From an optimization exercise on the open Yosys and OpenROAD flow, aimed at small area; shortcuts taken in it are not production practice.
Function was checked by simulation only, so behaviour that the tests miss may differ from the original.
Some runs may be left out. An edit can pass the tests and still lose a function that they never use.
The clock port is modelled as an ideal driver; clocking choices that lean on that would not hold on a real chip.
Power figures rest on the tool's default switching activity, not on a simulated workload.

### Layout detail, run 1

The bar under the picture is 10 um long. Window x 341 to 371, y 104 to 134 um. Cells in grey, sequential cells in the stronger grey; small squares are vias.
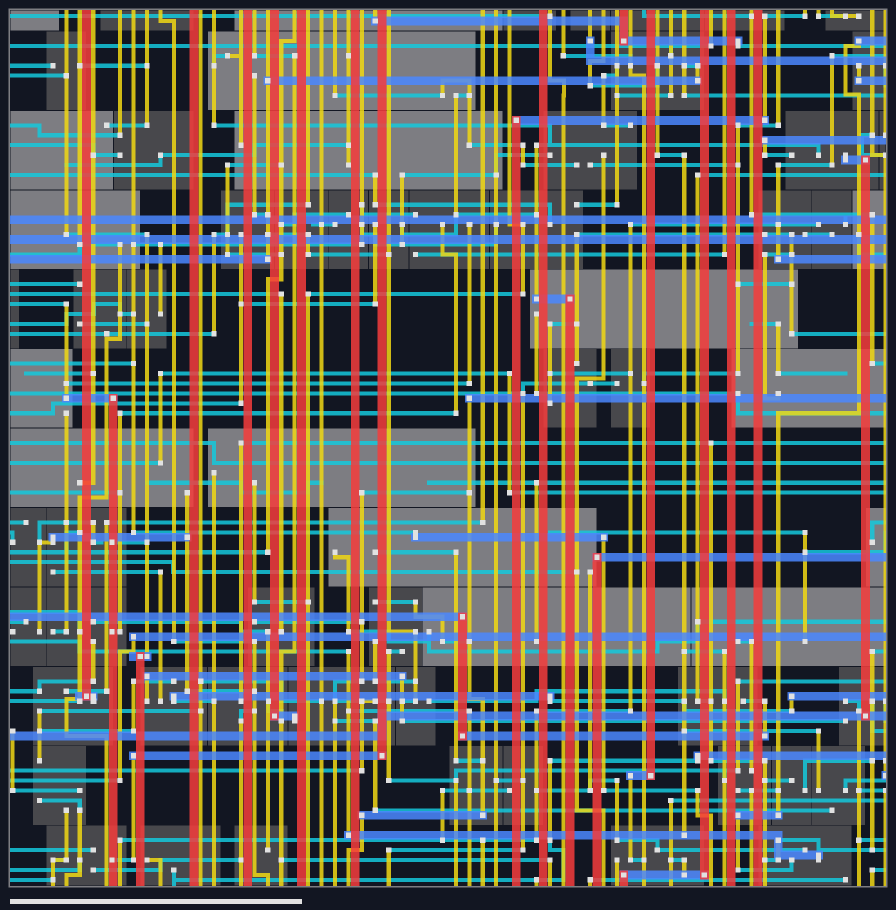
### Metal layers overlaid, run 1

Only two layers are drawn.
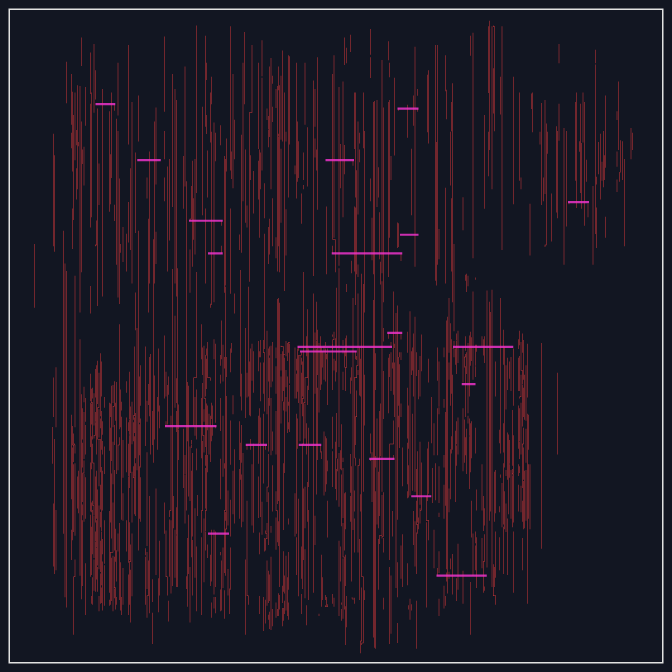
### Clock wiring as the flow saved it, run 1

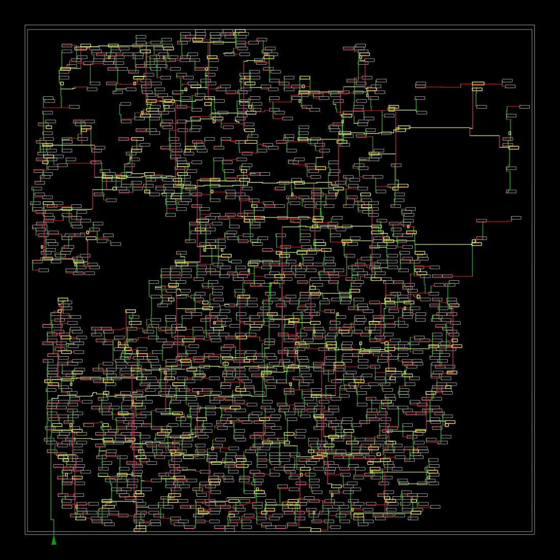
### The clock tree on the layout, run 1

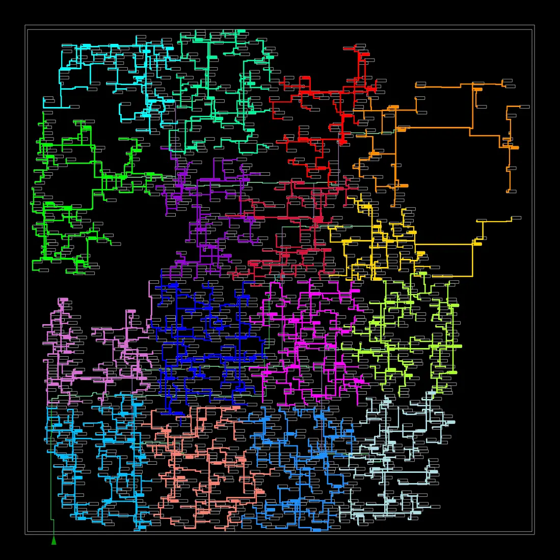
### flow/run.sh
#!/bin/bash
# synth_recipe.tcl (not shown) runs the flow's synth.tcl, then flattens the netlist and writes it again
# the make line also repeats each setting of config.mk as NAME=value (left out here)
make -C /OpenROAD-flow-scripts/flow DESIGN_CONFIG=/design/flow/config.mk WORK_HOME=/design/flow/orfs CLKGATE_MAP_FILE= SYNTH_SCRIPT=/design/flow/synth_recipe.tcl finish
### flow/config.mk
export PLATFORM = sky130hd
export DESIGN_NAME = SCPU
export DESIGN_NICKNAME = SCPU
export VERILOG_FILES = /design/flow/design.v
export SDC_FILE = /design/flow/constraint.sdc
export NUM_CORES = 4
export LEC_CHECK = 0
export CAP_MARGIN = 20
export CORE_MARGIN = 2
export CORE_UTILIZATION = 40
export PLACE_DENSITY = 0.6
export SLEW_MARGIN = 20
### flow/design.v
`timescale 1ns / 1ps
module ALU(
    input [31:0] A,
    input [31:0] B,
    input [3:0] ALU_operation,
    output reg [31:0] res,
    output zero
    );
    assign zero = (res == 0);
    always @(*) begin
        case(ALU_operation)
            4'b0000: res = $signed(A) + $signed(B);
            4'b0001: res = $signed(A) - $signed(B);
            4'b0010: res = A << B[4:0];
            4'b0011: res = ($signed(A) < $signed(B));
            4'b0100: res = ($unsigned(A) < $unsigned(B));
            4'b0101: res = A ^ B;
            4'b0110: res = A >> B[4:0];
            4'b0111: res = $signed(A) >>> B[4:0];
            4'b1000: res = A | B;
            4'b1001: res = A & B;
            default: res = 32'b0;
        endcase
    end
endmodule
`timescale 1ns / 1ps
module Regs(
    input clk,
    input rst,
    input [4:0] Rs1_addr, 
    input [4:0] Rs2_addr, 
    input [4:0] Wt_addr, 
    input [31:0] Wt_data, 
    input RegWrite, 
    output [31:0] Rs1_data, 
    output [31:0] Rs2_data
    );
    reg [31:0] temp [31:0];
    assign Rs1_data = temp[Rs1_addr];
    assign Rs2_data = temp[Rs2_addr];
    always @(negedge clk or posedge rst) begin
        if (rst) begin
            temp [0] <= 32'b0;
            temp [1] <= 32'b0;
            temp [2] <= 32'b0;
            temp [3] <= 32'b0;
            temp [4] <= 32'b0;
            temp [5] <= 32'b0;
            temp [6] <= 32'b0;
            temp [7] <= 32'b0;
            temp [8] <= 32'b0;
            temp [9] <= 32'b0;
            temp [10] <= 32'b0;
            temp [11] <= 32'b0;
            temp [12] <= 32'b0;
            temp [13] <= 32'b0;
            temp [14] <= 32'b0;
            temp [15] <= 32'b0;
            temp [16] <= 32'b0;
            temp [17] <= 32'b0;
            temp [18] <= 32'b0;
            temp [19] <= 32'b0;
            temp [20] <= 32'b0;
            temp [21] <= 32'b0;
            temp [22] <= 32'b0;
            temp [23] <= 32'b0;
            temp [24] <= 32'b0;
            temp [25] <= 32'b0;
            temp [26] <= 32'b0;
            temp [27] <= 32'b0;
            temp [28] <= 32'b0;
            temp [29] <= 32'b0;
            temp [30] <= 32'b0;
            temp [31] <= 32'b0;
        end else begin 
            if (RegWrite) begin
                if (Wt_addr != 5'b00000) begin
                    temp[Wt_addr] <= Wt_data;
                end else begin
                    temp[0] = 32'b0;
                end
            end
        end
    end
endmodule
`timescale 1ns / 1ps
module ImmGen(
    input [31:0] inst_field,
    input [2:0] ImmSel,
    output reg [31:0] Imm_out
    );
    always @(*) begin
        case(ImmSel) 
            3'd0: Imm_out = {{20{inst_field[31]}}, inst_field[31:20]};
            3'd1: Imm_out = {{20{inst_field[31]}}, inst_field[31:25], inst_field[11:7]};
            3'd2: Imm_out = {{19{inst_field[31]}}, inst_field[31], inst_field[7], inst_field[30:25], inst_field[11:8], 1'b0};
            3'd3: Imm_out = {{11{inst_field[31]}}, inst_field[31], inst_field[19:12], inst_field[20], inst_field[30:21], 1'b0};
            3'd4: Imm_out = {inst_field[31:12], 12'b0};
            default: Imm_out = 32'b0;
        endcase
    end
endmodule
`timescale 1ns / 1ps
module ALU_ctrl(
    input [2:0]       Fun3,
    input             Fun7,
    input [1:0]       ALU_op,
    output reg [3:0]  ALU_Control
    );
always @(*) begin
    case(ALU_op) 
    2'b00: ALU_Control = 4'd0;  
    2'b01: begin
        case(Fun3) 
        3'd0: ALU_Control = 4'd5;  
        3'd1: ALU_Control = 4'd5;  
        3'd4: ALU_Control = 4'd3;  
        3'd5: ALU_Control = 4'd3;  
        3'd6: ALU_Control = 4'd4;  
        3'd7: ALU_Control = 4'd4;  
        default: ALU_Control = 4'd10;
        endcase
    end
    2'b10: begin
        case(Fun3)
        3'd0: ALU_Control = Fun7 ? 4'd1 : 4'd0;  
        3'd1: ALU_Control = 4'd2;  
        3'd2: ALU_Control = 4'd3;  
        3'd3: ALU_Control = 4'd4;  
        3'd4: ALU_Control = 4'd5;  
        3'd5: ALU_Control = Fun7 ? 4'd7 : 4'd6;  
        3'd6: ALU_Control = 4'd8;  
        3'd7: ALU_Control = 4'd9;  
        default: ALU_Control = 4'd10;
        endcase
    end
    2'b11: begin
        case(Fun3)
        3'd0: ALU_Control = 4'd0;  
        3'd1: ALU_Control = 4'd2;  
        3'd2: ALU_Control = 4'd3;  
        3'd3: ALU_Control = 4'd4;  
        3'd4: ALU_Control = 4'd5;  
        3'd5: ALU_Control = Fun7 ? 4'd7 : 4'd6;  
        3'd6: ALU_Control = 4'd8;  
        3'd7: ALU_Control =  4'd9;  
        default: ALU_Control = 4'd10;
    endcase
    end
    default: ALU_Control = 4'd10;
    endcase
end
endmodule
`timescale 1ns / 1ps
module main_ctrl(
    input [6:0]       OPcode,
    input [2:0]       Fun3,
    input             Fun7,
    output reg [2:0]  ImmSel,
    output reg        ALUSrc_A,   
    output reg        ALUSrc_B,
    output reg [2:0]  MemtoReg,
    output reg [1:0]  Jump,  
    output reg [2:0]  Branch, 
    output reg        sign,  
    output reg [1:0]  width,
    output reg        RegWrite,
    output reg        MemWrite,  
    output reg        MemRead,  
    output reg [1:0]  ALU_op,
    output reg        CPU_MIO
    );
always @(*) begin
    case(OPcode)
    7'b0110011: begin  
        ImmSel = 3'b000;
        ALUSrc_A = 0;
        ALUSrc_B = 0;
        MemtoReg = 3'b000;
        Jump = 2'b00;
        Branch = 3'b000;
        RegWrite = 1;
        MemWrite = 0;
        MemRead = 0;
        ALU_op = 2'b10;
        CPU_MIO = 0;
        if (Fun3 == 3'b011) begin
            sign = 1;
        end else begin 
            sign = 0;
        end
        width = 2'b00;
    end
    7'b0010011: begin  
        ImmSel = 3'b000;
        ALUSrc_A = 0;
        ALUSrc_B = 1;
        MemtoReg = 3'b000;
        Jump = 2'b00;
        Branch = 3'b000;
        RegWrite = 1;
        MemWrite = 0;
        MemRead = 0;
        ALU_op = 2'b11;
        CPU_MIO = 0;
        if (Fun3 == 3'b011) begin
            sign = 1;
        end else begin 
            sign = 0;
        end
        width = 2'b00;
    end
    7'b0000011: begin  
        ImmSel = 3'b000;
        ALUSrc_A = 0;
        ALUSrc_B = 1;
        MemtoReg = 3'b001;
        Jump = 2'b00;
        Branch = 3'b000;
        RegWrite = 1;
        MemWrite = 0;
        MemRead = 1;
        ALU_op = 2'b00;
        CPU_MIO = 1;
        sign = Fun3[2];
        width = Fun3[1:0];
    end
    7'b1100111: begin  
        ImmSel = 3'b000;
        ALUSrc_A = 0;
        ALUSrc_B = 1;
        MemtoReg = 3'b010;
        Jump = 2'b11;
        Branch = 3'b000;
        RegWrite = 1;
        MemWrite = 0;
        MemRead = 0;
        ALU_op = 2'b00;
        CPU_MIO = 0;
        sign = 0;
        width = 2'b00;
    end
    7'b0100011: begin  
        ImmSel = 3'b001;
        ALUSrc_A = 0;
        ALUSrc_B = 1;
        MemtoReg = 3'b000;
        Jump = 2'b00;
        Branch = 3'b000;
        RegWrite = 0;
        MemWrite = 1;
        MemRead = 0;
        ALU_op = 2'b00;
        CPU_MIO = 1;
        sign = 0;
        width = Fun3[1:0];
    end
    7'b1100011: begin  
        ImmSel = 3'b010;
        ALUSrc_A = 0;
        ALUSrc_B = 0;
        MemtoReg = 3'b000;
        Jump = 2'b00;
        case (Fun3)
        3'b000: begin
            Branch = 3'b100;  
            sign = 0;
        end
        3'b001: begin 
            Branch = 3'b101;  
            sign = 0;
        end
        3'b100: begin 
            Branch = 3'b110;  
            sign = 0;
        end
        3'b101: begin 
            Branch = 3'b111;  
            sign = 0;
        end
        3'b110: begin 
            Branch = 3'b110;  
            sign = 1;
        end
        3'b111: begin 
            Branch = 3'b111;  
            sign = 1;
        end
        default: begin 
            Branch = 3'b000;
            sign = 0;
        end
        endcase
        RegWrite = 0;
        MemWrite = 0;
        MemRead = 0;
        ALU_op = 2'b01;
        CPU_MIO = 0;
        width = 2'b00;
    end
    7'b1101111: begin  
        ImmSel = 3'b011;
        ALUSrc_A = 0;
        ALUSrc_B = 0;
        MemtoReg = 3'b010;
        Jump = 2'b10;
        Branch = 3'b000;
        RegWrite = 1;
        MemWrite = 0;
        MemRead = 0;
        ALU_op = 2'b00;
        CPU_MIO = 0;
        sign = 0;
        width = 2'b00;
    end
    7'b0110111: begin  
        ImmSel = 3'b100;
        ALUSrc_A = 0;
        ALUSrc_B = 1;
        MemtoReg = 3'b011;
        Jump = 2'b00;
        Branch = 3'b000;
        RegWrite = 1;
        MemWrite = 0;
        MemRead = 0;
        ALU_op = 2'b00;
        CPU_MIO = 0;
        sign = 0;
        width = 2'b00;
    end
    7'b0010111: begin  
        ImmSel = 3'b100;
        ALUSrc_A = 1;
        ALUSrc_B = 1;
        MemtoReg = 3'b100;
        Jump = 2'b00;
        Branch = 3'b000;
        RegWrite = 1;
        MemWrite = 0;
        MemRead = 0;
        ALU_op = 2'b00;
        CPU_MIO = 0;
        sign = 0;
        width = 2'b00;
    end
    default: begin
        ImmSel = 3'b000;
        ALUSrc_A = 0;
        ALUSrc_B = 0;
        MemtoReg = 3'b000;
        Jump = 2'b00;
        Branch = 3'b000;
        RegWrite = 0;
        MemWrite = 0;
        MemRead = 0;
        ALU_op = 2'b00;
        CPU_MIO = 0;
        sign = 0;
        width = 2'b00;
    end
    endcase
end
endmodule
`timescale 1ns / 1ps
module SCPU_ctrl(
  input [6:0]       OPcode, 
  input [2:0]       Fun3,
  input             Fun7,
  input             MIO_ready,
  output [2:0]  ImmSel,
  output        ALUSrc_A,
  output        ALUSrc_B,
  output  [2:0]  MemtoReg,
  output  [1:0]  Jump,
  output  [2:0]  Branch,
  output         RegWrite,
  output         MemWrite,
  output         MemRead,
  output  [3:0]  ALU_Control,
  output         CPU_MIO,
  output         sign,
  output  [1:0]  width
);
wire [1:0] ALU_op;
main_ctrl U1(.OPcode(OPcode), .Fun3(Fun3), .Fun7(Fun7), .ImmSel(ImmSel), .ALUSrc_A(ALUSrc_A), .ALUSrc_B(ALUSrc_B), .MemtoReg(MemtoReg), .Jump(Jump), .Branch(Branch), .sign(sign), .width(width), .RegWrite(RegWrite), .MemWrite(MemWrite), .MemRead(MemRead), .ALU_op(ALU_op), .CPU_MIO(CPU_MIO));
ALU_ctrl U2(.ALU_op(ALU_op), .Fun3(Fun3), .Fun7(Fun7), .ALU_Control(ALU_Control));
endmodule
`timescale 1ns / 1ps
module stall(
    input [4:0] IF_ID_rs1,
    input [4:0] IF_ID_rs2,
    input [4:0] ID_EX_rd,
    input       ID_EX_MemRead,
    input       BJ,
    input       ID_EX_RegWrite,
    output      bubble
    );
    assign bubble = (ID_EX_MemRead && ID_EX_rd != 0 && ((ID_EX_rd == IF_ID_rs1) || (ID_EX_rd == IF_ID_rs2))) || (BJ && ID_EX_RegWrite && ID_EX_rd!= 0 && ((ID_EX_rd == IF_ID_rs1) || (ID_EX_rd == IF_ID_rs2)));
endmodule
`timescale 1ns / 1ps
module forwarding(
    input [4:0] EX_MEM_rd,
    input [4:0] MEM_WB_rd,
    input [4:0] ID_EX_rs1,
    input [4:0] ID_EX_rs2,
    input [2:0] EX_MEM_MemtoReg,
    input [2:0] MEM_WB_MemtoReg,
    input       EX_MEM_RegWrite,
    input       MEM_WB_RegWrite,
    input       ID_EX_ALUSrc_A, 
    input       ID_EX_ALUSrc_B, 
    output reg [2:0] forwardA,  
    output reg [2:0] forwardB,  
    output reg [1:0] forwardC  
    );
    always @(*) begin
        if (ID_EX_ALUSrc_A) begin
            forwardA = 3'b011;
        end else begin
            if (EX_MEM_RegWrite == 1 && EX_MEM_rd != 0 && EX_MEM_rd == ID_EX_rs1) begin
                if (EX_MEM_MemtoReg == 3'd3) begin 
                    forwardA = 3'b110;
                end else if (EX_MEM_MemtoReg == 3'd2) begin 
                    forwardA = 3'b100;
                end else begin 
                    forwardA = 3'b001;
                end
            end else if (MEM_WB_RegWrite == 1 && MEM_WB_rd != 0 && MEM_WB_rd == ID_EX_rs1) begin
                if (MEM_WB_MemtoReg == 3'd3) begin 
                    forwardA = 3'b111;
                end else if (MEM_WB_MemtoReg == 3'd2) begin 
                    forwardA = 3'b101;
                end else begin 
                    forwardA = 3'b010;
                end
            end else begin
                forwardA = 3'b000;
            end
        end
        if (ID_EX_ALUSrc_B) begin
            forwardB = 3'b011;
        end else begin
            if (EX_MEM_RegWrite == 1 && EX_MEM_rd != 0 && EX_MEM_rd == ID_EX_rs2) begin
                if (EX_MEM_MemtoReg == 3'd3) begin 
                    forwardB = 3'b110;
                end else if (EX_MEM_MemtoReg == 3'd2) begin 
                    forwardB = 3'b100;
                end else begin 
                    forwardB = 3'b001;
                end
            end else if (MEM_WB_RegWrite == 1 && MEM_WB_rd != 0 && MEM_WB_rd == ID_EX_rs2) begin
                if (MEM_WB_MemtoReg == 3'd3) begin 
                    forwardB = 3'b111;
                end else if (MEM_WB_MemtoReg == 3'd2) begin 
                    forwardB = 3'b101;
                end else begin 
                    forwardB = 3'b010;
                end
            end else begin
                forwardB = 3'b000;
            end
        end
        if (EX_MEM_RegWrite ==1 && EX_MEM_rd != 0 && EX_MEM_rd == ID_EX_rs2) begin 
            forwardC = 2'b01;
        end else if (MEM_WB_RegWrite == 1 && MEM_WB_rd != 0 && MEM_WB_rd == ID_EX_rs2) begin
            forwardC = 2'b10;
        end else begin
            forwardC = 2'b00;
        end
    end
endmodule
`timescale 1ns / 1ps
module SCPU(
    input clk,
    input rst,
    input [31:0] inst_in,
    input [31:0] Data_in,
    output reg [3:0] RAM_mask,
    output reg [31:0] Data_out,
    output reg [31:0] Addr_out,
    output reg        MemWrite,
    output reg [31:0] PC_out
    );
reg [31:0] IF_ID_PC, IF_ID_inst_field;
reg [31:0] ID_EX_PC, ID_EX_rs1_data, ID_EX_rs2_data, ID_EX_imm_data;
reg [4:0]  ID_EX_rs1, ID_EX_rs2, ID_EX_rd;
reg [3:0]  ID_EX_ALU_Control;
reg [2:0]  ID_EX_Branch, ID_EX_MemtoReg;
reg [1:0]  ID_EX_Jump, ID_EX_width;
reg        ID_EX_ALUSrc_A, ID_EX_ALUSrc_B, ID_EX_RegWrite, ID_EX_MemWrite, ID_EX_MemRead, ID_EX_sign;
reg [31:0] EX_MEM_PC, EX_MEM_ALU_out, EX_MEM_rs2_data, EX_MEM_imm_data;
reg [4:0]  EX_MEM_rd;
reg [2:0]  EX_MEM_MemtoReg;
reg [1:0]  EX_MEM_Jump, EX_MEM_width;
reg        EX_MEM_RegWrite, EX_MEM_MemWrite, EX_MEM_sign, EX_MEM_ALU_zero;
reg [31:0] MEM_WB_PC, MEM_WB_ALU_out, MEM_WB_imm_data, MEM_WB_Data_in;
reg [4:0]  MEM_WB_rd;
reg [3:0]  MEM_WB_MemtoReg;
reg [1:0]  MEM_WB_width;
reg        MEM_WB_sign, MEM_WB_RegWrite;
reg [31:0] Wt_data;
wire [31:0] PC_next;
reg  [31:0] PC;
always @(*) begin
    PC_out = PC;
end
always @(posedge clk or posedge rst) begin
    if(rst) begin
        PC <= 32'b0;
        IF_ID_PC <= 32'b0;
        IF_ID_inst_field <= 32'b0;
        ID_EX_PC <= 32'b0;
        ID_EX_rs1 <= 5'b0;
        ID_EX_rs2 <= 5'b0;
        ID_EX_rs1_data <= 32'b0;
        ID_EX_rs2_data <= 32'b0;
        ID_EX_imm_data <= 32'b0;
        ID_EX_rd <= 5'b0;
        ID_EX_ALU_Control <= 4'b0;
        ID_EX_Branch <= 3'b0;
        ID_EX_MemtoReg <= 3'b0;
        ID_EX_Jump <= 2'b0;
        ID_EX_width <= 2'b0;
        ID_EX_ALUSrc_A <= 1'b0;
        ID_EX_ALUSrc_B <= 1'b0;
        ID_EX_RegWrite <= 1'b0;
        ID_EX_MemWrite <= 1'b0;
        ID_EX_MemRead <= 1'b0;
        ID_EX_sign <= 1'b0;
        EX_MEM_PC <= 32'b0;
        EX_MEM_ALU_out <= 32'b0;
        EX_MEM_imm_data <= 32'b0;
        EX_MEM_rd <= 5'b0;
        EX_MEM_rs2_data <= 4'b0;
        EX_MEM_MemtoReg <= 3'b0;
        EX_MEM_Jump <= 2'b0;
        EX_MEM_width <= 2'b0;
        EX_MEM_RegWrite <= 1'b0;
        EX_MEM_MemWrite <= 1'b0;
        EX_MEM_sign <= 1'b0;
        EX_MEM_ALU_zero <= 1'b0;
        MEM_WB_PC <= 32'b0;
        MEM_WB_ALU_out <= 32'b0;
        MEM_WB_imm_data <= 32'b0;
        MEM_WB_Data_in <= 32'b0;
        MEM_WB_rd <= 5'b0;
        MEM_WB_MemtoReg <= 3'b0;
        MEM_WB_width <= 2'b0;
        MEM_WB_sign <= 1'b0;
        MEM_WB_RegWrite <= 1'b0;
    end else begin
        if (bubble) begin 
            ID_EX_ALU_Control <= 4'b0;
            ID_EX_Branch <= 3'b0;
            ID_EX_MemtoReg <= 3'b0;
            ID_EX_Jump <= 2'b0;
            ID_EX_width <= 2'b0;
            ID_EX_ALUSrc_A <= 1'b0;
            ID_EX_ALUSrc_B <= 1'b0;
            ID_EX_RegWrite <= 1'b0;
            ID_EX_MemWrite <= 1'b0;
            ID_EX_MemRead <= 1'b0;
            ID_EX_sign <= 1'b0;
        end else if (BJ) begin
            PC <= PC_next;
            IF_ID_PC <= PC;
            IF_ID_inst_field <= 32'h00000013;
            ID_EX_PC <= IF_ID_PC;
            ID_EX_rs1 <= IF_ID_inst_field[19:15];
            ID_EX_rs2 <= IF_ID_inst_field[24:20];
            ID_EX_rs1_data <= rs1_data;
            ID_EX_rs2_data <= rs2_data;
            ID_EX_imm_data <= imm_data;
            ID_EX_rd <= IF_ID_inst_field[11:7];
            ID_EX_ALU_Control <= ALU_Control;
            ID_EX_Branch <= Branch;
            ID_EX_MemtoReg <= MemtoReg;
            ID_EX_Jump <= Jump;
            ID_EX_width <= width;
            ID_EX_ALUSrc_A <= ALUSrc_A;
            ID_EX_ALUSrc_B <= ALUSrc_B;
            ID_EX_RegWrite <= RegWrite;
            ID_EX_MemWrite <= MemWrite_temp;
            ID_EX_MemRead <= MemRead_temp;
            ID_EX_sign <= sign;
        end else begin 
            PC <= PC_next;
            IF_ID_PC <= PC;
            IF_ID_inst_field <= inst_in;
            ID_EX_PC <= IF_ID_PC;
            ID_EX_rs1 <= IF_ID_inst_field[19:15];
            ID_EX_rs2 <= IF_ID_inst_field[24:20];
            ID_EX_rs1_data <= rs1_data;
            ID_EX_rs2_data <= rs2_data;
            ID_EX_imm_data <= imm_data;
            ID_EX_rd <= IF_ID_inst_field[11:7];
            ID_EX_ALU_Control <= ALU_Control;
            ID_EX_Branch <= Branch;
            ID_EX_MemtoReg <= MemtoReg;
            ID_EX_Jump <= Jump;
            ID_EX_width <= width;
            ID_EX_ALUSrc_A <= ALUSrc_A;
            ID_EX_ALUSrc_B <= ALUSrc_B;
            ID_EX_RegWrite <= RegWrite;
            ID_EX_MemWrite <= MemWrite_temp;
            ID_EX_MemRead <= MemRead_temp;
            ID_EX_sign <= sign;
        end
        EX_MEM_PC <= ID_EX_PC;
        EX_MEM_ALU_out <= ALU_res;
        EX_MEM_rs2_data <= rs2_data_temp;
        EX_MEM_imm_data <= ID_EX_imm_data;
        EX_MEM_rd <= ID_EX_rd;
        EX_MEM_MemtoReg <= ID_EX_MemtoReg;
        EX_MEM_Jump <= ID_EX_Jump;
        EX_MEM_width <= ID_EX_width;
        EX_MEM_RegWrite <= ID_EX_RegWrite;
        EX_MEM_MemWrite <= ID_EX_MemWrite;
        EX_MEM_sign <= ID_EX_sign;
        EX_MEM_ALU_zero <= ALU_zero;
        MEM_WB_PC <= EX_MEM_PC;
        MEM_WB_ALU_out <= EX_MEM_ALU_out;
        MEM_WB_imm_data <= EX_MEM_imm_data;
        MEM_WB_Data_in <= Data_in_temp;
        MEM_WB_rd <= EX_MEM_rd;
        MEM_WB_MemtoReg <= EX_MEM_MemtoReg;
        MEM_WB_width <= EX_MEM_width;
        MEM_WB_sign <= EX_MEM_sign;
        MEM_WB_RegWrite <= EX_MEM_RegWrite;
    end
end
wire [31:0] rs1_data, rs2_data, imm_data;
wire [31:0] reg1_data, reg2_data;
wire [31:0] PC_temp;
wire [31:0] jal_addr, jalr_addr, ALU_res_temp;
wire [3:0]  ALU_Control;
wire [2:0]  Branch;
wire [2:0]  MemtoReg, ImmSel;
wire [1:0]  Jump;
wire [1:0]  width;
wire        ALUSrc_A, ALUSrc_B, RegWrite, MemWrite_temp, MemRead_temp, CPU_MIO_temp, sign, BJ, Branch_temp;
assign BJ = (Jump[1] | Branch[2]);
wire [31:0] EX_MEM_result = (EX_MEM_MemtoReg == 3'd1) ? Data_in_temp :
                            (EX_MEM_MemtoReg == 3'd3) ? EX_MEM_imm_data :
                            (EX_MEM_MemtoReg == 3'd2) ? EX_MEM_PC + 4 : EX_MEM_ALU_out;
assign reg1_data = (BJ && EX_MEM_RegWrite && EX_MEM_rd != 0 && (EX_MEM_rd == IF_ID_inst_field[19:15])) ? EX_MEM_result : rs1_data;
assign reg2_data = (BJ && EX_MEM_RegWrite && EX_MEM_rd != 0 && (EX_MEM_rd == IF_ID_inst_field[24:20])) ? EX_MEM_result : rs2_data;
assign jal_addr = IF_ID_PC + imm_data;
assign jalr_addr = reg1_data + imm_data;
assign ALU_res_temp = 
(ALU_Control == 4'd5) ? (reg1_data ^ reg2_data) :
(ALU_Control == 4'd4) ? (reg1_data < reg2_data) :
($signed(reg1_data) < $signed(reg2_data));
assign Branch_temp = Branch[2] && ( ((ALU_res_temp == 32'b0) && (Branch[1:0] == 2'b00)) || ((ALU_res_temp != 32'b0) && (Branch[1:0] == 2'b01)) || ((ALU_res_temp[0] == 1) && (Branch[1:0] == 2'b10)) || ((ALU_res_temp[0] == 0) && (Branch[1:0] == 2'b11)));
assign PC_temp = BJ ? PC : PC + 4;
assign PC_next = Jump[1] ? (Jump[0] ? jalr_addr : jal_addr) : (Branch_temp ? (IF_ID_PC + imm_data) : PC_temp);
Regs U1(
    .clk(clk),
    .rst(rst),
    .RegWrite(MEM_WB_RegWrite),
    .Rs1_addr(IF_ID_inst_field[19:15]),
    .Rs2_addr(IF_ID_inst_field[24:20]),
    .Wt_addr(MEM_WB_rd),
    .Wt_data(Wt_data),
    .Rs1_data(rs1_data),
    .Rs2_data(rs2_data)
);
SCPU_ctrl U2(
    .OPcode(IF_ID_inst_field[6:0]),
    .Fun3(IF_ID_inst_field[14:12]),
    .Fun7(IF_ID_inst_field[30]),
    .MIO_ready(1'b0),
    .ImmSel(ImmSel),
    .ALUSrc_A(ALUSrc_A),
    .ALUSrc_B(ALUSrc_B),
    .MemtoReg(MemtoReg),
    .Jump(Jump),
    .Branch(Branch),
    .RegWrite(RegWrite),
    .MemWrite(MemWrite_temp),
    .MemRead(MemRead_temp),
    .ALU_Control(ALU_Control),
    .CPU_MIO(CPU_MIO_temp),
    .sign(sign),
    .width(width)
);
ImmGen U3(
    .inst_field(IF_ID_inst_field),
    .ImmSel(ImmSel),
    .Imm_out(imm_data)
);
wire bubble;
stall U6(
    .IF_ID_rs1(IF_ID_inst_field[19:15]),
    .IF_ID_rs2(IF_ID_inst_field[24:20]),
    .ID_EX_rd(ID_EX_rd),
    .ID_EX_MemRead(ID_EX_MemRead),
    .BJ(BJ),
    .ID_EX_RegWrite(ID_EX_RegWrite),
    .bubble(bubble)
);
wire [31:0] ALU_A, ALU_B, ALU_res;
wire [31:0] rs2_data_temp;
wire        ALU_zero;
wire [2:0] forwardA, forwardB;
wire [1:0] forwardC;
forwarding U5(
    .EX_MEM_rd(EX_MEM_rd),
    .MEM_WB_rd(MEM_WB_rd),
    .ID_EX_rs1(ID_EX_rs1),
    .ID_EX_rs2(ID_EX_rs2),
    .EX_MEM_RegWrite(EX_MEM_RegWrite),
    .EX_MEM_MemtoReg(EX_MEM_MemtoReg),
    .MEM_WB_RegWrite(MEM_WB_RegWrite),
    .MEM_WB_MemtoReg(MEM_WB_MemtoReg),
    .ID_EX_ALUSrc_A(ID_EX_ALUSrc_A),
    .ID_EX_ALUSrc_B(ID_EX_ALUSrc_B),
    .forwardA(forwardA),
    .forwardB(forwardB),
    .forwardC(forwardC)
);
assign ALU_A = forwardA[2] ? (forwardA[1] ? (forwardA[0] ? MEM_WB_imm_data : EX_MEM_imm_data) : (forwardA[0] ? MEM_WB_PC + 4 : EX_MEM_PC + 4)) : (forwardA[1] ? (forwardA[0] ? ID_EX_PC : Wt_data) : (forwardA[0] ? EX_MEM_ALU_out : ID_EX_rs1_data));
assign ALU_B = forwardB[2] ? (forwardB[1] ? (forwardB[0] ? MEM_WB_imm_data : EX_MEM_imm_data) : (forwardB[0] ? MEM_WB_PC + 4 : EX_MEM_PC + 4)) : (forwardB[1] ? (forwardB[0] ? ID_EX_imm_data : Wt_data) : (forwardB[0] ? EX_MEM_ALU_out : ID_EX_rs2_data));
assign rs2_data_temp = forwardC[1] ? (forwardC[0] ? 32'b0 : Wt_data) : (forwardC[0] ? EX_MEM_result : ID_EX_rs2_data);
ALU U4(
    .A(ALU_A),
    .B(ALU_B),
    .ALU_operation(ID_EX_ALU_Control),
    .res(ALU_res),
    .zero(ALU_zero)
);
always @(*) begin
    Addr_out = EX_MEM_ALU_out;
    MemWrite = EX_MEM_MemWrite;
    Data_out = 32'b0;
    RAM_mask = 4'b0000;
    if({EX_MEM_sign, EX_MEM_width} == 3'd0) begin
        case(EX_MEM_ALU_out[1:0])
            2'd0: begin
                Data_out = {24'b0, EX_MEM_rs2_data[7:0]};
                RAM_mask = 4'b0001;
            end
            2'd1: begin
                Data_out = {16'b0, EX_MEM_rs2_data[7:0], 8'b0};
                RAM_mask = 4'b0010;
            end
            2'd2: begin
                Data_out = {8'b0, EX_MEM_rs2_data[7:0], 16'b0};
                RAM_mask = 4'b0100;
            end
            2'd3: begin
                Data_out = {EX_MEM_rs2_data[7:0], 24'b0};
                RAM_mask = 4'b1000;
            end
            default: begin
                Data_out = 32'b0;
                RAM_mask = 4'b0000;
            end
        endcase
    end else if ({EX_MEM_sign, EX_MEM_width} == 3'd1) begin
        case(EX_MEM_ALU_out[1:0])
            2'd0: begin
                Data_out = {16'b0, EX_MEM_rs2_data[15:0]};
                RAM_mask = 4'b0011;
            end
            2'd1: begin
                Data_out = {8'b0, EX_MEM_rs2_data[15:0], 8'b0};
                RAM_mask = 4'b0110;
            end
            2'd2: begin
                Data_out = {EX_MEM_rs2_data[15:0], 16'b0};
                RAM_mask = 4'b1100;
            end
            default: begin
                Data_out = 32'b0;
                RAM_mask = 4'b0000;
            end
        endcase
    end else if ({EX_MEM_sign, EX_MEM_width} == 3'd2) begin
        Data_out = EX_MEM_rs2_data;
        RAM_mask = 4'b1111;
    end
end
reg [31:0] Data_in_temp;
always @(*) begin 
    case({EX_MEM_sign, EX_MEM_width, EX_MEM_ALU_out[1:0]})
        {3'd0, 2'd0}: Data_in_temp = {{24{Data_in[7]}}, Data_in[7:0]};
        {3'd0, 2'd1}: Data_in_temp = {{24{Data_in[15]}}, Data_in[15:8]};
        {3'd0, 2'd2}: Data_in_temp = {{24{Data_in[23]}}, Data_in[23:16]};
        {3'd0, 2'd3}: Data_in_temp = {{24{Data_in[31]}}, Data_in[31:24]}; 
        {3'd1, 2'd0}: Data_in_temp = {{16{Data_in[15]}}, Data_in[15:0]};
        {3'd1, 2'd1}: Data_in_temp = {{16{Data_in[23]}}, Data_in[23:8]};
        {3'd1, 2'd2}: Data_in_temp = {{16{Data_in[31]}}, Data_in[31:16]};
        {3'd2, 2'd0}: Data_in_temp = Data_in;
        {3'd4, 2'd0}: Data_in_temp = {{24{1'b0}}, Data_in[7:0]};
        {3'd4, 2'd1}: Data_in_temp = {{24{1'b0}}, Data_in[15:8]};
        {3'd4, 2'd2}: Data_in_temp = {{24{1'b0}}, Data_in[23:16]};
        {3'd4, 2'd3}: Data_in_temp = {{24{1'b0}}, Data_in[31:24]};
        {3'd5, 2'd0}: Data_in_temp = {{16{1'b0}}, Data_in[15:0]};
        {3'd5, 2'd1}: Data_in_temp = {{16{1'b0}}, Data_in[23:8]};
        {3'd5, 2'd2}: Data_in_temp = {{16{1'b0}}, Data_in[31:16]};
        default: Data_in_temp = 32'b0;
    endcase
end
always @(*) begin
    case(MEM_WB_MemtoReg) 
        3'd0: Wt_data = MEM_WB_ALU_out;
        3'd1: Wt_data = MEM_WB_Data_in;
        3'd2: Wt_data = MEM_WB_PC + 4;
        3'd3: Wt_data = MEM_WB_imm_data;
        3'd4: Wt_data = MEM_WB_ALU_out;
        default: Wt_data = 32'b0;
    endcase
end
endmodule
### flow/constraint.sdc
create_clock -name core_clock -period 15.0 [get_ports {clk}]
set_input_delay 3.0000 -clock core_clock [delete_from_list [all_inputs] [get_ports {clk}]]
set_output_delay 3.0000 -clock core_clock [all_outputs]
set_load 0.01 [all_outputs]
==> notes.md, run 1 <==
Global route
The number of global-route vias before repair was 84,646. In the global route stage, met1 resource usage came out at approximately 54%.

Setup path
Traced cell by cell, the critical path runs through a22o_1, a221oi_1, nand3_1, o32a_1, mux2i_1, inv_1, ha_1, nand2_1, nor4_1, and2_1, a211oi_1, a21boi_0, a211o_1, a21oi_1, o221a_2, o221ai_1, buf_4, nand2_1, o311ai_0, a22o_1. The launch instance of the worst register-to-register path is U1.temp[11][31]$_DFFE_NP0P_. The critical path is of the reg2reg type.

The buffering stage count on the worst path with inverters included is 2. Tracing the worst setup path back leads to its startpoint at U1.temp[11][31]$_DFFE_NP0P_. The worst path required time is 15.81 ns.

The endpoint of the worst register-to-register path is PC[13]$_DFFE_PP0P_. The launching element type of the critical path is a flop. For the worst flop-to-flop path, the logic depth is 20. Following the worst setup path forward leads to its endpoint at PC[13]$_DFFE_PP0P_.

In this run the number of cells on the critical path is 20.

Worst hold path
The worst hold path passes through 0 cells. The class of the worst hold path is reg2reg.

Detailed routing
The highest metal layer used by the detailed router is met5.

Cells and area
U1.temp holds more flip-flops than any other register. The top cell types in the final layout, fill and taps aside, are 1,336 x sky130_fd_sc_hd__nand2_1, 1,054 x sky130_fd_sc_hd__nor2_1, 1,031 x sky130_fd_sc_hd__a21oi_1. The final cell count without fillers is 12,992.

Clock network
The number of H-tree levels is 4. The post-cts repair resize count is 0. In this run the deepest clock path goes through 3 buffers.

Synth
The count of mapped cells out of synthesis is just over 10,000. By area, the combinational part of the netlist is dominated by compound AO/OA/AOI/OAI gates. In the post-synthesis netlist, the biggest area contributors are sky130_fd_sc_hd__dfrtn_1 29%, sky130_fd_sc_hd__dfrtp_1 15%, sky130_fd_sc_hd__a21oi_1 5.8%.

Sorting the synthesized cells by how often they occur yields 1,348 x sky130_fd_sc_hd__nand2_1, 1,138 x sky130_fd_sc_hd__nor2_1, 1,034 x sky130_fd_sc_hd__a21oi_1, 1,024 x sky130_fd_sc_hd__dfrtn_1, 697 x sky130_fd_sc_hd__clkbuf_1. The area share of the largest cell type after synthesis is 28.9%.

The post-synthesis async set-or-reset flop share is 100%.

Timing
The final sum of negative setup slack is 0 ns.

Power and ir drop
For this design the static power due to leakage is around 44 nW. The worst-case IR drop observed on VDD is approximately 0.14 mV.

Placed design
The instance area after placement is roughly 94,000 um^2. The number of buffers added on ports is around 170. The HPWL after detailed placement is between 300,000 and 400,000 um.

Status
The flow ran to the end and the layout has no timing, DRC or antenna violations.

Floorplan
From left edge to right edge, the die measures around 470 um.

Flow run
Across the run, the number of max-cap violations was 0.
## Picture notes: 'Layout detail'
| colour | layer |
|---|---|
| red | met4 |
| blue | met3 |
| cyan | met1 |
| yellow | met2 |
cells with their middle in the window: 50
netlist names of flops here include: U1.temp (9)
most frequent: dfrtn_1 (9), a22oi_1 (8), nand2_1 (7)
sequential cells in the window: 9

## Picture notes: 'Metal layers overlaid'
| colour | layer | wire length |
|---|---|---|
| magenta | met5 | 479 um |
| red | met4 | 42.1 mm |
gr usage total: 42.0%
WL/cell: 37.5 um
Final Routed Wirelength: 488,000 um
vias: 91,734

## Picture notes: 'Clock wiring as the flow saved it'
Worst-Skew Late Latency: 0.90 ns
clk sinks: 1,556
Clock Power: 0.00471 W

## Picture notes: 'The clock tree on the layout'
TritonCTS buffer count: 176
buffer cell driving the clock tree root: sky130_fd_sc_hd__clkbuf_16

==> run 1: logic make-up (layout without fill, tap and decap cells) <==
logic type	Yosys count	in the layout
xor gates and xnor gates	167	167
muxes	300	300
DFF	1556	1556
buffers and inverters	990	923
AOI/OAI and AO/OA	3515	3515
other	0	36
and+or+nand+nor	3327	3327
adders and majority gates	210	210
==> run 1: cell type report <==
class                   count  share of cell area, %
repair buffers            453                   3.94
well taps                2958                   3.69
inverters                 150                  0.568
clock buffers             255                   5.19
multi-input cells        7519                   46.7
diodes                     36                 0.0899
flip-flops and latches   1556                   38.8
clock inverters            65                  0.989
==> run 1: power groups by stage <==
stage	Sequential, W	Combinational (W)	Clock [W]
after floorplan	0.00526	0.00221	0
after global placement	0.00557	0.00353	0
after detailed placement	0.00558	0.00356	0
after CTS	0.00552	0.00357	0.00469
after global routing	0.00560	0.00391	0.00486
final	0.00556	0.00373	0.00471
==> run 2: a larger rewrite; changed files in full <==
==> flow/design.v <==
module Regs(
    input        clk,
    input  [4:0] Rs1_addr,
    input  [4:0] Rs2_addr,
    input  [4:0] Wt_addr,
    input        RegWrite,
    input        Wt_bit,
    output       Rs1_bit,
    output       Rs2_bit
    );
    wire [31:0] q;
    assign q[0] = 1'b0;
    genvar i;
    generate
        for (i = 1; i < 32; i = i + 1) begin : r
            reg [31:0] x;
            always @(posedge clk)
                x <= {(RegWrite && Wt_addr == i) ? Wt_bit : x[0], x[31:1]};
            assign q[i] = x[0];
        end
    endgenerate
    assign Rs1_bit = q[Rs1_addr];
    assign Rs2_bit = q[Rs2_addr];
endmodule
`timescale 1ns / 1ps
module SCPU(
    input clk,
    input rst,
    input [31:0] inst_in,
    input [31:0] Data_in,
    output [3:0] RAM_mask,
    output [31:0] Data_out,
    output [31:0] Addr_out,
    output        MemWrite,
    output [31:0] PC_out
    );
reg  [4:0]  cnt;         
reg  [1:0]  ph;          
reg  [31:2] pc;
reg  [31:2] a;           
reg  [31:0] d;           
reg  [4:0]  t;           
reg         c;           
reg         ci;          
reg         f;           
wire init = ~ph[0] & ~ph[1];
wire p0   = ph[0];
wire p1   = ph[1];
wire c0   = (cnt == 5'd0);
wire c31  = (cnt == 5'd31);
wire [31:0] ins = inst_in;
wire [2:0]  f3  = ins[14:12];
wire o2 = ins[2], o3 = ins[3], o4 = ins[4], o5 = ins[5], o6 = ins[6];
wire isALU   = o4 & ~o2;             
wire isR     = isALU & o5;           
wire isU     = o4 & o2;              
wire isLUI   = isU & o5;
wire isAUIPC = isU & ~o5;
wire isJ     = ~o4 & o2;             
wire isJAL   = isJ & o3;
wire isBR    = o6 & ~o2;
wire isMEM   = ~o6 & ~o4;
wire isLOAD  = isMEM & ~o5;
wire isSTORE = isMEM & o5;
wire isShift = isALU & ~f3[1] & f3[0];
wire isSLL   = isShift & ~f3[2];
wire isSLT   = isALU & ~f3[2] & f3[1];
wire twoPh   = isBR | isMEM | isShift | isSLT;
wire rs1_bit, rs2_bit;
wire [31:0] pcf = {pc, 2'b00};
wire pc_bit = pcf[cnt];
reg imm_bit;
always @(*) begin
    if (isU)
        imm_bit = (cnt >= 5'd12) ? ins[cnt] : 1'b0;
    else if (isJAL) begin
        if (cnt == 5'd0)       imm_bit = 1'b0;
        else if (cnt <= 5'd10) imm_bit = ins[cnt + 5'd20];
        else if (cnt == 5'd11) imm_bit = ins[20];
        else if (cnt <= 5'd19) imm_bit = ins[cnt];
        else                   imm_bit = ins[31];
    end else begin
        if (cnt >= 5'd11)
            imm_bit = (isBR && cnt == 5'd11) ? ins[7] : ins[31];
        else if (cnt >= 5'd5)
            imm_bit = ins[cnt + 5'd20];
        else if (isBR | isSTORE)
            imm_bit = (isBR && cnt == 5'd0) ? 1'b0 : ins[cnt + 5'd7];
        else
            imm_bit = ins[cnt + 5'd20];
    end
end
wire sub   = p0 & ((isR & ins[30] & (f3 == 3'b000)) | isSLT | isBR | isSLL);
wire op_a  = (p1 | isAUIPC | isJAL) ? pc_bit : ((isLUI | isShift) ? 1'b0 : rs1_bit);
wire op_b  = (p0 & (isR | isBR)) ? rs2_bit : imm_bit;
wire bx    = op_b ^ sub;
wire cin   = c0 ? sub : c;
wire sum   = op_a ^ bx ^ cin;
wire cout  = (op_a & bx) | (op_a & cin) | (bx & cin);
reg alu_out;
always @(*) begin
    if (isALU)
        case (f3)
            3'b100:  alu_out = op_a ^ op_b;
            3'b110:  alu_out = op_a | op_b;
            3'b111:  alu_out = op_a & op_b;
            default: alu_out = sum;
        endcase
    else
        alu_out = sum;
end
wire ci_eff = (cnt == 5'd2) | ci;
wire inc_bit = pc_bit ^ ci_eff;
wire lt   = (op_a ^ op_b) ? op_a : sum;
wire ltu  = ~cout;
wire eq   = ~(f | sum);
wire cond = isBR ? ((f3[2] ? (f3[1] ? ltu : lt) : eq) ^ f3[0])
                 : (f3[0] ? ltu : lt);
wire [4:0] tap = isLOAD ? {t[1:0], 3'b000} : t;
wire [5:0] cs  = {1'b0, cnt} + {1'b0, t};
wire sh_fill   = isSLL ? ~(cs[5] | (t == 5'd0)) : cs[5];
wire ld_valid  = f3[1] | (f3[0] ? ~cnt[4] : (cnt[4:3] == 2'b00));
wire fill      = isLOAD ? ~ld_valid : sh_fill;
wire sgn       = isLOAD ? ~f3[2] : ins[30];
wire [1:0] off = t[1:0];
wire ld_first  = Data_in[{off, 3'b000}];
wire main_bit  = (isLOAD & c0) ? ld_first : d[tap];
wire p1_bit    = isSLT ? (c0 & f) : (fill ? (c & sgn) : main_bit);
wire rd_bit = p1 ? p1_bit : (isJ ? inc_bit : alu_out);
wire wr_p0  = (isALU & ~isShift & ~isSLT) | isU | isJ;
wire wr_p1  = isLOAD | isShift | isSLT;
wire we     = (p0 & wr_p0) | (p1 & wr_p1);
Regs U_regs (
    .clk(clk),
    .Rs1_addr(ins[19:15]),
    .Rs2_addr(ins[24:20]),
    .Wt_addr(ins[11:7]),
    .RegWrite(we),
    .Wt_bit(rd_bit),
    .Rs1_bit(rs1_bit),
    .Rs2_bit(rs2_bit)
);
wire commit = init | (p0 & ~twoPh) | p1;
wire a_in   = init ? 1'b0
            : p0 ? ((isJ | isMEM) ? sum : inc_bit)
            : ((isBR & f) ? sum : inc_bit);
wire [31:2] a_next = {a_in, a[31:3]};
always @(posedge clk) begin
    a  <= a_next;
    ci <= c31 ? 1'b0 : (pc_bit & ci_eff);
    if (commit & c31)
        pc <= a_next;
    if (p0 & (cnt < 5'd5))
        t <= {sum, t[4:1]};
    c <= (p1 & (isLOAD | isShift)) ? rd_bit : cout;
    if (p0)
        f <= c31 ? cond : ((~c0 & f) | sum);
end
wire st_bit = (f3[1:0] == 2'b00 && cnt >= 5'd8)  ? d[24]
            : (f3[1:0] == 2'b01 && cnt >= 5'd16) ? d[16]
            : rs2_bit;
wire d_in   = p1 ? d[0] : (isSTORE ? st_bit : rs1_bit);
wire cap    = p1 & isLOAD & c0;
always @(posedge clk) begin
    if (cap)
        d <= {Data_in[0], Data_in[31:1]};
    else
        d <= {d_in, d[31:1]};
end
always @(posedge clk or posedge rst) begin
    if (rst) begin
        cnt <= 5'd0;
        ph  <= 2'b00;
    end else begin
        cnt <= cnt + 5'd1;
        if (c31)
            ph <= (p0 & twoPh) ? 2'b10 : 2'b01;
    end
end
assign PC_out   = {pc, 2'b00};
assign Addr_out = {a, 2'b00};
assign Data_out = d;
assign MemWrite = p1 & isSTORE & c0;
assign RAM_mask = f3[1] ? 4'b1111
                : f3[0] ? (off[1] ? 4'b1100 : 4'b0011)
                : (4'b0001 << off);
endmodule
==> run 2 against run 1 <==
Sequential power down 46%; clock power down 46%; critical path type is now in2out; register-to-register slack better by 8.6 ns; critical path depth down 15; die area down 69%; largest power group unchanged; synthesized area down 70%.
==> notes.md, run 2 <==
Clock network
The number of H-tree levels is 3 (was 4). The post-cts repair resize count is 0 (unchanged). The number of buffers added to fix hold violations after cts is 0 (unchanged). The master cell of the clock root buffer is sky130_fd_sc_hd__clkbuf_16 (unchanged). The maximum count of clock buffers along a single path was 3 (unchanged). The number of CTS-inserted buffers is 96 (was 176). The insertion delay of the later-clocked pin in the worst-skew pair came to 0.64 ns (was 0.90 ns).

Detailed routing
The first-pass detailed-route iteration total came to 5 (was 10). The average detailed-routed wire length per instance was 16.3 um (was 37.5 um).

Power and ir drop
The leakage component of the power is 12.9 nW (was 43.5 nW). The worst-case vdd ir drop is 0.131 mV (was 0.139 mV).

Setup path
The endpoint of the worst register-to-register path is U_regs.r[30].x[31]$_DFF_P_ (was PC[13]$_DFFE_PP0P_). The launch point of the worst path is inst_in[4] (was U1.temp[11][31]$_DFFE_NP0P_). The critical path capture point is MemWrite (was PC[13]$_DFFE_PP0P_). The worst path required time is 12.00 ns (was 15.81 ns). The instance count on the critical path is 5 (was 20).

The buffering stage count on the worst path with inverters included came to 2 (unchanged). The launching element type of the critical path is an input port (was flop). The kind of critical path was in2out (was reg2reg). Critical-path cell list: clkdlybuf4s50_1, nor2_1, nand2_1, nor3_1, clkdlybuf4s50_1 (was a22o_1, a221oi_1, nand3_1, o32a_1, mux2i_1, inv_1, ha_1, nand2_1, nor4_1, and2_1, a211oi_1, a21boi_0, a211o_1, a21oi_1, o221a_2, o221ai_1, buf_4, nand2_1, o311ai_0, a22o_1).

Floorplan
The number of tap cells inserted is 864 (was 2,958). The overall die width is 262 um (was 475 um).

Timing
The final sum of negative setup slack is 0 ns (unchanged).

Synth
The dominant combinational cell family by area after synthesis is multiplexers (was compound AO/OA/AOI/OAI gates). The area share of the largest cell type after synthesis is 79.2% (was 28.9%). Main area contributors after synthesis: sky130_fd_sc_hd__dfxtp_1 79%, sky130_fd_sc_hd__edfxtp_1 4.1%, sky130_fd_sc_hd__mux4_2 3.0% (was sky130_fd_sc_hd__dfrtn_1 29%, sky130_fd_sc_hd__dfrtp_1 15%, sky130_fd_sc_hd__a21oi_1 5.8%). Ranking of synthesized cells by instance count: 1,056 x sky130_fd_sc_hd__dfxtp_1, 74 x sky130_fd_sc_hd__nor2_1, 48 x sky130_fd_sc_hd__mux2_2, 40 x sky130_fd_sc_hd__mux2i_1 (was 1,348 x sky130_fd_sc_hd__nand2_1, 1,138 x sky130_fd_sc_hd__nor2_1, 1,034 x sky130_fd_sc_hd__a21oi_1, 1,024 x sky130_fd_sc_hd__dfrtn_1, 697 x sky130_fd_sc_hd__clkbuf_1). The post-synthesis async set-or-reset flop share is 0.637% (was 100%).

Placed design
The number of buffers added on ports is 162 (was 166). The HPWL after detailed placement was 29,200 um (was 311,000 um). The instance area after placement came to 29,200 um^2 (was 93,900 um^2).

Cells and area
The sequential portion of the cell area is 68.6% (was 38.8%). The total number of multi-input combinational cells came to 467 (was 7,519). The number of inverters outside the clock class in the layout is 17 (was 150). The number of non-clock buffers in the layout is 167 (was 453). The top cell class by occupied area is flip-flops and latches (was multi-input combinational cells). The portion of the layout cell area used by clock cells came to 10.5% (was 6.18%). The number of clock buffers in the layout came to 143 (was 255). The number of sequential storage elements is 1,099 (was 1,556). Commonest non-fill, non-tap cells in the layout: 1,056 x sky130_fd_sc_hd__dfxtp_1, 162 x sky130_fd_sc_hd__clkdlybuf4s50_1, 100 x sky130_fd_sc_hd__clkbuf_16 (was 1,336 x sky130_fd_sc_hd__nand2_1, 1,054 x sky130_fd_sc_hd__nor2_1, 1,031 x sky130_fd_sc_hd__a21oi_1). The non-clock buffer share of cell area is 5.08% (was 3.94%). The final cell count without fillers is 2,797 (was 12,992).

Global route
The routing usage on met1 is 17.8% (was 54.1%). The number of global-route vias before repair came to 12,513 (was 84,646).

Status
Run status: timing/DRC/antenna clean (unchanged).

Worst hold path
The worst hold path depth is 0 (unchanged).

Flow run
The number of violations of the max-capacitance limit is 0 (unchanged).
-- run 2: changes by cell type in the layout (fill, tap and decap cells not counted), sizes merged, moves of 340 or more --
cell | previous run | this run
dfrtn | 1024 | 0
nand2 | 1353 | 28
nor2 | 1142 | 74
dfxtp | 0 | 1056
a21oi | 1037 | 26
o21ai | 613 | 15
a22o | 342 | 2
a221oi | 360 | 7
a22oi | 378 | 7
dfrtp | 532 | 7
-- run 2: power by group --
part	internal, W	switching [W]	total, W
sequential	0.00298	0.0000219	0.00300
combinational	0.0000726	0.0000709	0.000144
clock	0.00152	0.00102	0.00255
-- run 2: cells by family (layout without fill, tap and decap cells) --
group,Yosys count,after routing
flops,1099,1099
simple gates,170,170
compound gates,134,134
mux,134,134
buf+inv,63,363
fa+ha+maj,18,18
xor+xnor,7,7
other cells,1,8
-- run 2: stage by stage --
step / util (%) / total power, W
final: 49.6 / 0.00569
after CTS: 49.6 / 0.00576
after global placement: 44.3 / 0.00321
after detailed placement: 44.3 / 0.00321
after global routing: 49.6 / 0.00590
after floorplan: - / 0.00313
### Metal 3, run 2

The bar under the picture is 100 um long.
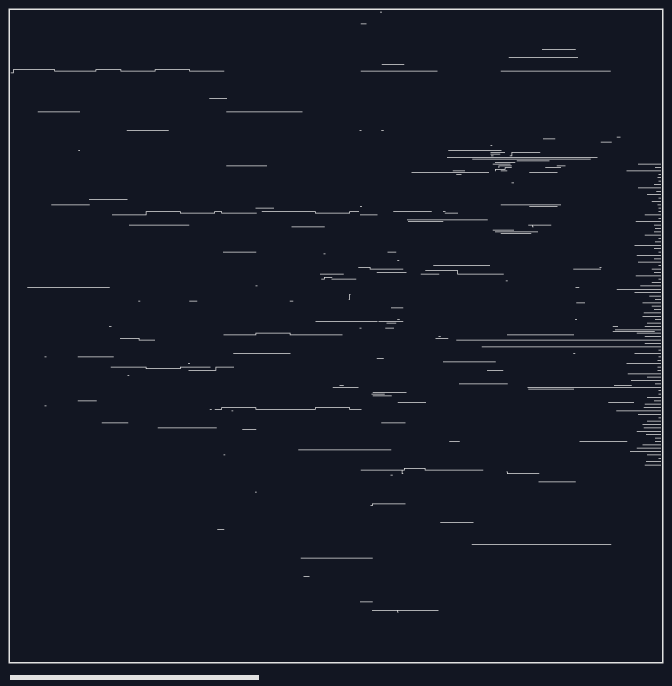
share of all routed wire: 5.6%
nets with wire on the layer: 156
Final Routed Wirelength: 45,500 um
global routing usage on met3: 3.86%
vias: 12,382

### Layout detail, run 2

The bar under the picture is 10 um long. Window x 182 to 212, y 51 to 81 um. Cells in grey, sequential cells in the stronger grey; small squares are vias.
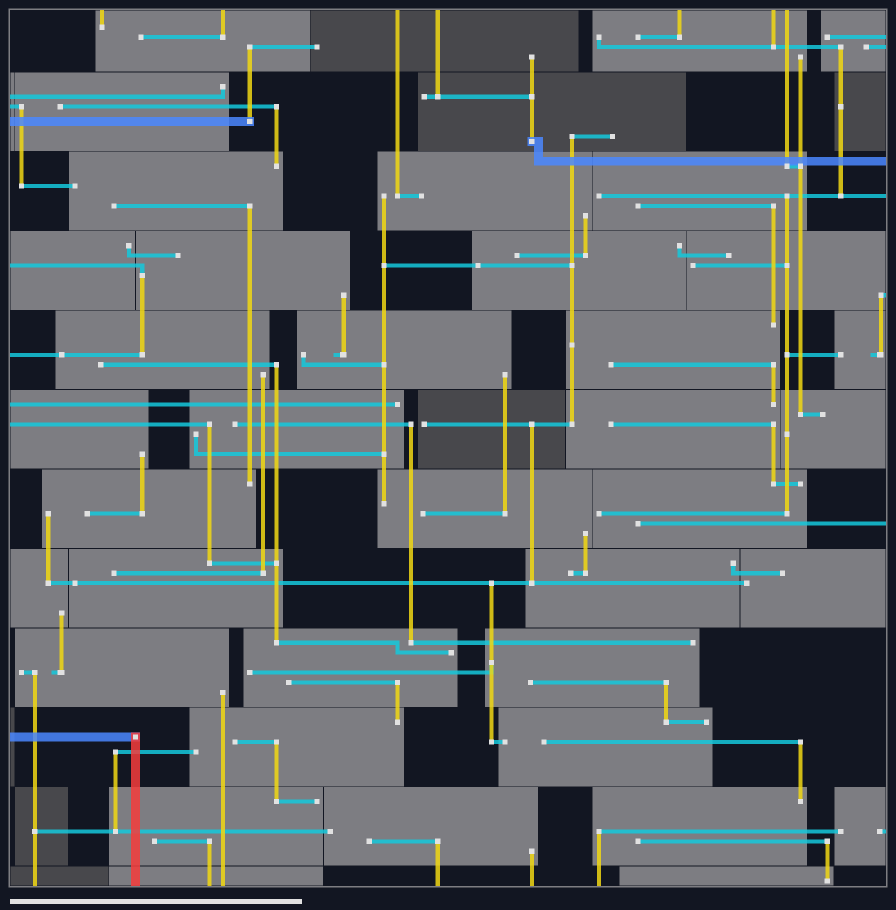
| colour | layer |
|---|---|
| blue | met3 |
| yellow | met2 |
| red | met4 |
| cyan | met1 |
netlist names of flops here include: U_regs.r.x (30)
cells with their middle in the window: 34
sequential cells in the window: 30
most frequent: dfxtp_1 (30), clkbuf_16 (2)

==> run 3, diff against run 2 <==
==> flow/flow/run.sh (new file) <==
#!/bin/bash
# Standard ORFS layout (bash standard.sh) with two changes:
#  - port buffers use the smallest buffer (buf_1) instead of clkdlybuf4s50_1;
#  - CTS uses clkbuf_8 leaf buffers with clusters of up to 18 registers and no dummy loads.
# Each tool's full output stays in orfs/logs; make's own output goes to make.log.
set -euo pipefail
export BUFFER_PORTS_ARGS="-buffer_cell sky130_fd_sc_hd__buf_1"
export CTS_ARGS="-sink_clustering_enable -repair_clock_nets -buf_list sky130_fd_sc_hd__clkbuf_8 -sink_clustering_size 18 -sink_clustering_max_diameter 60 -sink_buffer_max_cap_derate 1.0 -dont_use_dummy_load"
bash standard.sh > make.log 2>&1
==> flow/standard.sh (new file) <==
#!/bin/bash
# synth_recipe.tcl (not shown) runs the flow's synth.tcl, then flattens the netlist and writes it again
# the make line also repeats each setting of config.mk as NAME=value (left out here)
make -C /OpenROAD-flow-scripts/flow DESIGN_CONFIG=/design/flow/config.mk WORK_HOME=/design/flow/orfs CLKGATE_MAP_FILE= SYNTH_SCRIPT=/design/flow/synth_recipe.tcl "${@:-finish}"
--- a/flow/config.mk
+++ b/flow/config.mk
@@ -9,4 +9,4 @@
 export CORE_MARGIN = 2
-export CORE_UTILIZATION = 40
-export PLACE_DENSITY = 0.6
+export CORE_UTILIZATION = 60
+export PLACE_DENSITY = 0.8
 export SLEW_MARGIN = 20
removed: flow/run.sh
==> run 3 against run 2 <==
Still clean on timing, DRC and antenna; power fell by 24%; non-clock buffer count is 2 higher; cell count down 14%; die area is 33% lower; combinational power fell by 23%; clock skew grew 0.029 ns; worst setup slack gained 0.75 ns; design area down 12%; flip-flop and latch count is the same; global-route usage is 6.2 points higher; count of clock-buffer cells in the layout fell by 71; largest cell class unchanged; largest power group unchanged.
==> notes.md, run 3 <==
Detailed routing
The average detailed-routed wire length per instance came to 18.4 um (was 16.3 um). The highest metal layer used by the detailed router is met4 (was met5). The first-pass detailed-route iteration total is 5 (unchanged). The total number of vias is 12,016 (was 12,382). The post-detailed-routing wire length is 44,400 um (was 45,500 um).

Clock network
The number of H-tree levels is 3 (unchanged). The master cell of the clock root buffer is sky130_fd_sc_hd__clkbuf_8 (was sky130_fd_sc_hd__clkbuf_16). The clock-pin transition on the worst setup and hold timing paths came to 0.10 ns (was 0.06 ns).

The post-cts repair resize count is 0 (unchanged). The number of buffers added to fix hold violations after cts is 0 (unchanged). The number of CTS-inserted buffers is 72 (was 96).

Setup path
The worst path required time is 12.00 ns (about the same). The endpoint of the worst register-to-register path is U_regs.r[29].x[31]$_DFF_P_ (was U_regs.r[30].x[31]$_DFF_P_). The launch instance of the worst register-to-register path was cnt[0]$_DFF_PP0_ (was cnt[1]$_DFF_PP0_). The launching element type of the critical path is an input port (unchanged). The depth of the most critical reg-to-reg path came to 17 (unchanged).

The arrival time at the worst endpoint is 4.43 ns (was 5.19 ns).

Synth
The dominant combinational cell family by area after synthesis is multiplexers (unchanged). The count of mapped cells out of synthesis is 1,626 (unchanged). The mean post-synth cell area is 16.4 um^2 (unchanged).

Main area contributors after synthesis: sky130_fd_sc_hd__dfxtp_1 79%, sky130_fd_sc_hd__edfxtp_1 4.1%, sky130_fd_sc_hd__mux4_2 3.0% (unchanged). Ranking of synthesized cells by instance count: 1,056 x sky130_fd_sc_hd__dfxtp_1, 74 x sky130_fd_sc_hd__nor2_1, 48 x sky130_fd_sc_hd__mux2_2, 40 x sky130_fd_sc_hd__mux2i_1 (unchanged). The post-synthesis async set-or-reset flop share came to 0.637% (unchanged). The area share of the largest cell type after synthesis is 79.2% (unchanged).

Cells and area
The register containing the most flip-flops in the final layout is U_regs.r.x (unchanged). The utilization after layout is 65.6% (was 49.6%). Commonest non-fill, non-tap cells in the layout: 1,056 x sky130_fd_sc_hd__dfxtp_1, 162 x sky130_fd_sc_hd__buf_1, 74 x sky130_fd_sc_hd__nor2_1 (was 1,056 x sky130_fd_sc_hd__dfxtp_1, 162 x sky130_fd_sc_hd__clkdlybuf4s50_1, 100 x sky130_fd_sc_hd__clkbuf_16).

Floorplan
The overall die width is 215 um (was 262 um). The initial core utilization is 60.6% (was 40.5%).

Timing
The smallest setup slack after layout is 7.57 ns (was 6.81 ns). The final sum of negative setup slack is 0 ns (unchanged).

Status
Run status: timing/DRC/antenna clean (unchanged).

Placed design
The instance area after placement is 27,900 um^2 (was 29,200 um^2). The number of buffers added on ports is 162 (unchanged). The HPWL after detailed placement is 29,800 um (was 29,200 um).

Power and ir drop
The sum of internal, switching and leakage power is 0.00434 W (was 0.00569 W). The leakage component of the power came to 11.2 nW (was 12.9 nW).

Worst hold path
The worst hold path depth is 0 (unchanged). The class of the worst hold path is reg2reg (unchanged).

Global route
The global-route wire length before repair was 69,000 um (was 71,600 um). The number of global-route vias before repair was 12,288 (was 12,513).

Flow run
The number of violations of the max-capacitance limit is 0 (unchanged).
-- run 3: worst max-delay path, cell delays in order --
cell and delay (ns):
sky130_fd_sc_hd__buf_1 0.62, sky130_fd_sc_hd__nand2_1 0.31, sky130_fd_sc_hd__nor3_1 0.28, sky130_fd_sc_hd__buf_1 0.22
-- run 3: power by group --
part	switching (W)	leakage (nW)	internal, W
logic	0.0000694	1.79	0.0000418
clock network	0.000789	0.518	0.000434
registers	0.0000236	8.94	0.00298
-- run 3: layout make-up --
type / count / area, um^2 / area share (%)
tap: 592 / 741 / 2.57
inverter: 17 / 63.8 / 0.221
antenna: 2 / 5.00 / 0.0173
clock buffer: 72 / 991 / 3.43
timing repair buffer: 169 / 664 / 2.30
multi-input combinational: 467 / 4010 / 13.9
sequential: 1099 / 22400 / 77.6
-- run 3: routing by layer --
layer  vias up  track usage, %
met1      5780            25.8
met2       352            31.6
met5         -               0
li1       5788               -
met4         0            7.55
met3        96            4.30
-- run 3: per-stage QoR --
step	std cells	hold slack (ns)
detailed placement	2343	0.312
global placement	2343	0.310
finish	2418	0.287
floorplan	1629	0.310
CTS	2415	0.288
global route	2416	0.291
### Layout detail, run 3

The bar under the picture is 10 um long. Window x 146 to 176, y 39 to 69 um. Cells in grey, sequential cells in the stronger grey; small squares are vias.
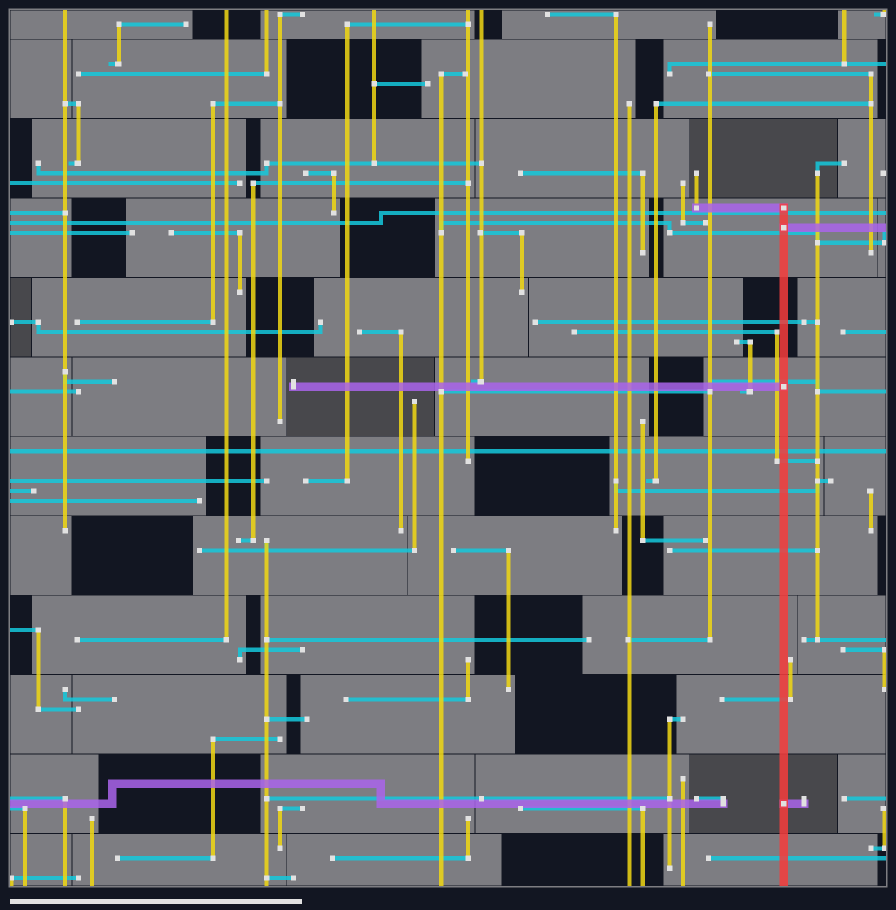
| colour | layer |
|---|---|
| red | met4 |
| cyan | met1 |
| purple | met3 |
| yellow | met2 |
most frequent: dfxtp_1 (32), clkbuf_8 (3)
sequential cells in the window: 32
cells with their middle in the window: 35
netlist names of flops here include: U_regs.r.x (32)

### Clock wiring as the flow saved it, run 3

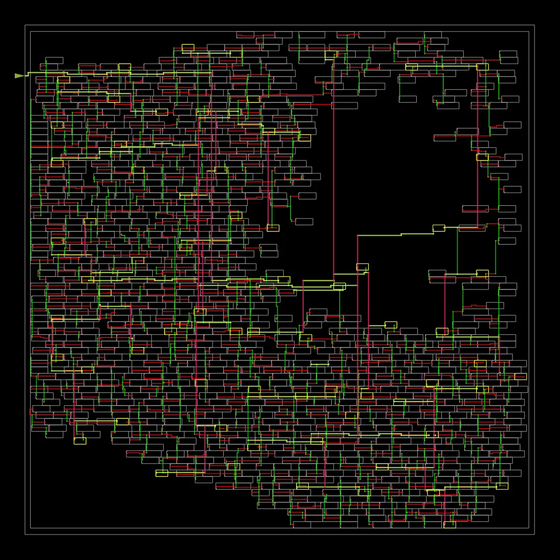
Worst-Skew Late Latency: 0.66 ns
clock buffer count: 72

==> run 4, diff against run 3 <==
--- a/flow/design.v
+++ b/flow/design.v
@@ -71,22 +71,20 @@
 wire pc_bit = pcf[cnt];
+wire [31:0] ins_hi = {ins[31:12], 12'b0};
+wire hi_bit = ins_hi[cnt];                      
+wire [15:0] ins_lo = {5'b0, ins[30:20]};
+wire lo_bit = ins_lo[cnt[3:0]];                 
+wire [7:0] ins_sb = {3'b0, ins[11:7]};
+wire sb_bit = ins_sb[cnt[2:0]];                 
 reg imm_bit;
 always @(*) begin
-    if (isU)
-        imm_bit = (cnt >= 5'd12) ? ins[cnt] : 1'b0;
-    else if (isJAL) begin
-        if (cnt == 5'd0)       imm_bit = 1'b0;
-        else if (cnt <= 5'd10) imm_bit = ins[cnt + 5'd20];
-        else if (cnt == 5'd11) imm_bit = ins[20];
-        else if (cnt <= 5'd19) imm_bit = ins[cnt];
-        else                   imm_bit = ins[31];
-    end else begin
-        if (cnt >= 5'd11)
-            imm_bit = (isBR && cnt == 5'd11) ? ins[7] : ins[31];
-        else if (cnt >= 5'd5)
-            imm_bit = ins[cnt + 5'd20];
-        else if (isBR | isSTORE)
-            imm_bit = (isBR && cnt == 5'd0) ? 1'b0 : ins[cnt + 5'd7];
-        else
-            imm_bit = ins[cnt + 5'd20];
-    end
+    if (cnt >= 5'd12)
+        imm_bit = (isU | (isJAL & ~cnt[4]) | (isJAL & (cnt[4:2] == 3'b100))) ? hi_bit : ins[31];
+    else if (cnt == 5'd11)
+        imm_bit = isU ? 1'b0 : isJAL ? ins[20] : isBR ? ins[7] : ins[31];
+    else if (isU)
+        imm_bit = 1'b0;
+    else if ((cnt[4:2] == 3'b000 || cnt == 5'd4) && (isBR | isSTORE))
+        imm_bit = (isBR && cnt == 5'd0) ? 1'b0 : sb_bit;
+    else
+        imm_bit = (isJAL && cnt == 5'd0) ? 1'b0 : lo_bit;
 end
--- a/flow/config.mk
+++ b/flow/config.mk
@@ -12 +12,2 @@
 export SLEW_MARGIN = 20
+export SYNTH_HIERARCHICAL = 1
==> run 4 against run 3 <==
Combinational power down 12%; clock power about the same; core utilization up 0.16 points; first-iteration DRC count rose by 5.0%; routed wire length shrank 4.5%; global-route usage is 0.45 points lower; synthesized area fell by 2.3%; design area fell by 2.1%; largest cell class unchanged; highest routed layer is now met5.
==> notes.md, run 4 <==
Setup path
The buffering stage count on the worst path with inverters included is 2 (unchanged). The family with the most delay on the worst path is simple AND/OR/NAND/NOR gates (was buffers and inverters). The launch instance of the worst register-to-register path is cnt[1]$_DFF_PP0_ (was cnt[0]$_DFF_PP0_).

The cell with the most instances on the worst path is sky130_fd_sc_hd__buf_1 (unchanged). Critical-path cell list: buf_1, nor2_1, nand2_1, nor3_1, buf_1 (was buf_1, nand2_1, nor3_1, buf_1). The launching element type of the critical path is an input port (unchanged). The worst path required time is 12.00 ns (about the same). The largest stage delay on the critical path came to 0.30 ns (was 0.62 ns).

The launch point of the worst path is inst_in[4] (was inst_in[5]). The cell with the largest stage delay on the worst path is sky130_fd_sc_hd__buf_1 (unchanged). The arrival time at the worst endpoint came to 4.15 ns (was 4.43 ns).

The critical path capture point is MemWrite (unchanged).

Synth
The post-synthesis async set-or-reset flop share is 0.637% (unchanged). The total standard cell area after synthesis is 26,100 um^2 (was 26,700 um^2). The count of mapped cells out of synthesis is 1,571 (was 1,626). The mean post-synth cell area came to 16.6 um^2 (was 16.4 um^2). Main area contributors after synthesis: sky130_fd_sc_hd__dfxtp_1 81%, sky130_fd_sc_hd__edfxtp_1 4.1%, sky130_fd_sc_hd__mux2_2 3.0% (was sky130_fd_sc_hd__dfxtp_1 79%, sky130_fd_sc_hd__edfxtp_1 4.1%, sky130_fd_sc_hd__mux4_2 3.0%). The area share of the largest cell type after synthesis was 81.1% (was 79.2%). Ranking of synthesized cells by instance count: 1,056 x sky130_fd_sc_hd__dfxtp_1, 70 x sky130_fd_sc_hd__mux2_2, 45 x sky130_fd_sc_hd__nand2_1, 38 x sky130_fd_sc_hd__nor2_1, 36 x sky130_fd_sc_hd__edfxtp_1 (was 1,056 x sky130_fd_sc_hd__dfxtp_1, 74 x sky130_fd_sc_hd__nor2_1, 48 x sky130_fd_sc_hd__mux2_2, 40 x sky130_fd_sc_hd__mux2i_1).

Floorplan
The overall die width came to 212 um (was 215 um).

Clock network
The master cell of the clock root buffer is sky130_fd_sc_hd__clkbuf_8 (unchanged). The post-cts repair resize count is 0 (unchanged). The insertion delay of the later-clocked pin in the worst-skew pair is 0.66 ns (about the same). The number of sinks driven by the clock tree was 1,099 (unchanged).

The maximum count of clock buffers along a single path is 3 (unchanged). The number of buffers added to fix hold violations after cts came to 0 (unchanged).

Placed design
The number of placed instances, taps included is 2,280 (was 2,343). The HPWL after detailed placement was 27,500 um (was 29,800 um). The instance area after placement is 27,200 um^2 (was 27,900 um^2).

Power and ir drop
The cell-internal power is 0.00346 W (about the same). The sum of internal, switching and leakage power was 0.00434 W (about the same). The combinational cell fraction of total power is 2.2% (was 2.6%). The leakage component of the power was 11.1 nW (was 11.2 nW).

The power group with the largest share is sequential cells (unchanged). The worst-case vdd ir drop came to 0.112 mV (was 0.117 mV). The share of total power consumed by net switching is 20.3% (about the same). The sequential power share was 69.1% (was 69.2%). The share of total power in the clock network was 28.6% (was 28.2%).

The power dissipated by switching net loads is 0.000883 W (was 0.000882 W).

Global route
The global-route usage over all layers is 19.0% (was 19.5%). The global-route wire length before repair is 64,500 um (was 69,000 um). The number of global-route vias before repair is 11,604 (was 12,288).

Timing
The smallest setup slack after layout is 7.85 ns (was 7.57 ns). The worst hold slack after final layout is 0.290 ns (was 0.287 ns). The final sum of negative setup slack came to 0 ns (unchanged).

Cells and area
The final cell count without fillers was 2,356 (was 2,418). The register containing the most flip-flops in the final layout was U_regs.r.x (unchanged). The utilization after layout is 65.7% (was 65.6%). Commonest non-fill, non-tap cells in the layout: 1,056 x sky130_fd_sc_hd__dfxtp_1, 160 x sky130_fd_sc_hd__buf_1, 74 x sky130_fd_sc_hd__clkbuf_8 (was 1,056 x sky130_fd_sc_hd__dfxtp_1, 162 x sky130_fd_sc_hd__buf_1, 74 x sky130_fd_sc_hd__nor2_1).

Worst hold path
The class of the worst hold path is reg2reg (unchanged). The worst hold path depth is 0 (unchanged).

Detailed routing
The post-detailed-routing wire length is 42,400 um (was 44,400 um).

Status
Run status: timing/DRC/antenna clean (unchanged).
[run 4: cell count changes after synthesis, sizes merged, moves of 5 or more]
cell    previous run  this run
nand2             28        45
a31oi             19         4
o31ai              9         1
o21ai             15        21
o211ai             9         4
a22oi              7         2
nor2              74        38
nand3             14        20
mux2i             40        16
mux2              58        70
ha                17        11
mux4              36        25
[run 4: logic make-up (layout without fill, tap and decap cells)]
group                      Yosys count  count (layout)
AOI/OAI and AO/OA                  110             110
xor gates and xnor gates             4               4
adders and majority gates           12              12
buffers and inverters               63             258
DFF                               1099            1099
muxes                              111             111
other                                1               6
and+or+nand+nor                    171             171
[run 4: cell type report]
cell class	count	area, um^2
Antenna cell	2	5.00
Clock buffer	74	1020
Inverter	20	75.1
Timing Repair Buffer	164	631
Multi-Input combinational cell	412	3390
Sequential cell	1099	22400
Fill cell	2921	14700
Tap cell	585	732
[run 4: per-layer routing]
metal / global-route usage (%) / vias up / wire length, um
li1: - / 5552 / -
met3: 4.68 / 108 / 2560
met2: 30.9 / 352 / 19500
met1: 25.0 / 5520 / 19000
met4: 7.09 / 2 / 1310
met5: 0 / - / 13
### Clock wiring as the flow saved it, run 4

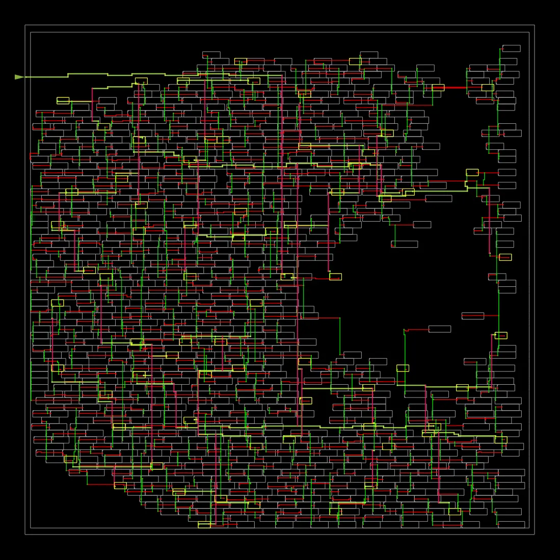
TritonCTS buffer count: 74
Clock Power: 0.00124 W

### Layout detail, run 4

The bar under the picture is 10 um long. Window x 144 to 174, y 38 to 68 um. Cells in grey, sequential cells in the stronger grey; small squares are vias.
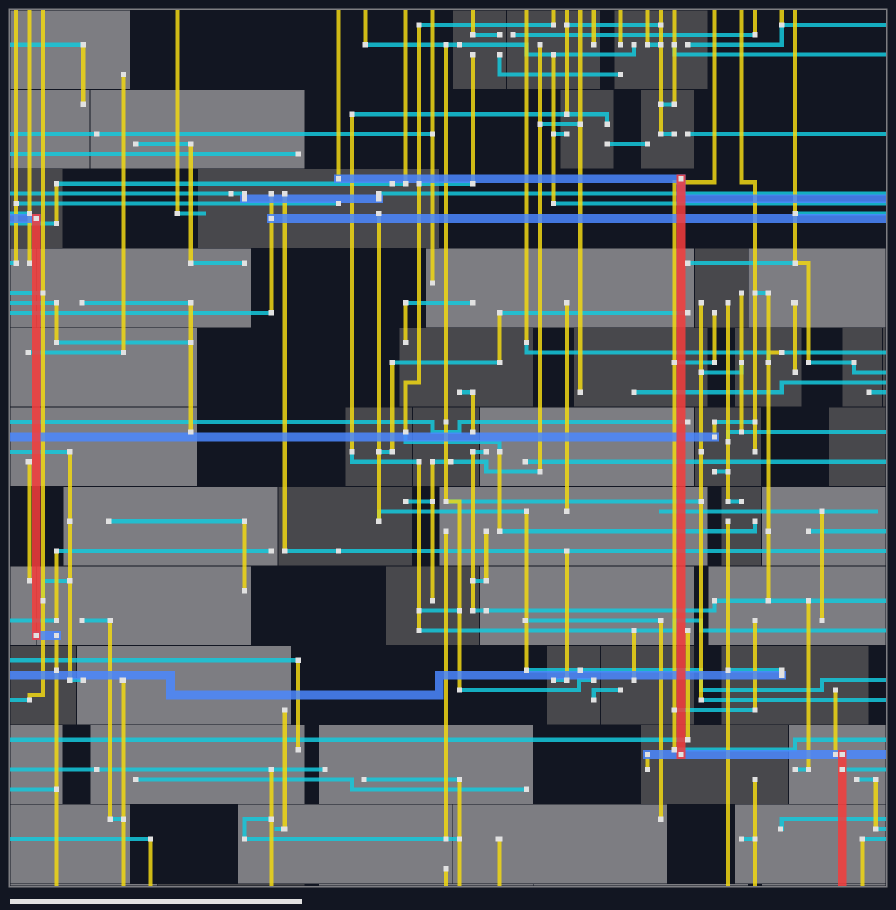
| colour | layer |
|---|---|
| cyan | met1 |
| red | met4 |
| yellow | met2 |
| blue | met3 |
netlist names of flops here include: U_regs.r.x (15), cnt (3)
cells with their middle in the window: 41
most frequent: dfxtp_1 (17)
sequential cells in the window: 20

==> run 5, diff against run 4 <==
--- a/flow/config.mk
+++ b/flow/config.mk
@@ -12,2 +12 @@
 export SLEW_MARGIN = 20
-export SYNTH_HIERARCHICAL = 1
==> run 5 against run 4 <==
Critical endpoint unchanged; largest cell class unchanged; global-route usage shrank 0.70 points; still clean on timing, DRC and antenna; power shrank 1.5%; core utilization is essentially flat.
==> notes.md, run 5 <==
Power and ir drop
The sum of internal, switching and leakage power is 0.00427 W (was 0.00434 W). The combinational cell fraction of total power is 1.8% (was 2.2%). The worst-case vdd ir drop is 0.130 mV (was 0.112 mV).

The share of total power consumed by net switching is 19.8% (was 20.3%). The power in the clock group is 0.00122 W (was 0.00124 W). The share of total power in the clock network came to 28.5% (was 28.6%). The cell-internal power was 0.00343 W (was 0.00346 W).

The leakage component of the power came to 11.0 nW (was 11.1 nW). The power dissipated by switching net loads is 0.000848 W (was 0.000883 W).

Setup path
The critical path capture point is MemWrite (unchanged). The worst path required time was 12.00 ns (about the same). The instance count on the critical path is 4 (was 5). The cell with the largest stage delay on the worst path is sky130_fd_sc_hd__or3b_2 (was sky130_fd_sc_hd__buf_1). The kind of critical path is in2out (unchanged). The depth of the most critical reg-to-reg path is 14 (was 15).

Detailed routing
The first-pass detailed-route iteration total is 5 (unchanged).

Timing
The final sum of negative setup slack is 0 ns (unchanged). The smallest setup slack after layout came to 7.67 ns (was 7.85 ns).

Global route
The met2 track demand over resource is 29.2% (was 30.9%). The global-route wire length before repair is 63,300 um (was 64,500 um). The met3 global-route usage was 4.32% (was 4.68%).

Cells and area
The register containing the most flip-flops in the final layout is U_regs.r.x (unchanged).

Clock network
The number of H-tree levels was 3 (unchanged). The number of buffers added to fix hold violations after cts was 0 (unchanged). The post-cts repair resize count is 0 (unchanged). The maximum count of clock buffers along a single path is 3 (unchanged). The clock-pin transition on the worst setup and hold timing paths is 0.10 ns (about the same).

Placed design
The number of buffers added on ports is 160 (unchanged). The HPWL after detailed placement is 26,800 um (was 27,500 um).

Synth
The total standard cell area after synthesis was 26,100 um^2 (about the same). The count of mapped cells out of synthesis is 1,565 (was 1,571). Main area contributors after synthesis: sky130_fd_sc_hd__dfxtp_1 81%, sky130_fd_sc_hd__edfxtp_1 4.1%, sky130_fd_sc_hd__mux4_2 2.2% (was sky130_fd_sc_hd__dfxtp_1 81%, sky130_fd_sc_hd__edfxtp_1 4.1%, sky130_fd_sc_hd__mux2_2 3.0%).

Status
Run status: timing/DRC/antenna clean (unchanged).
## run 5: cell types whose count changed after synthesis, sizes merged, moves of 8 or more
| cell | before | now |
|---|---|---|
| nor2 | 38 | 23 |
| mux2i | 16 | 29 |
| o21ai | 21 | 42 |
| mux2 | 70 | 33 |
| buf | 24 | 35 |
| o41ai | 0 | 30 |
| nand3 | 20 | 12 |
| clkbuf | 19 | 11 |
## run 5: worst reg2reg max path, delay by kind of cell, from the launching register on
family	cells	cell delay, ns
AND/OR/NAND/NOR	2	0.35
buffers and inverters	3	0.74
multiplexers	1	0.11
flip-flops	1	0.89
XOR/XNOR	1	0.17
adder cells (fa/ha/maj)	1	0.51
AO/OA/AOI/OAI	6	1.82
## run 5: final cells by class
| cell class | count | area (um^2) |
|---|---|---|
| Timing Repair Buffer | 166 | 646 |
| Fill cell | 2914 | 14800 |
| Clock buffer | 72 | 991 |
| Sequential cell | 1099 | 22400 |
| Inverter | 15 | 56.3 |
| Tap cell | 585 | 732 |
| Antenna cell | 1 | 2.50 |
| Multi-Input combinational cell | 408 | 3410 |
## run 5: layer usage
layer	vias to the layer above	part of all wire [%]
met5	-	0.098
met4	6	3.0
met3	103	5.1
met2	330	46
met1	5661	46
li1	5620	-
### Sequential cells grouped by signal name, run 5

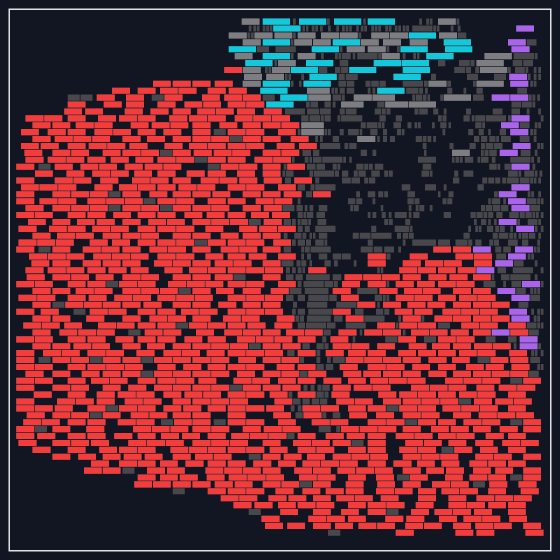
| colour | netlist name | flops |
|---|---|---|
| red | U_regs.r.x | 992 |
| purple | d | 32 |
| cyan | pc | 30 |
not coloured: 45
final core area utilization: 65.7%
sequential cell area in the final layout: 22,400 um^2
sequential cell area share: 79.3%
power consumed by sequential cells: 0.00298 W

### Metal layers overlaid, run 5

Only two layers are drawn.
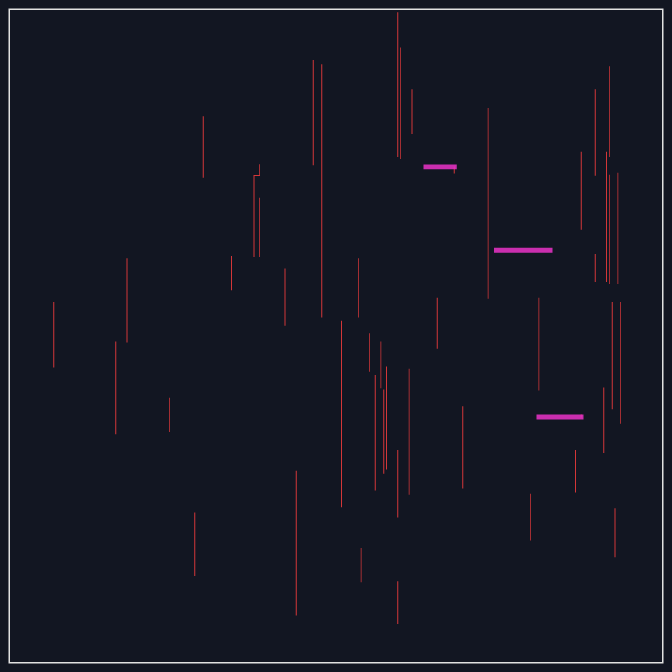
| colour | layer | wire length |
|---|---|---|
| magenta | met5 | 40.5 um |
| red | met4 | 1,240 um |
vias: 11,720
gr usage total: 18.3%
Final Routed Wirelength: 40,800 um
WL/cell: 17.4 um

==> run 6, diff against run 5 <==
==> flow/flow/run.sh (replaced) <==
#!/bin/bash
# Standard ORFS layout (bash standard.sh) with three changes:
#  - port buffers use the smallest buffer (buf_1) instead of clkdlybuf4s50_1;
#  - CTS uses clkbuf_8 leaf buffers with clusters of up to 18 registers and no dummy loads;
#  - after CTS, flow/post_cts.tcl downsizes lightly loaded clock buffers to clkbuf_4.
# Each tool's full output stays in orfs/logs; make's own output goes to make.log.
set -euo pipefail
export BUFFER_PORTS_ARGS="-buffer_cell sky130_fd_sc_hd__buf_1"
export CTS_ARGS="-sink_clustering_enable -repair_clock_nets -buf_list sky130_fd_sc_hd__clkbuf_8 -sink_clustering_size 18 -sink_clustering_max_diameter 60 -sink_buffer_max_cap_derate 1.0 -dont_use_dummy_load"
export POST_CTS_TCL="$PWD/flow/post_cts.tcl"
bash standard.sh > make.log 2>&1
==> flow/flow/post_cts.tcl (new file) <==
# Runs at the end of ORFS's CTS step (POST_CTS_TCL hook).
# Downsizes lightly loaded clock buffers to clkbuf_4: the upper tree levels,
# which drive only other clock buffers, and leaf buffers that drive at most
# 12 registers. The register clock-pin slew is reported before legalizing.
estimate_parasitics -placement
set n 0
foreach buf [get_cells clkbuf_*] {
  set out [get_pins -of_objects $buf -filter "direction==output"]
  set net [get_nets -of_objects $out]
  set nff 0
  set nbuf 0
  foreach p [get_pins -of_objects $net -filter "direction==input"] {
    if {[get_property $p name] eq "CLK"} {incr nff} else {incr nbuf}
  }
  if {$nff == 0 || ($nbuf == 0 && $nff <= 12)} {
    replace_cell $buf sky130_fd_sc_hd__clkbuf_4
    incr n
  }
}
puts "post_cts: downsized $n clock buffers to clkbuf_4"
estimate_parasitics -placement
set mx 0
foreach p [get_pins -hierarchical */CLK] {
  set s [get_property $p slew_max]
  if {$s > $mx} {set mx $s}
}
puts "post_cts: worst register clock-pin slew (placement estimate): $mx"
detailed_placement
check_placement -verbose
==> run 6 against run 5 <==
Clock power decreased by 3%; clock skew increased by 0.010 ns; flip-flop and latch count unchanged; sequential share of layout area increased by 0.19 points; still clean on timing, DRC and antenna; global-route usage about the same.
==> notes.md, run 6 <==
Setup path
The buffering stage count on the worst path with inverters included is 2 (unchanged). The cell with the most instances on the worst path is sky130_fd_sc_hd__buf_1 (unchanged). The kind of critical path is in2out (unchanged). The family with the most delay on the worst path is simple AND/OR/NAND/NOR gates (unchanged). The instance count on the critical path is 4 (unchanged). The cell with the largest stage delay on the worst path is sky130_fd_sc_hd__or3b_2 (unchanged). The launch instance of the worst register-to-register path is cnt[2]$_DFF_PP0_ (unchanged).

Detailed routing
The first-pass detailed-route iteration total is 5 (unchanged). The detailed-routed wire length on met3 is 2080 um (was 2070 um). The highest metal layer used by the detailed router is met5 (unchanged).

The total number of vias came to 11,751 (was 11,720). The post-detailed-routing wire length was 41,200 um (was 40,800 um).

Global route
The met2 track demand over resource is 29.3% (was 29.2%). The number of global-route vias before repair is 11,904 (was 11,926). The global-route wire length before repair is 63,300 um (about the same). The met3 global-route usage is 4.28% (was 4.32%).

The routing usage on met1 is 24.5% (about the same).

Power and ir drop
The share of total power consumed by net switching is 20.0% (was 19.8%). The leakage component of the power was 10.9 nW (was 11.0 nW). The sum of internal, switching and leakage power came to 0.00423 W (was 0.00427 W). The worst-case vdd ir drop came to 0.128 mV (was 0.130 mV). The power dissipated by switching net loads is 0.000847 W (was 0.000848 W). The combinational cell fraction of total power was 1.8% (about the same).

Timing
The final sum of negative setup slack came to 0 ns (unchanged). The worst hold slack after final layout is 0.287 ns (was 0.303 ns).

Synth
The dominant combinational cell family by area after synthesis is multiplexers (unchanged). Ranking of synthesized cells by instance count: 1,056 x sky130_fd_sc_hd__dfxtp_1, 42 x sky130_fd_sc_hd__o21ai_0, 38 x sky130_fd_sc_hd__nand2_1, 36 x sky130_fd_sc_hd__edfxtp_1, 33 x sky130_fd_sc_hd__mux2_2 (unchanged). The area share of the largest cell type after synthesis is 80.9% (unchanged).

Cells and area
The sequential cell area is 22,400 um^2 (unchanged). The register containing the most flip-flops in the final layout is U_regs.r.x (unchanged). The final cell count without fillers is 2,349 (was 2,346).

The count of fill cells added during filler insertion is 2,934 (was 2,914).

Floorplan
The initial core utilization is 60.8% (unchanged). The overall die width is 213 um (unchanged).

Status
Run status: timing/DRC/antenna clean (unchanged).

Clock network
The number of sinks driven by the clock tree was 1,099 (unchanged).

Flow run
The number of violations of the max-capacitance limit is 0 (unchanged).

Worst hold path
The worst hold path depth was 0 (unchanged).
## run 6: cell counts after synthesis
No cell type changed its count.
## run 6: through the flow
stage | worst slack [ns] | utilization [%]
after floorplan | 8.16 | -
after global placement | 7.63 | 63.4
after detailed placement | 7.68 | 63.4
after global routing | 7.57 | 65.5
final | 7.67 | 65.5
## run 6: power by group through the flow
stage,clock (W),combinational [W],sequential (W)
2_1_floorplan,0,0.0000432,0.00305
3_3_place_gp,0,0.0000750,0.00305
3_5_place_dp,0,0.0000755,0.00305
5_1_grt,0.00131,0.0000834,0.00299
6_report,0.00118,0.0000764,0.00298
## run 6: cell type report
class	instances	share of cell area, %
Sequential cell	1099	79.5
Multi-Input combinational cell	408	12.1
Clock buffer	72	3.25
Tap cell	585	2.60
Timing Repair Buffer	166	2.29
Inverter	15	0.200
Antenna cell	4	0.0355
## run 6: logic make-up after synthesis
group / Yosys count
xor+xnor: 3
simple gates: 136
mux: 92
other cells: 1
flops: 1099
compound gates: 162
fa+ha+maj: 11
buf+inv: 61
### Clock wiring as the flow saved it, run 6

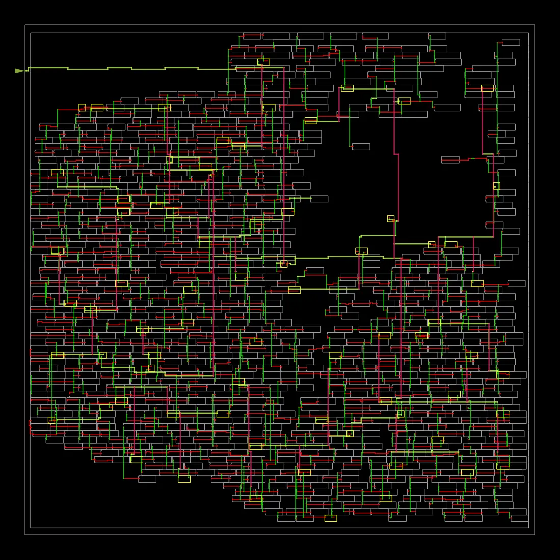
Worst Clk Skew: 0.0530 ns
Worst-Skew Late Latency: 0.79 ns

### Sequential cells grouped by signal name, run 6

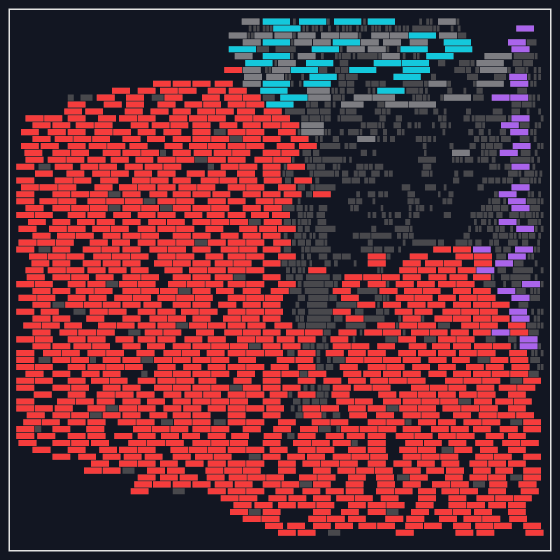
| colour | netlist name | flops |
|---|---|---|
| cyan | pc | 30 |
| red | U_regs.r.x | 992 |
| purple | d | 32 |
not coloured: 45
final core area utilization: 65.5%
sequential cell area share: 79.5%

## separate check: timing with driven ports
How much do the figures lean on ideal ports? The routed layouts below were timed once more, with nothing changed but the port constraints.
Step 1, drivers: a clkbuf_16 drives clk and a buf_2 each remaining input, both assumed.
Step 2, shift: input delay + t, output delay - t, t = (earliest + latest rising clock arrival at the registers) / 2. This alone moves slack from input paths to output paths.
a / b / c = no drivers / after step 1 / after step 2; a / b = the first two.
| run | t (ns) | slack for setup (ns) | worst hold slack (ns) | worst register clock-pin slew, ns | worst slew at a driven data input, ns |
|---|---|---|---|---|---|
| run 2 | 0.688 | 6.813 / 6.784 / 6.669 | 0.311 / 0.311 / 0.311 | 0.07 / 0.07 | 0.10 |
| run 3 | 0.682 | 7.566 / 7.537 / 7.002 | 0.287 / 0.287 / 0.287 | 0.11 / 0.11 | 0.10 |
| run 4 | 0.672 | 7.851 / 7.822 / 7.336 | 0.290 / 0.290 / 0.290 | 0.11 / 0.11 | 0.06 |
| run 5 | 0.665 | 7.671 / 7.647 / 7.596 | 0.303 / 0.303 / 0.303 | 0.11 / 0.11 | 0.09 |
| run 6 | 0.828 | 7.669 / 7.645 / 7.561 | 0.287 / 0.287 / 0.287 | 0.11 / 0.11 | 0.09 |
After both steps setup and hold are still met in every run listed. The setup slack of run 3, which loses most, moves by -0.029 ns with the drivers and by -0.564 ns with both steps.
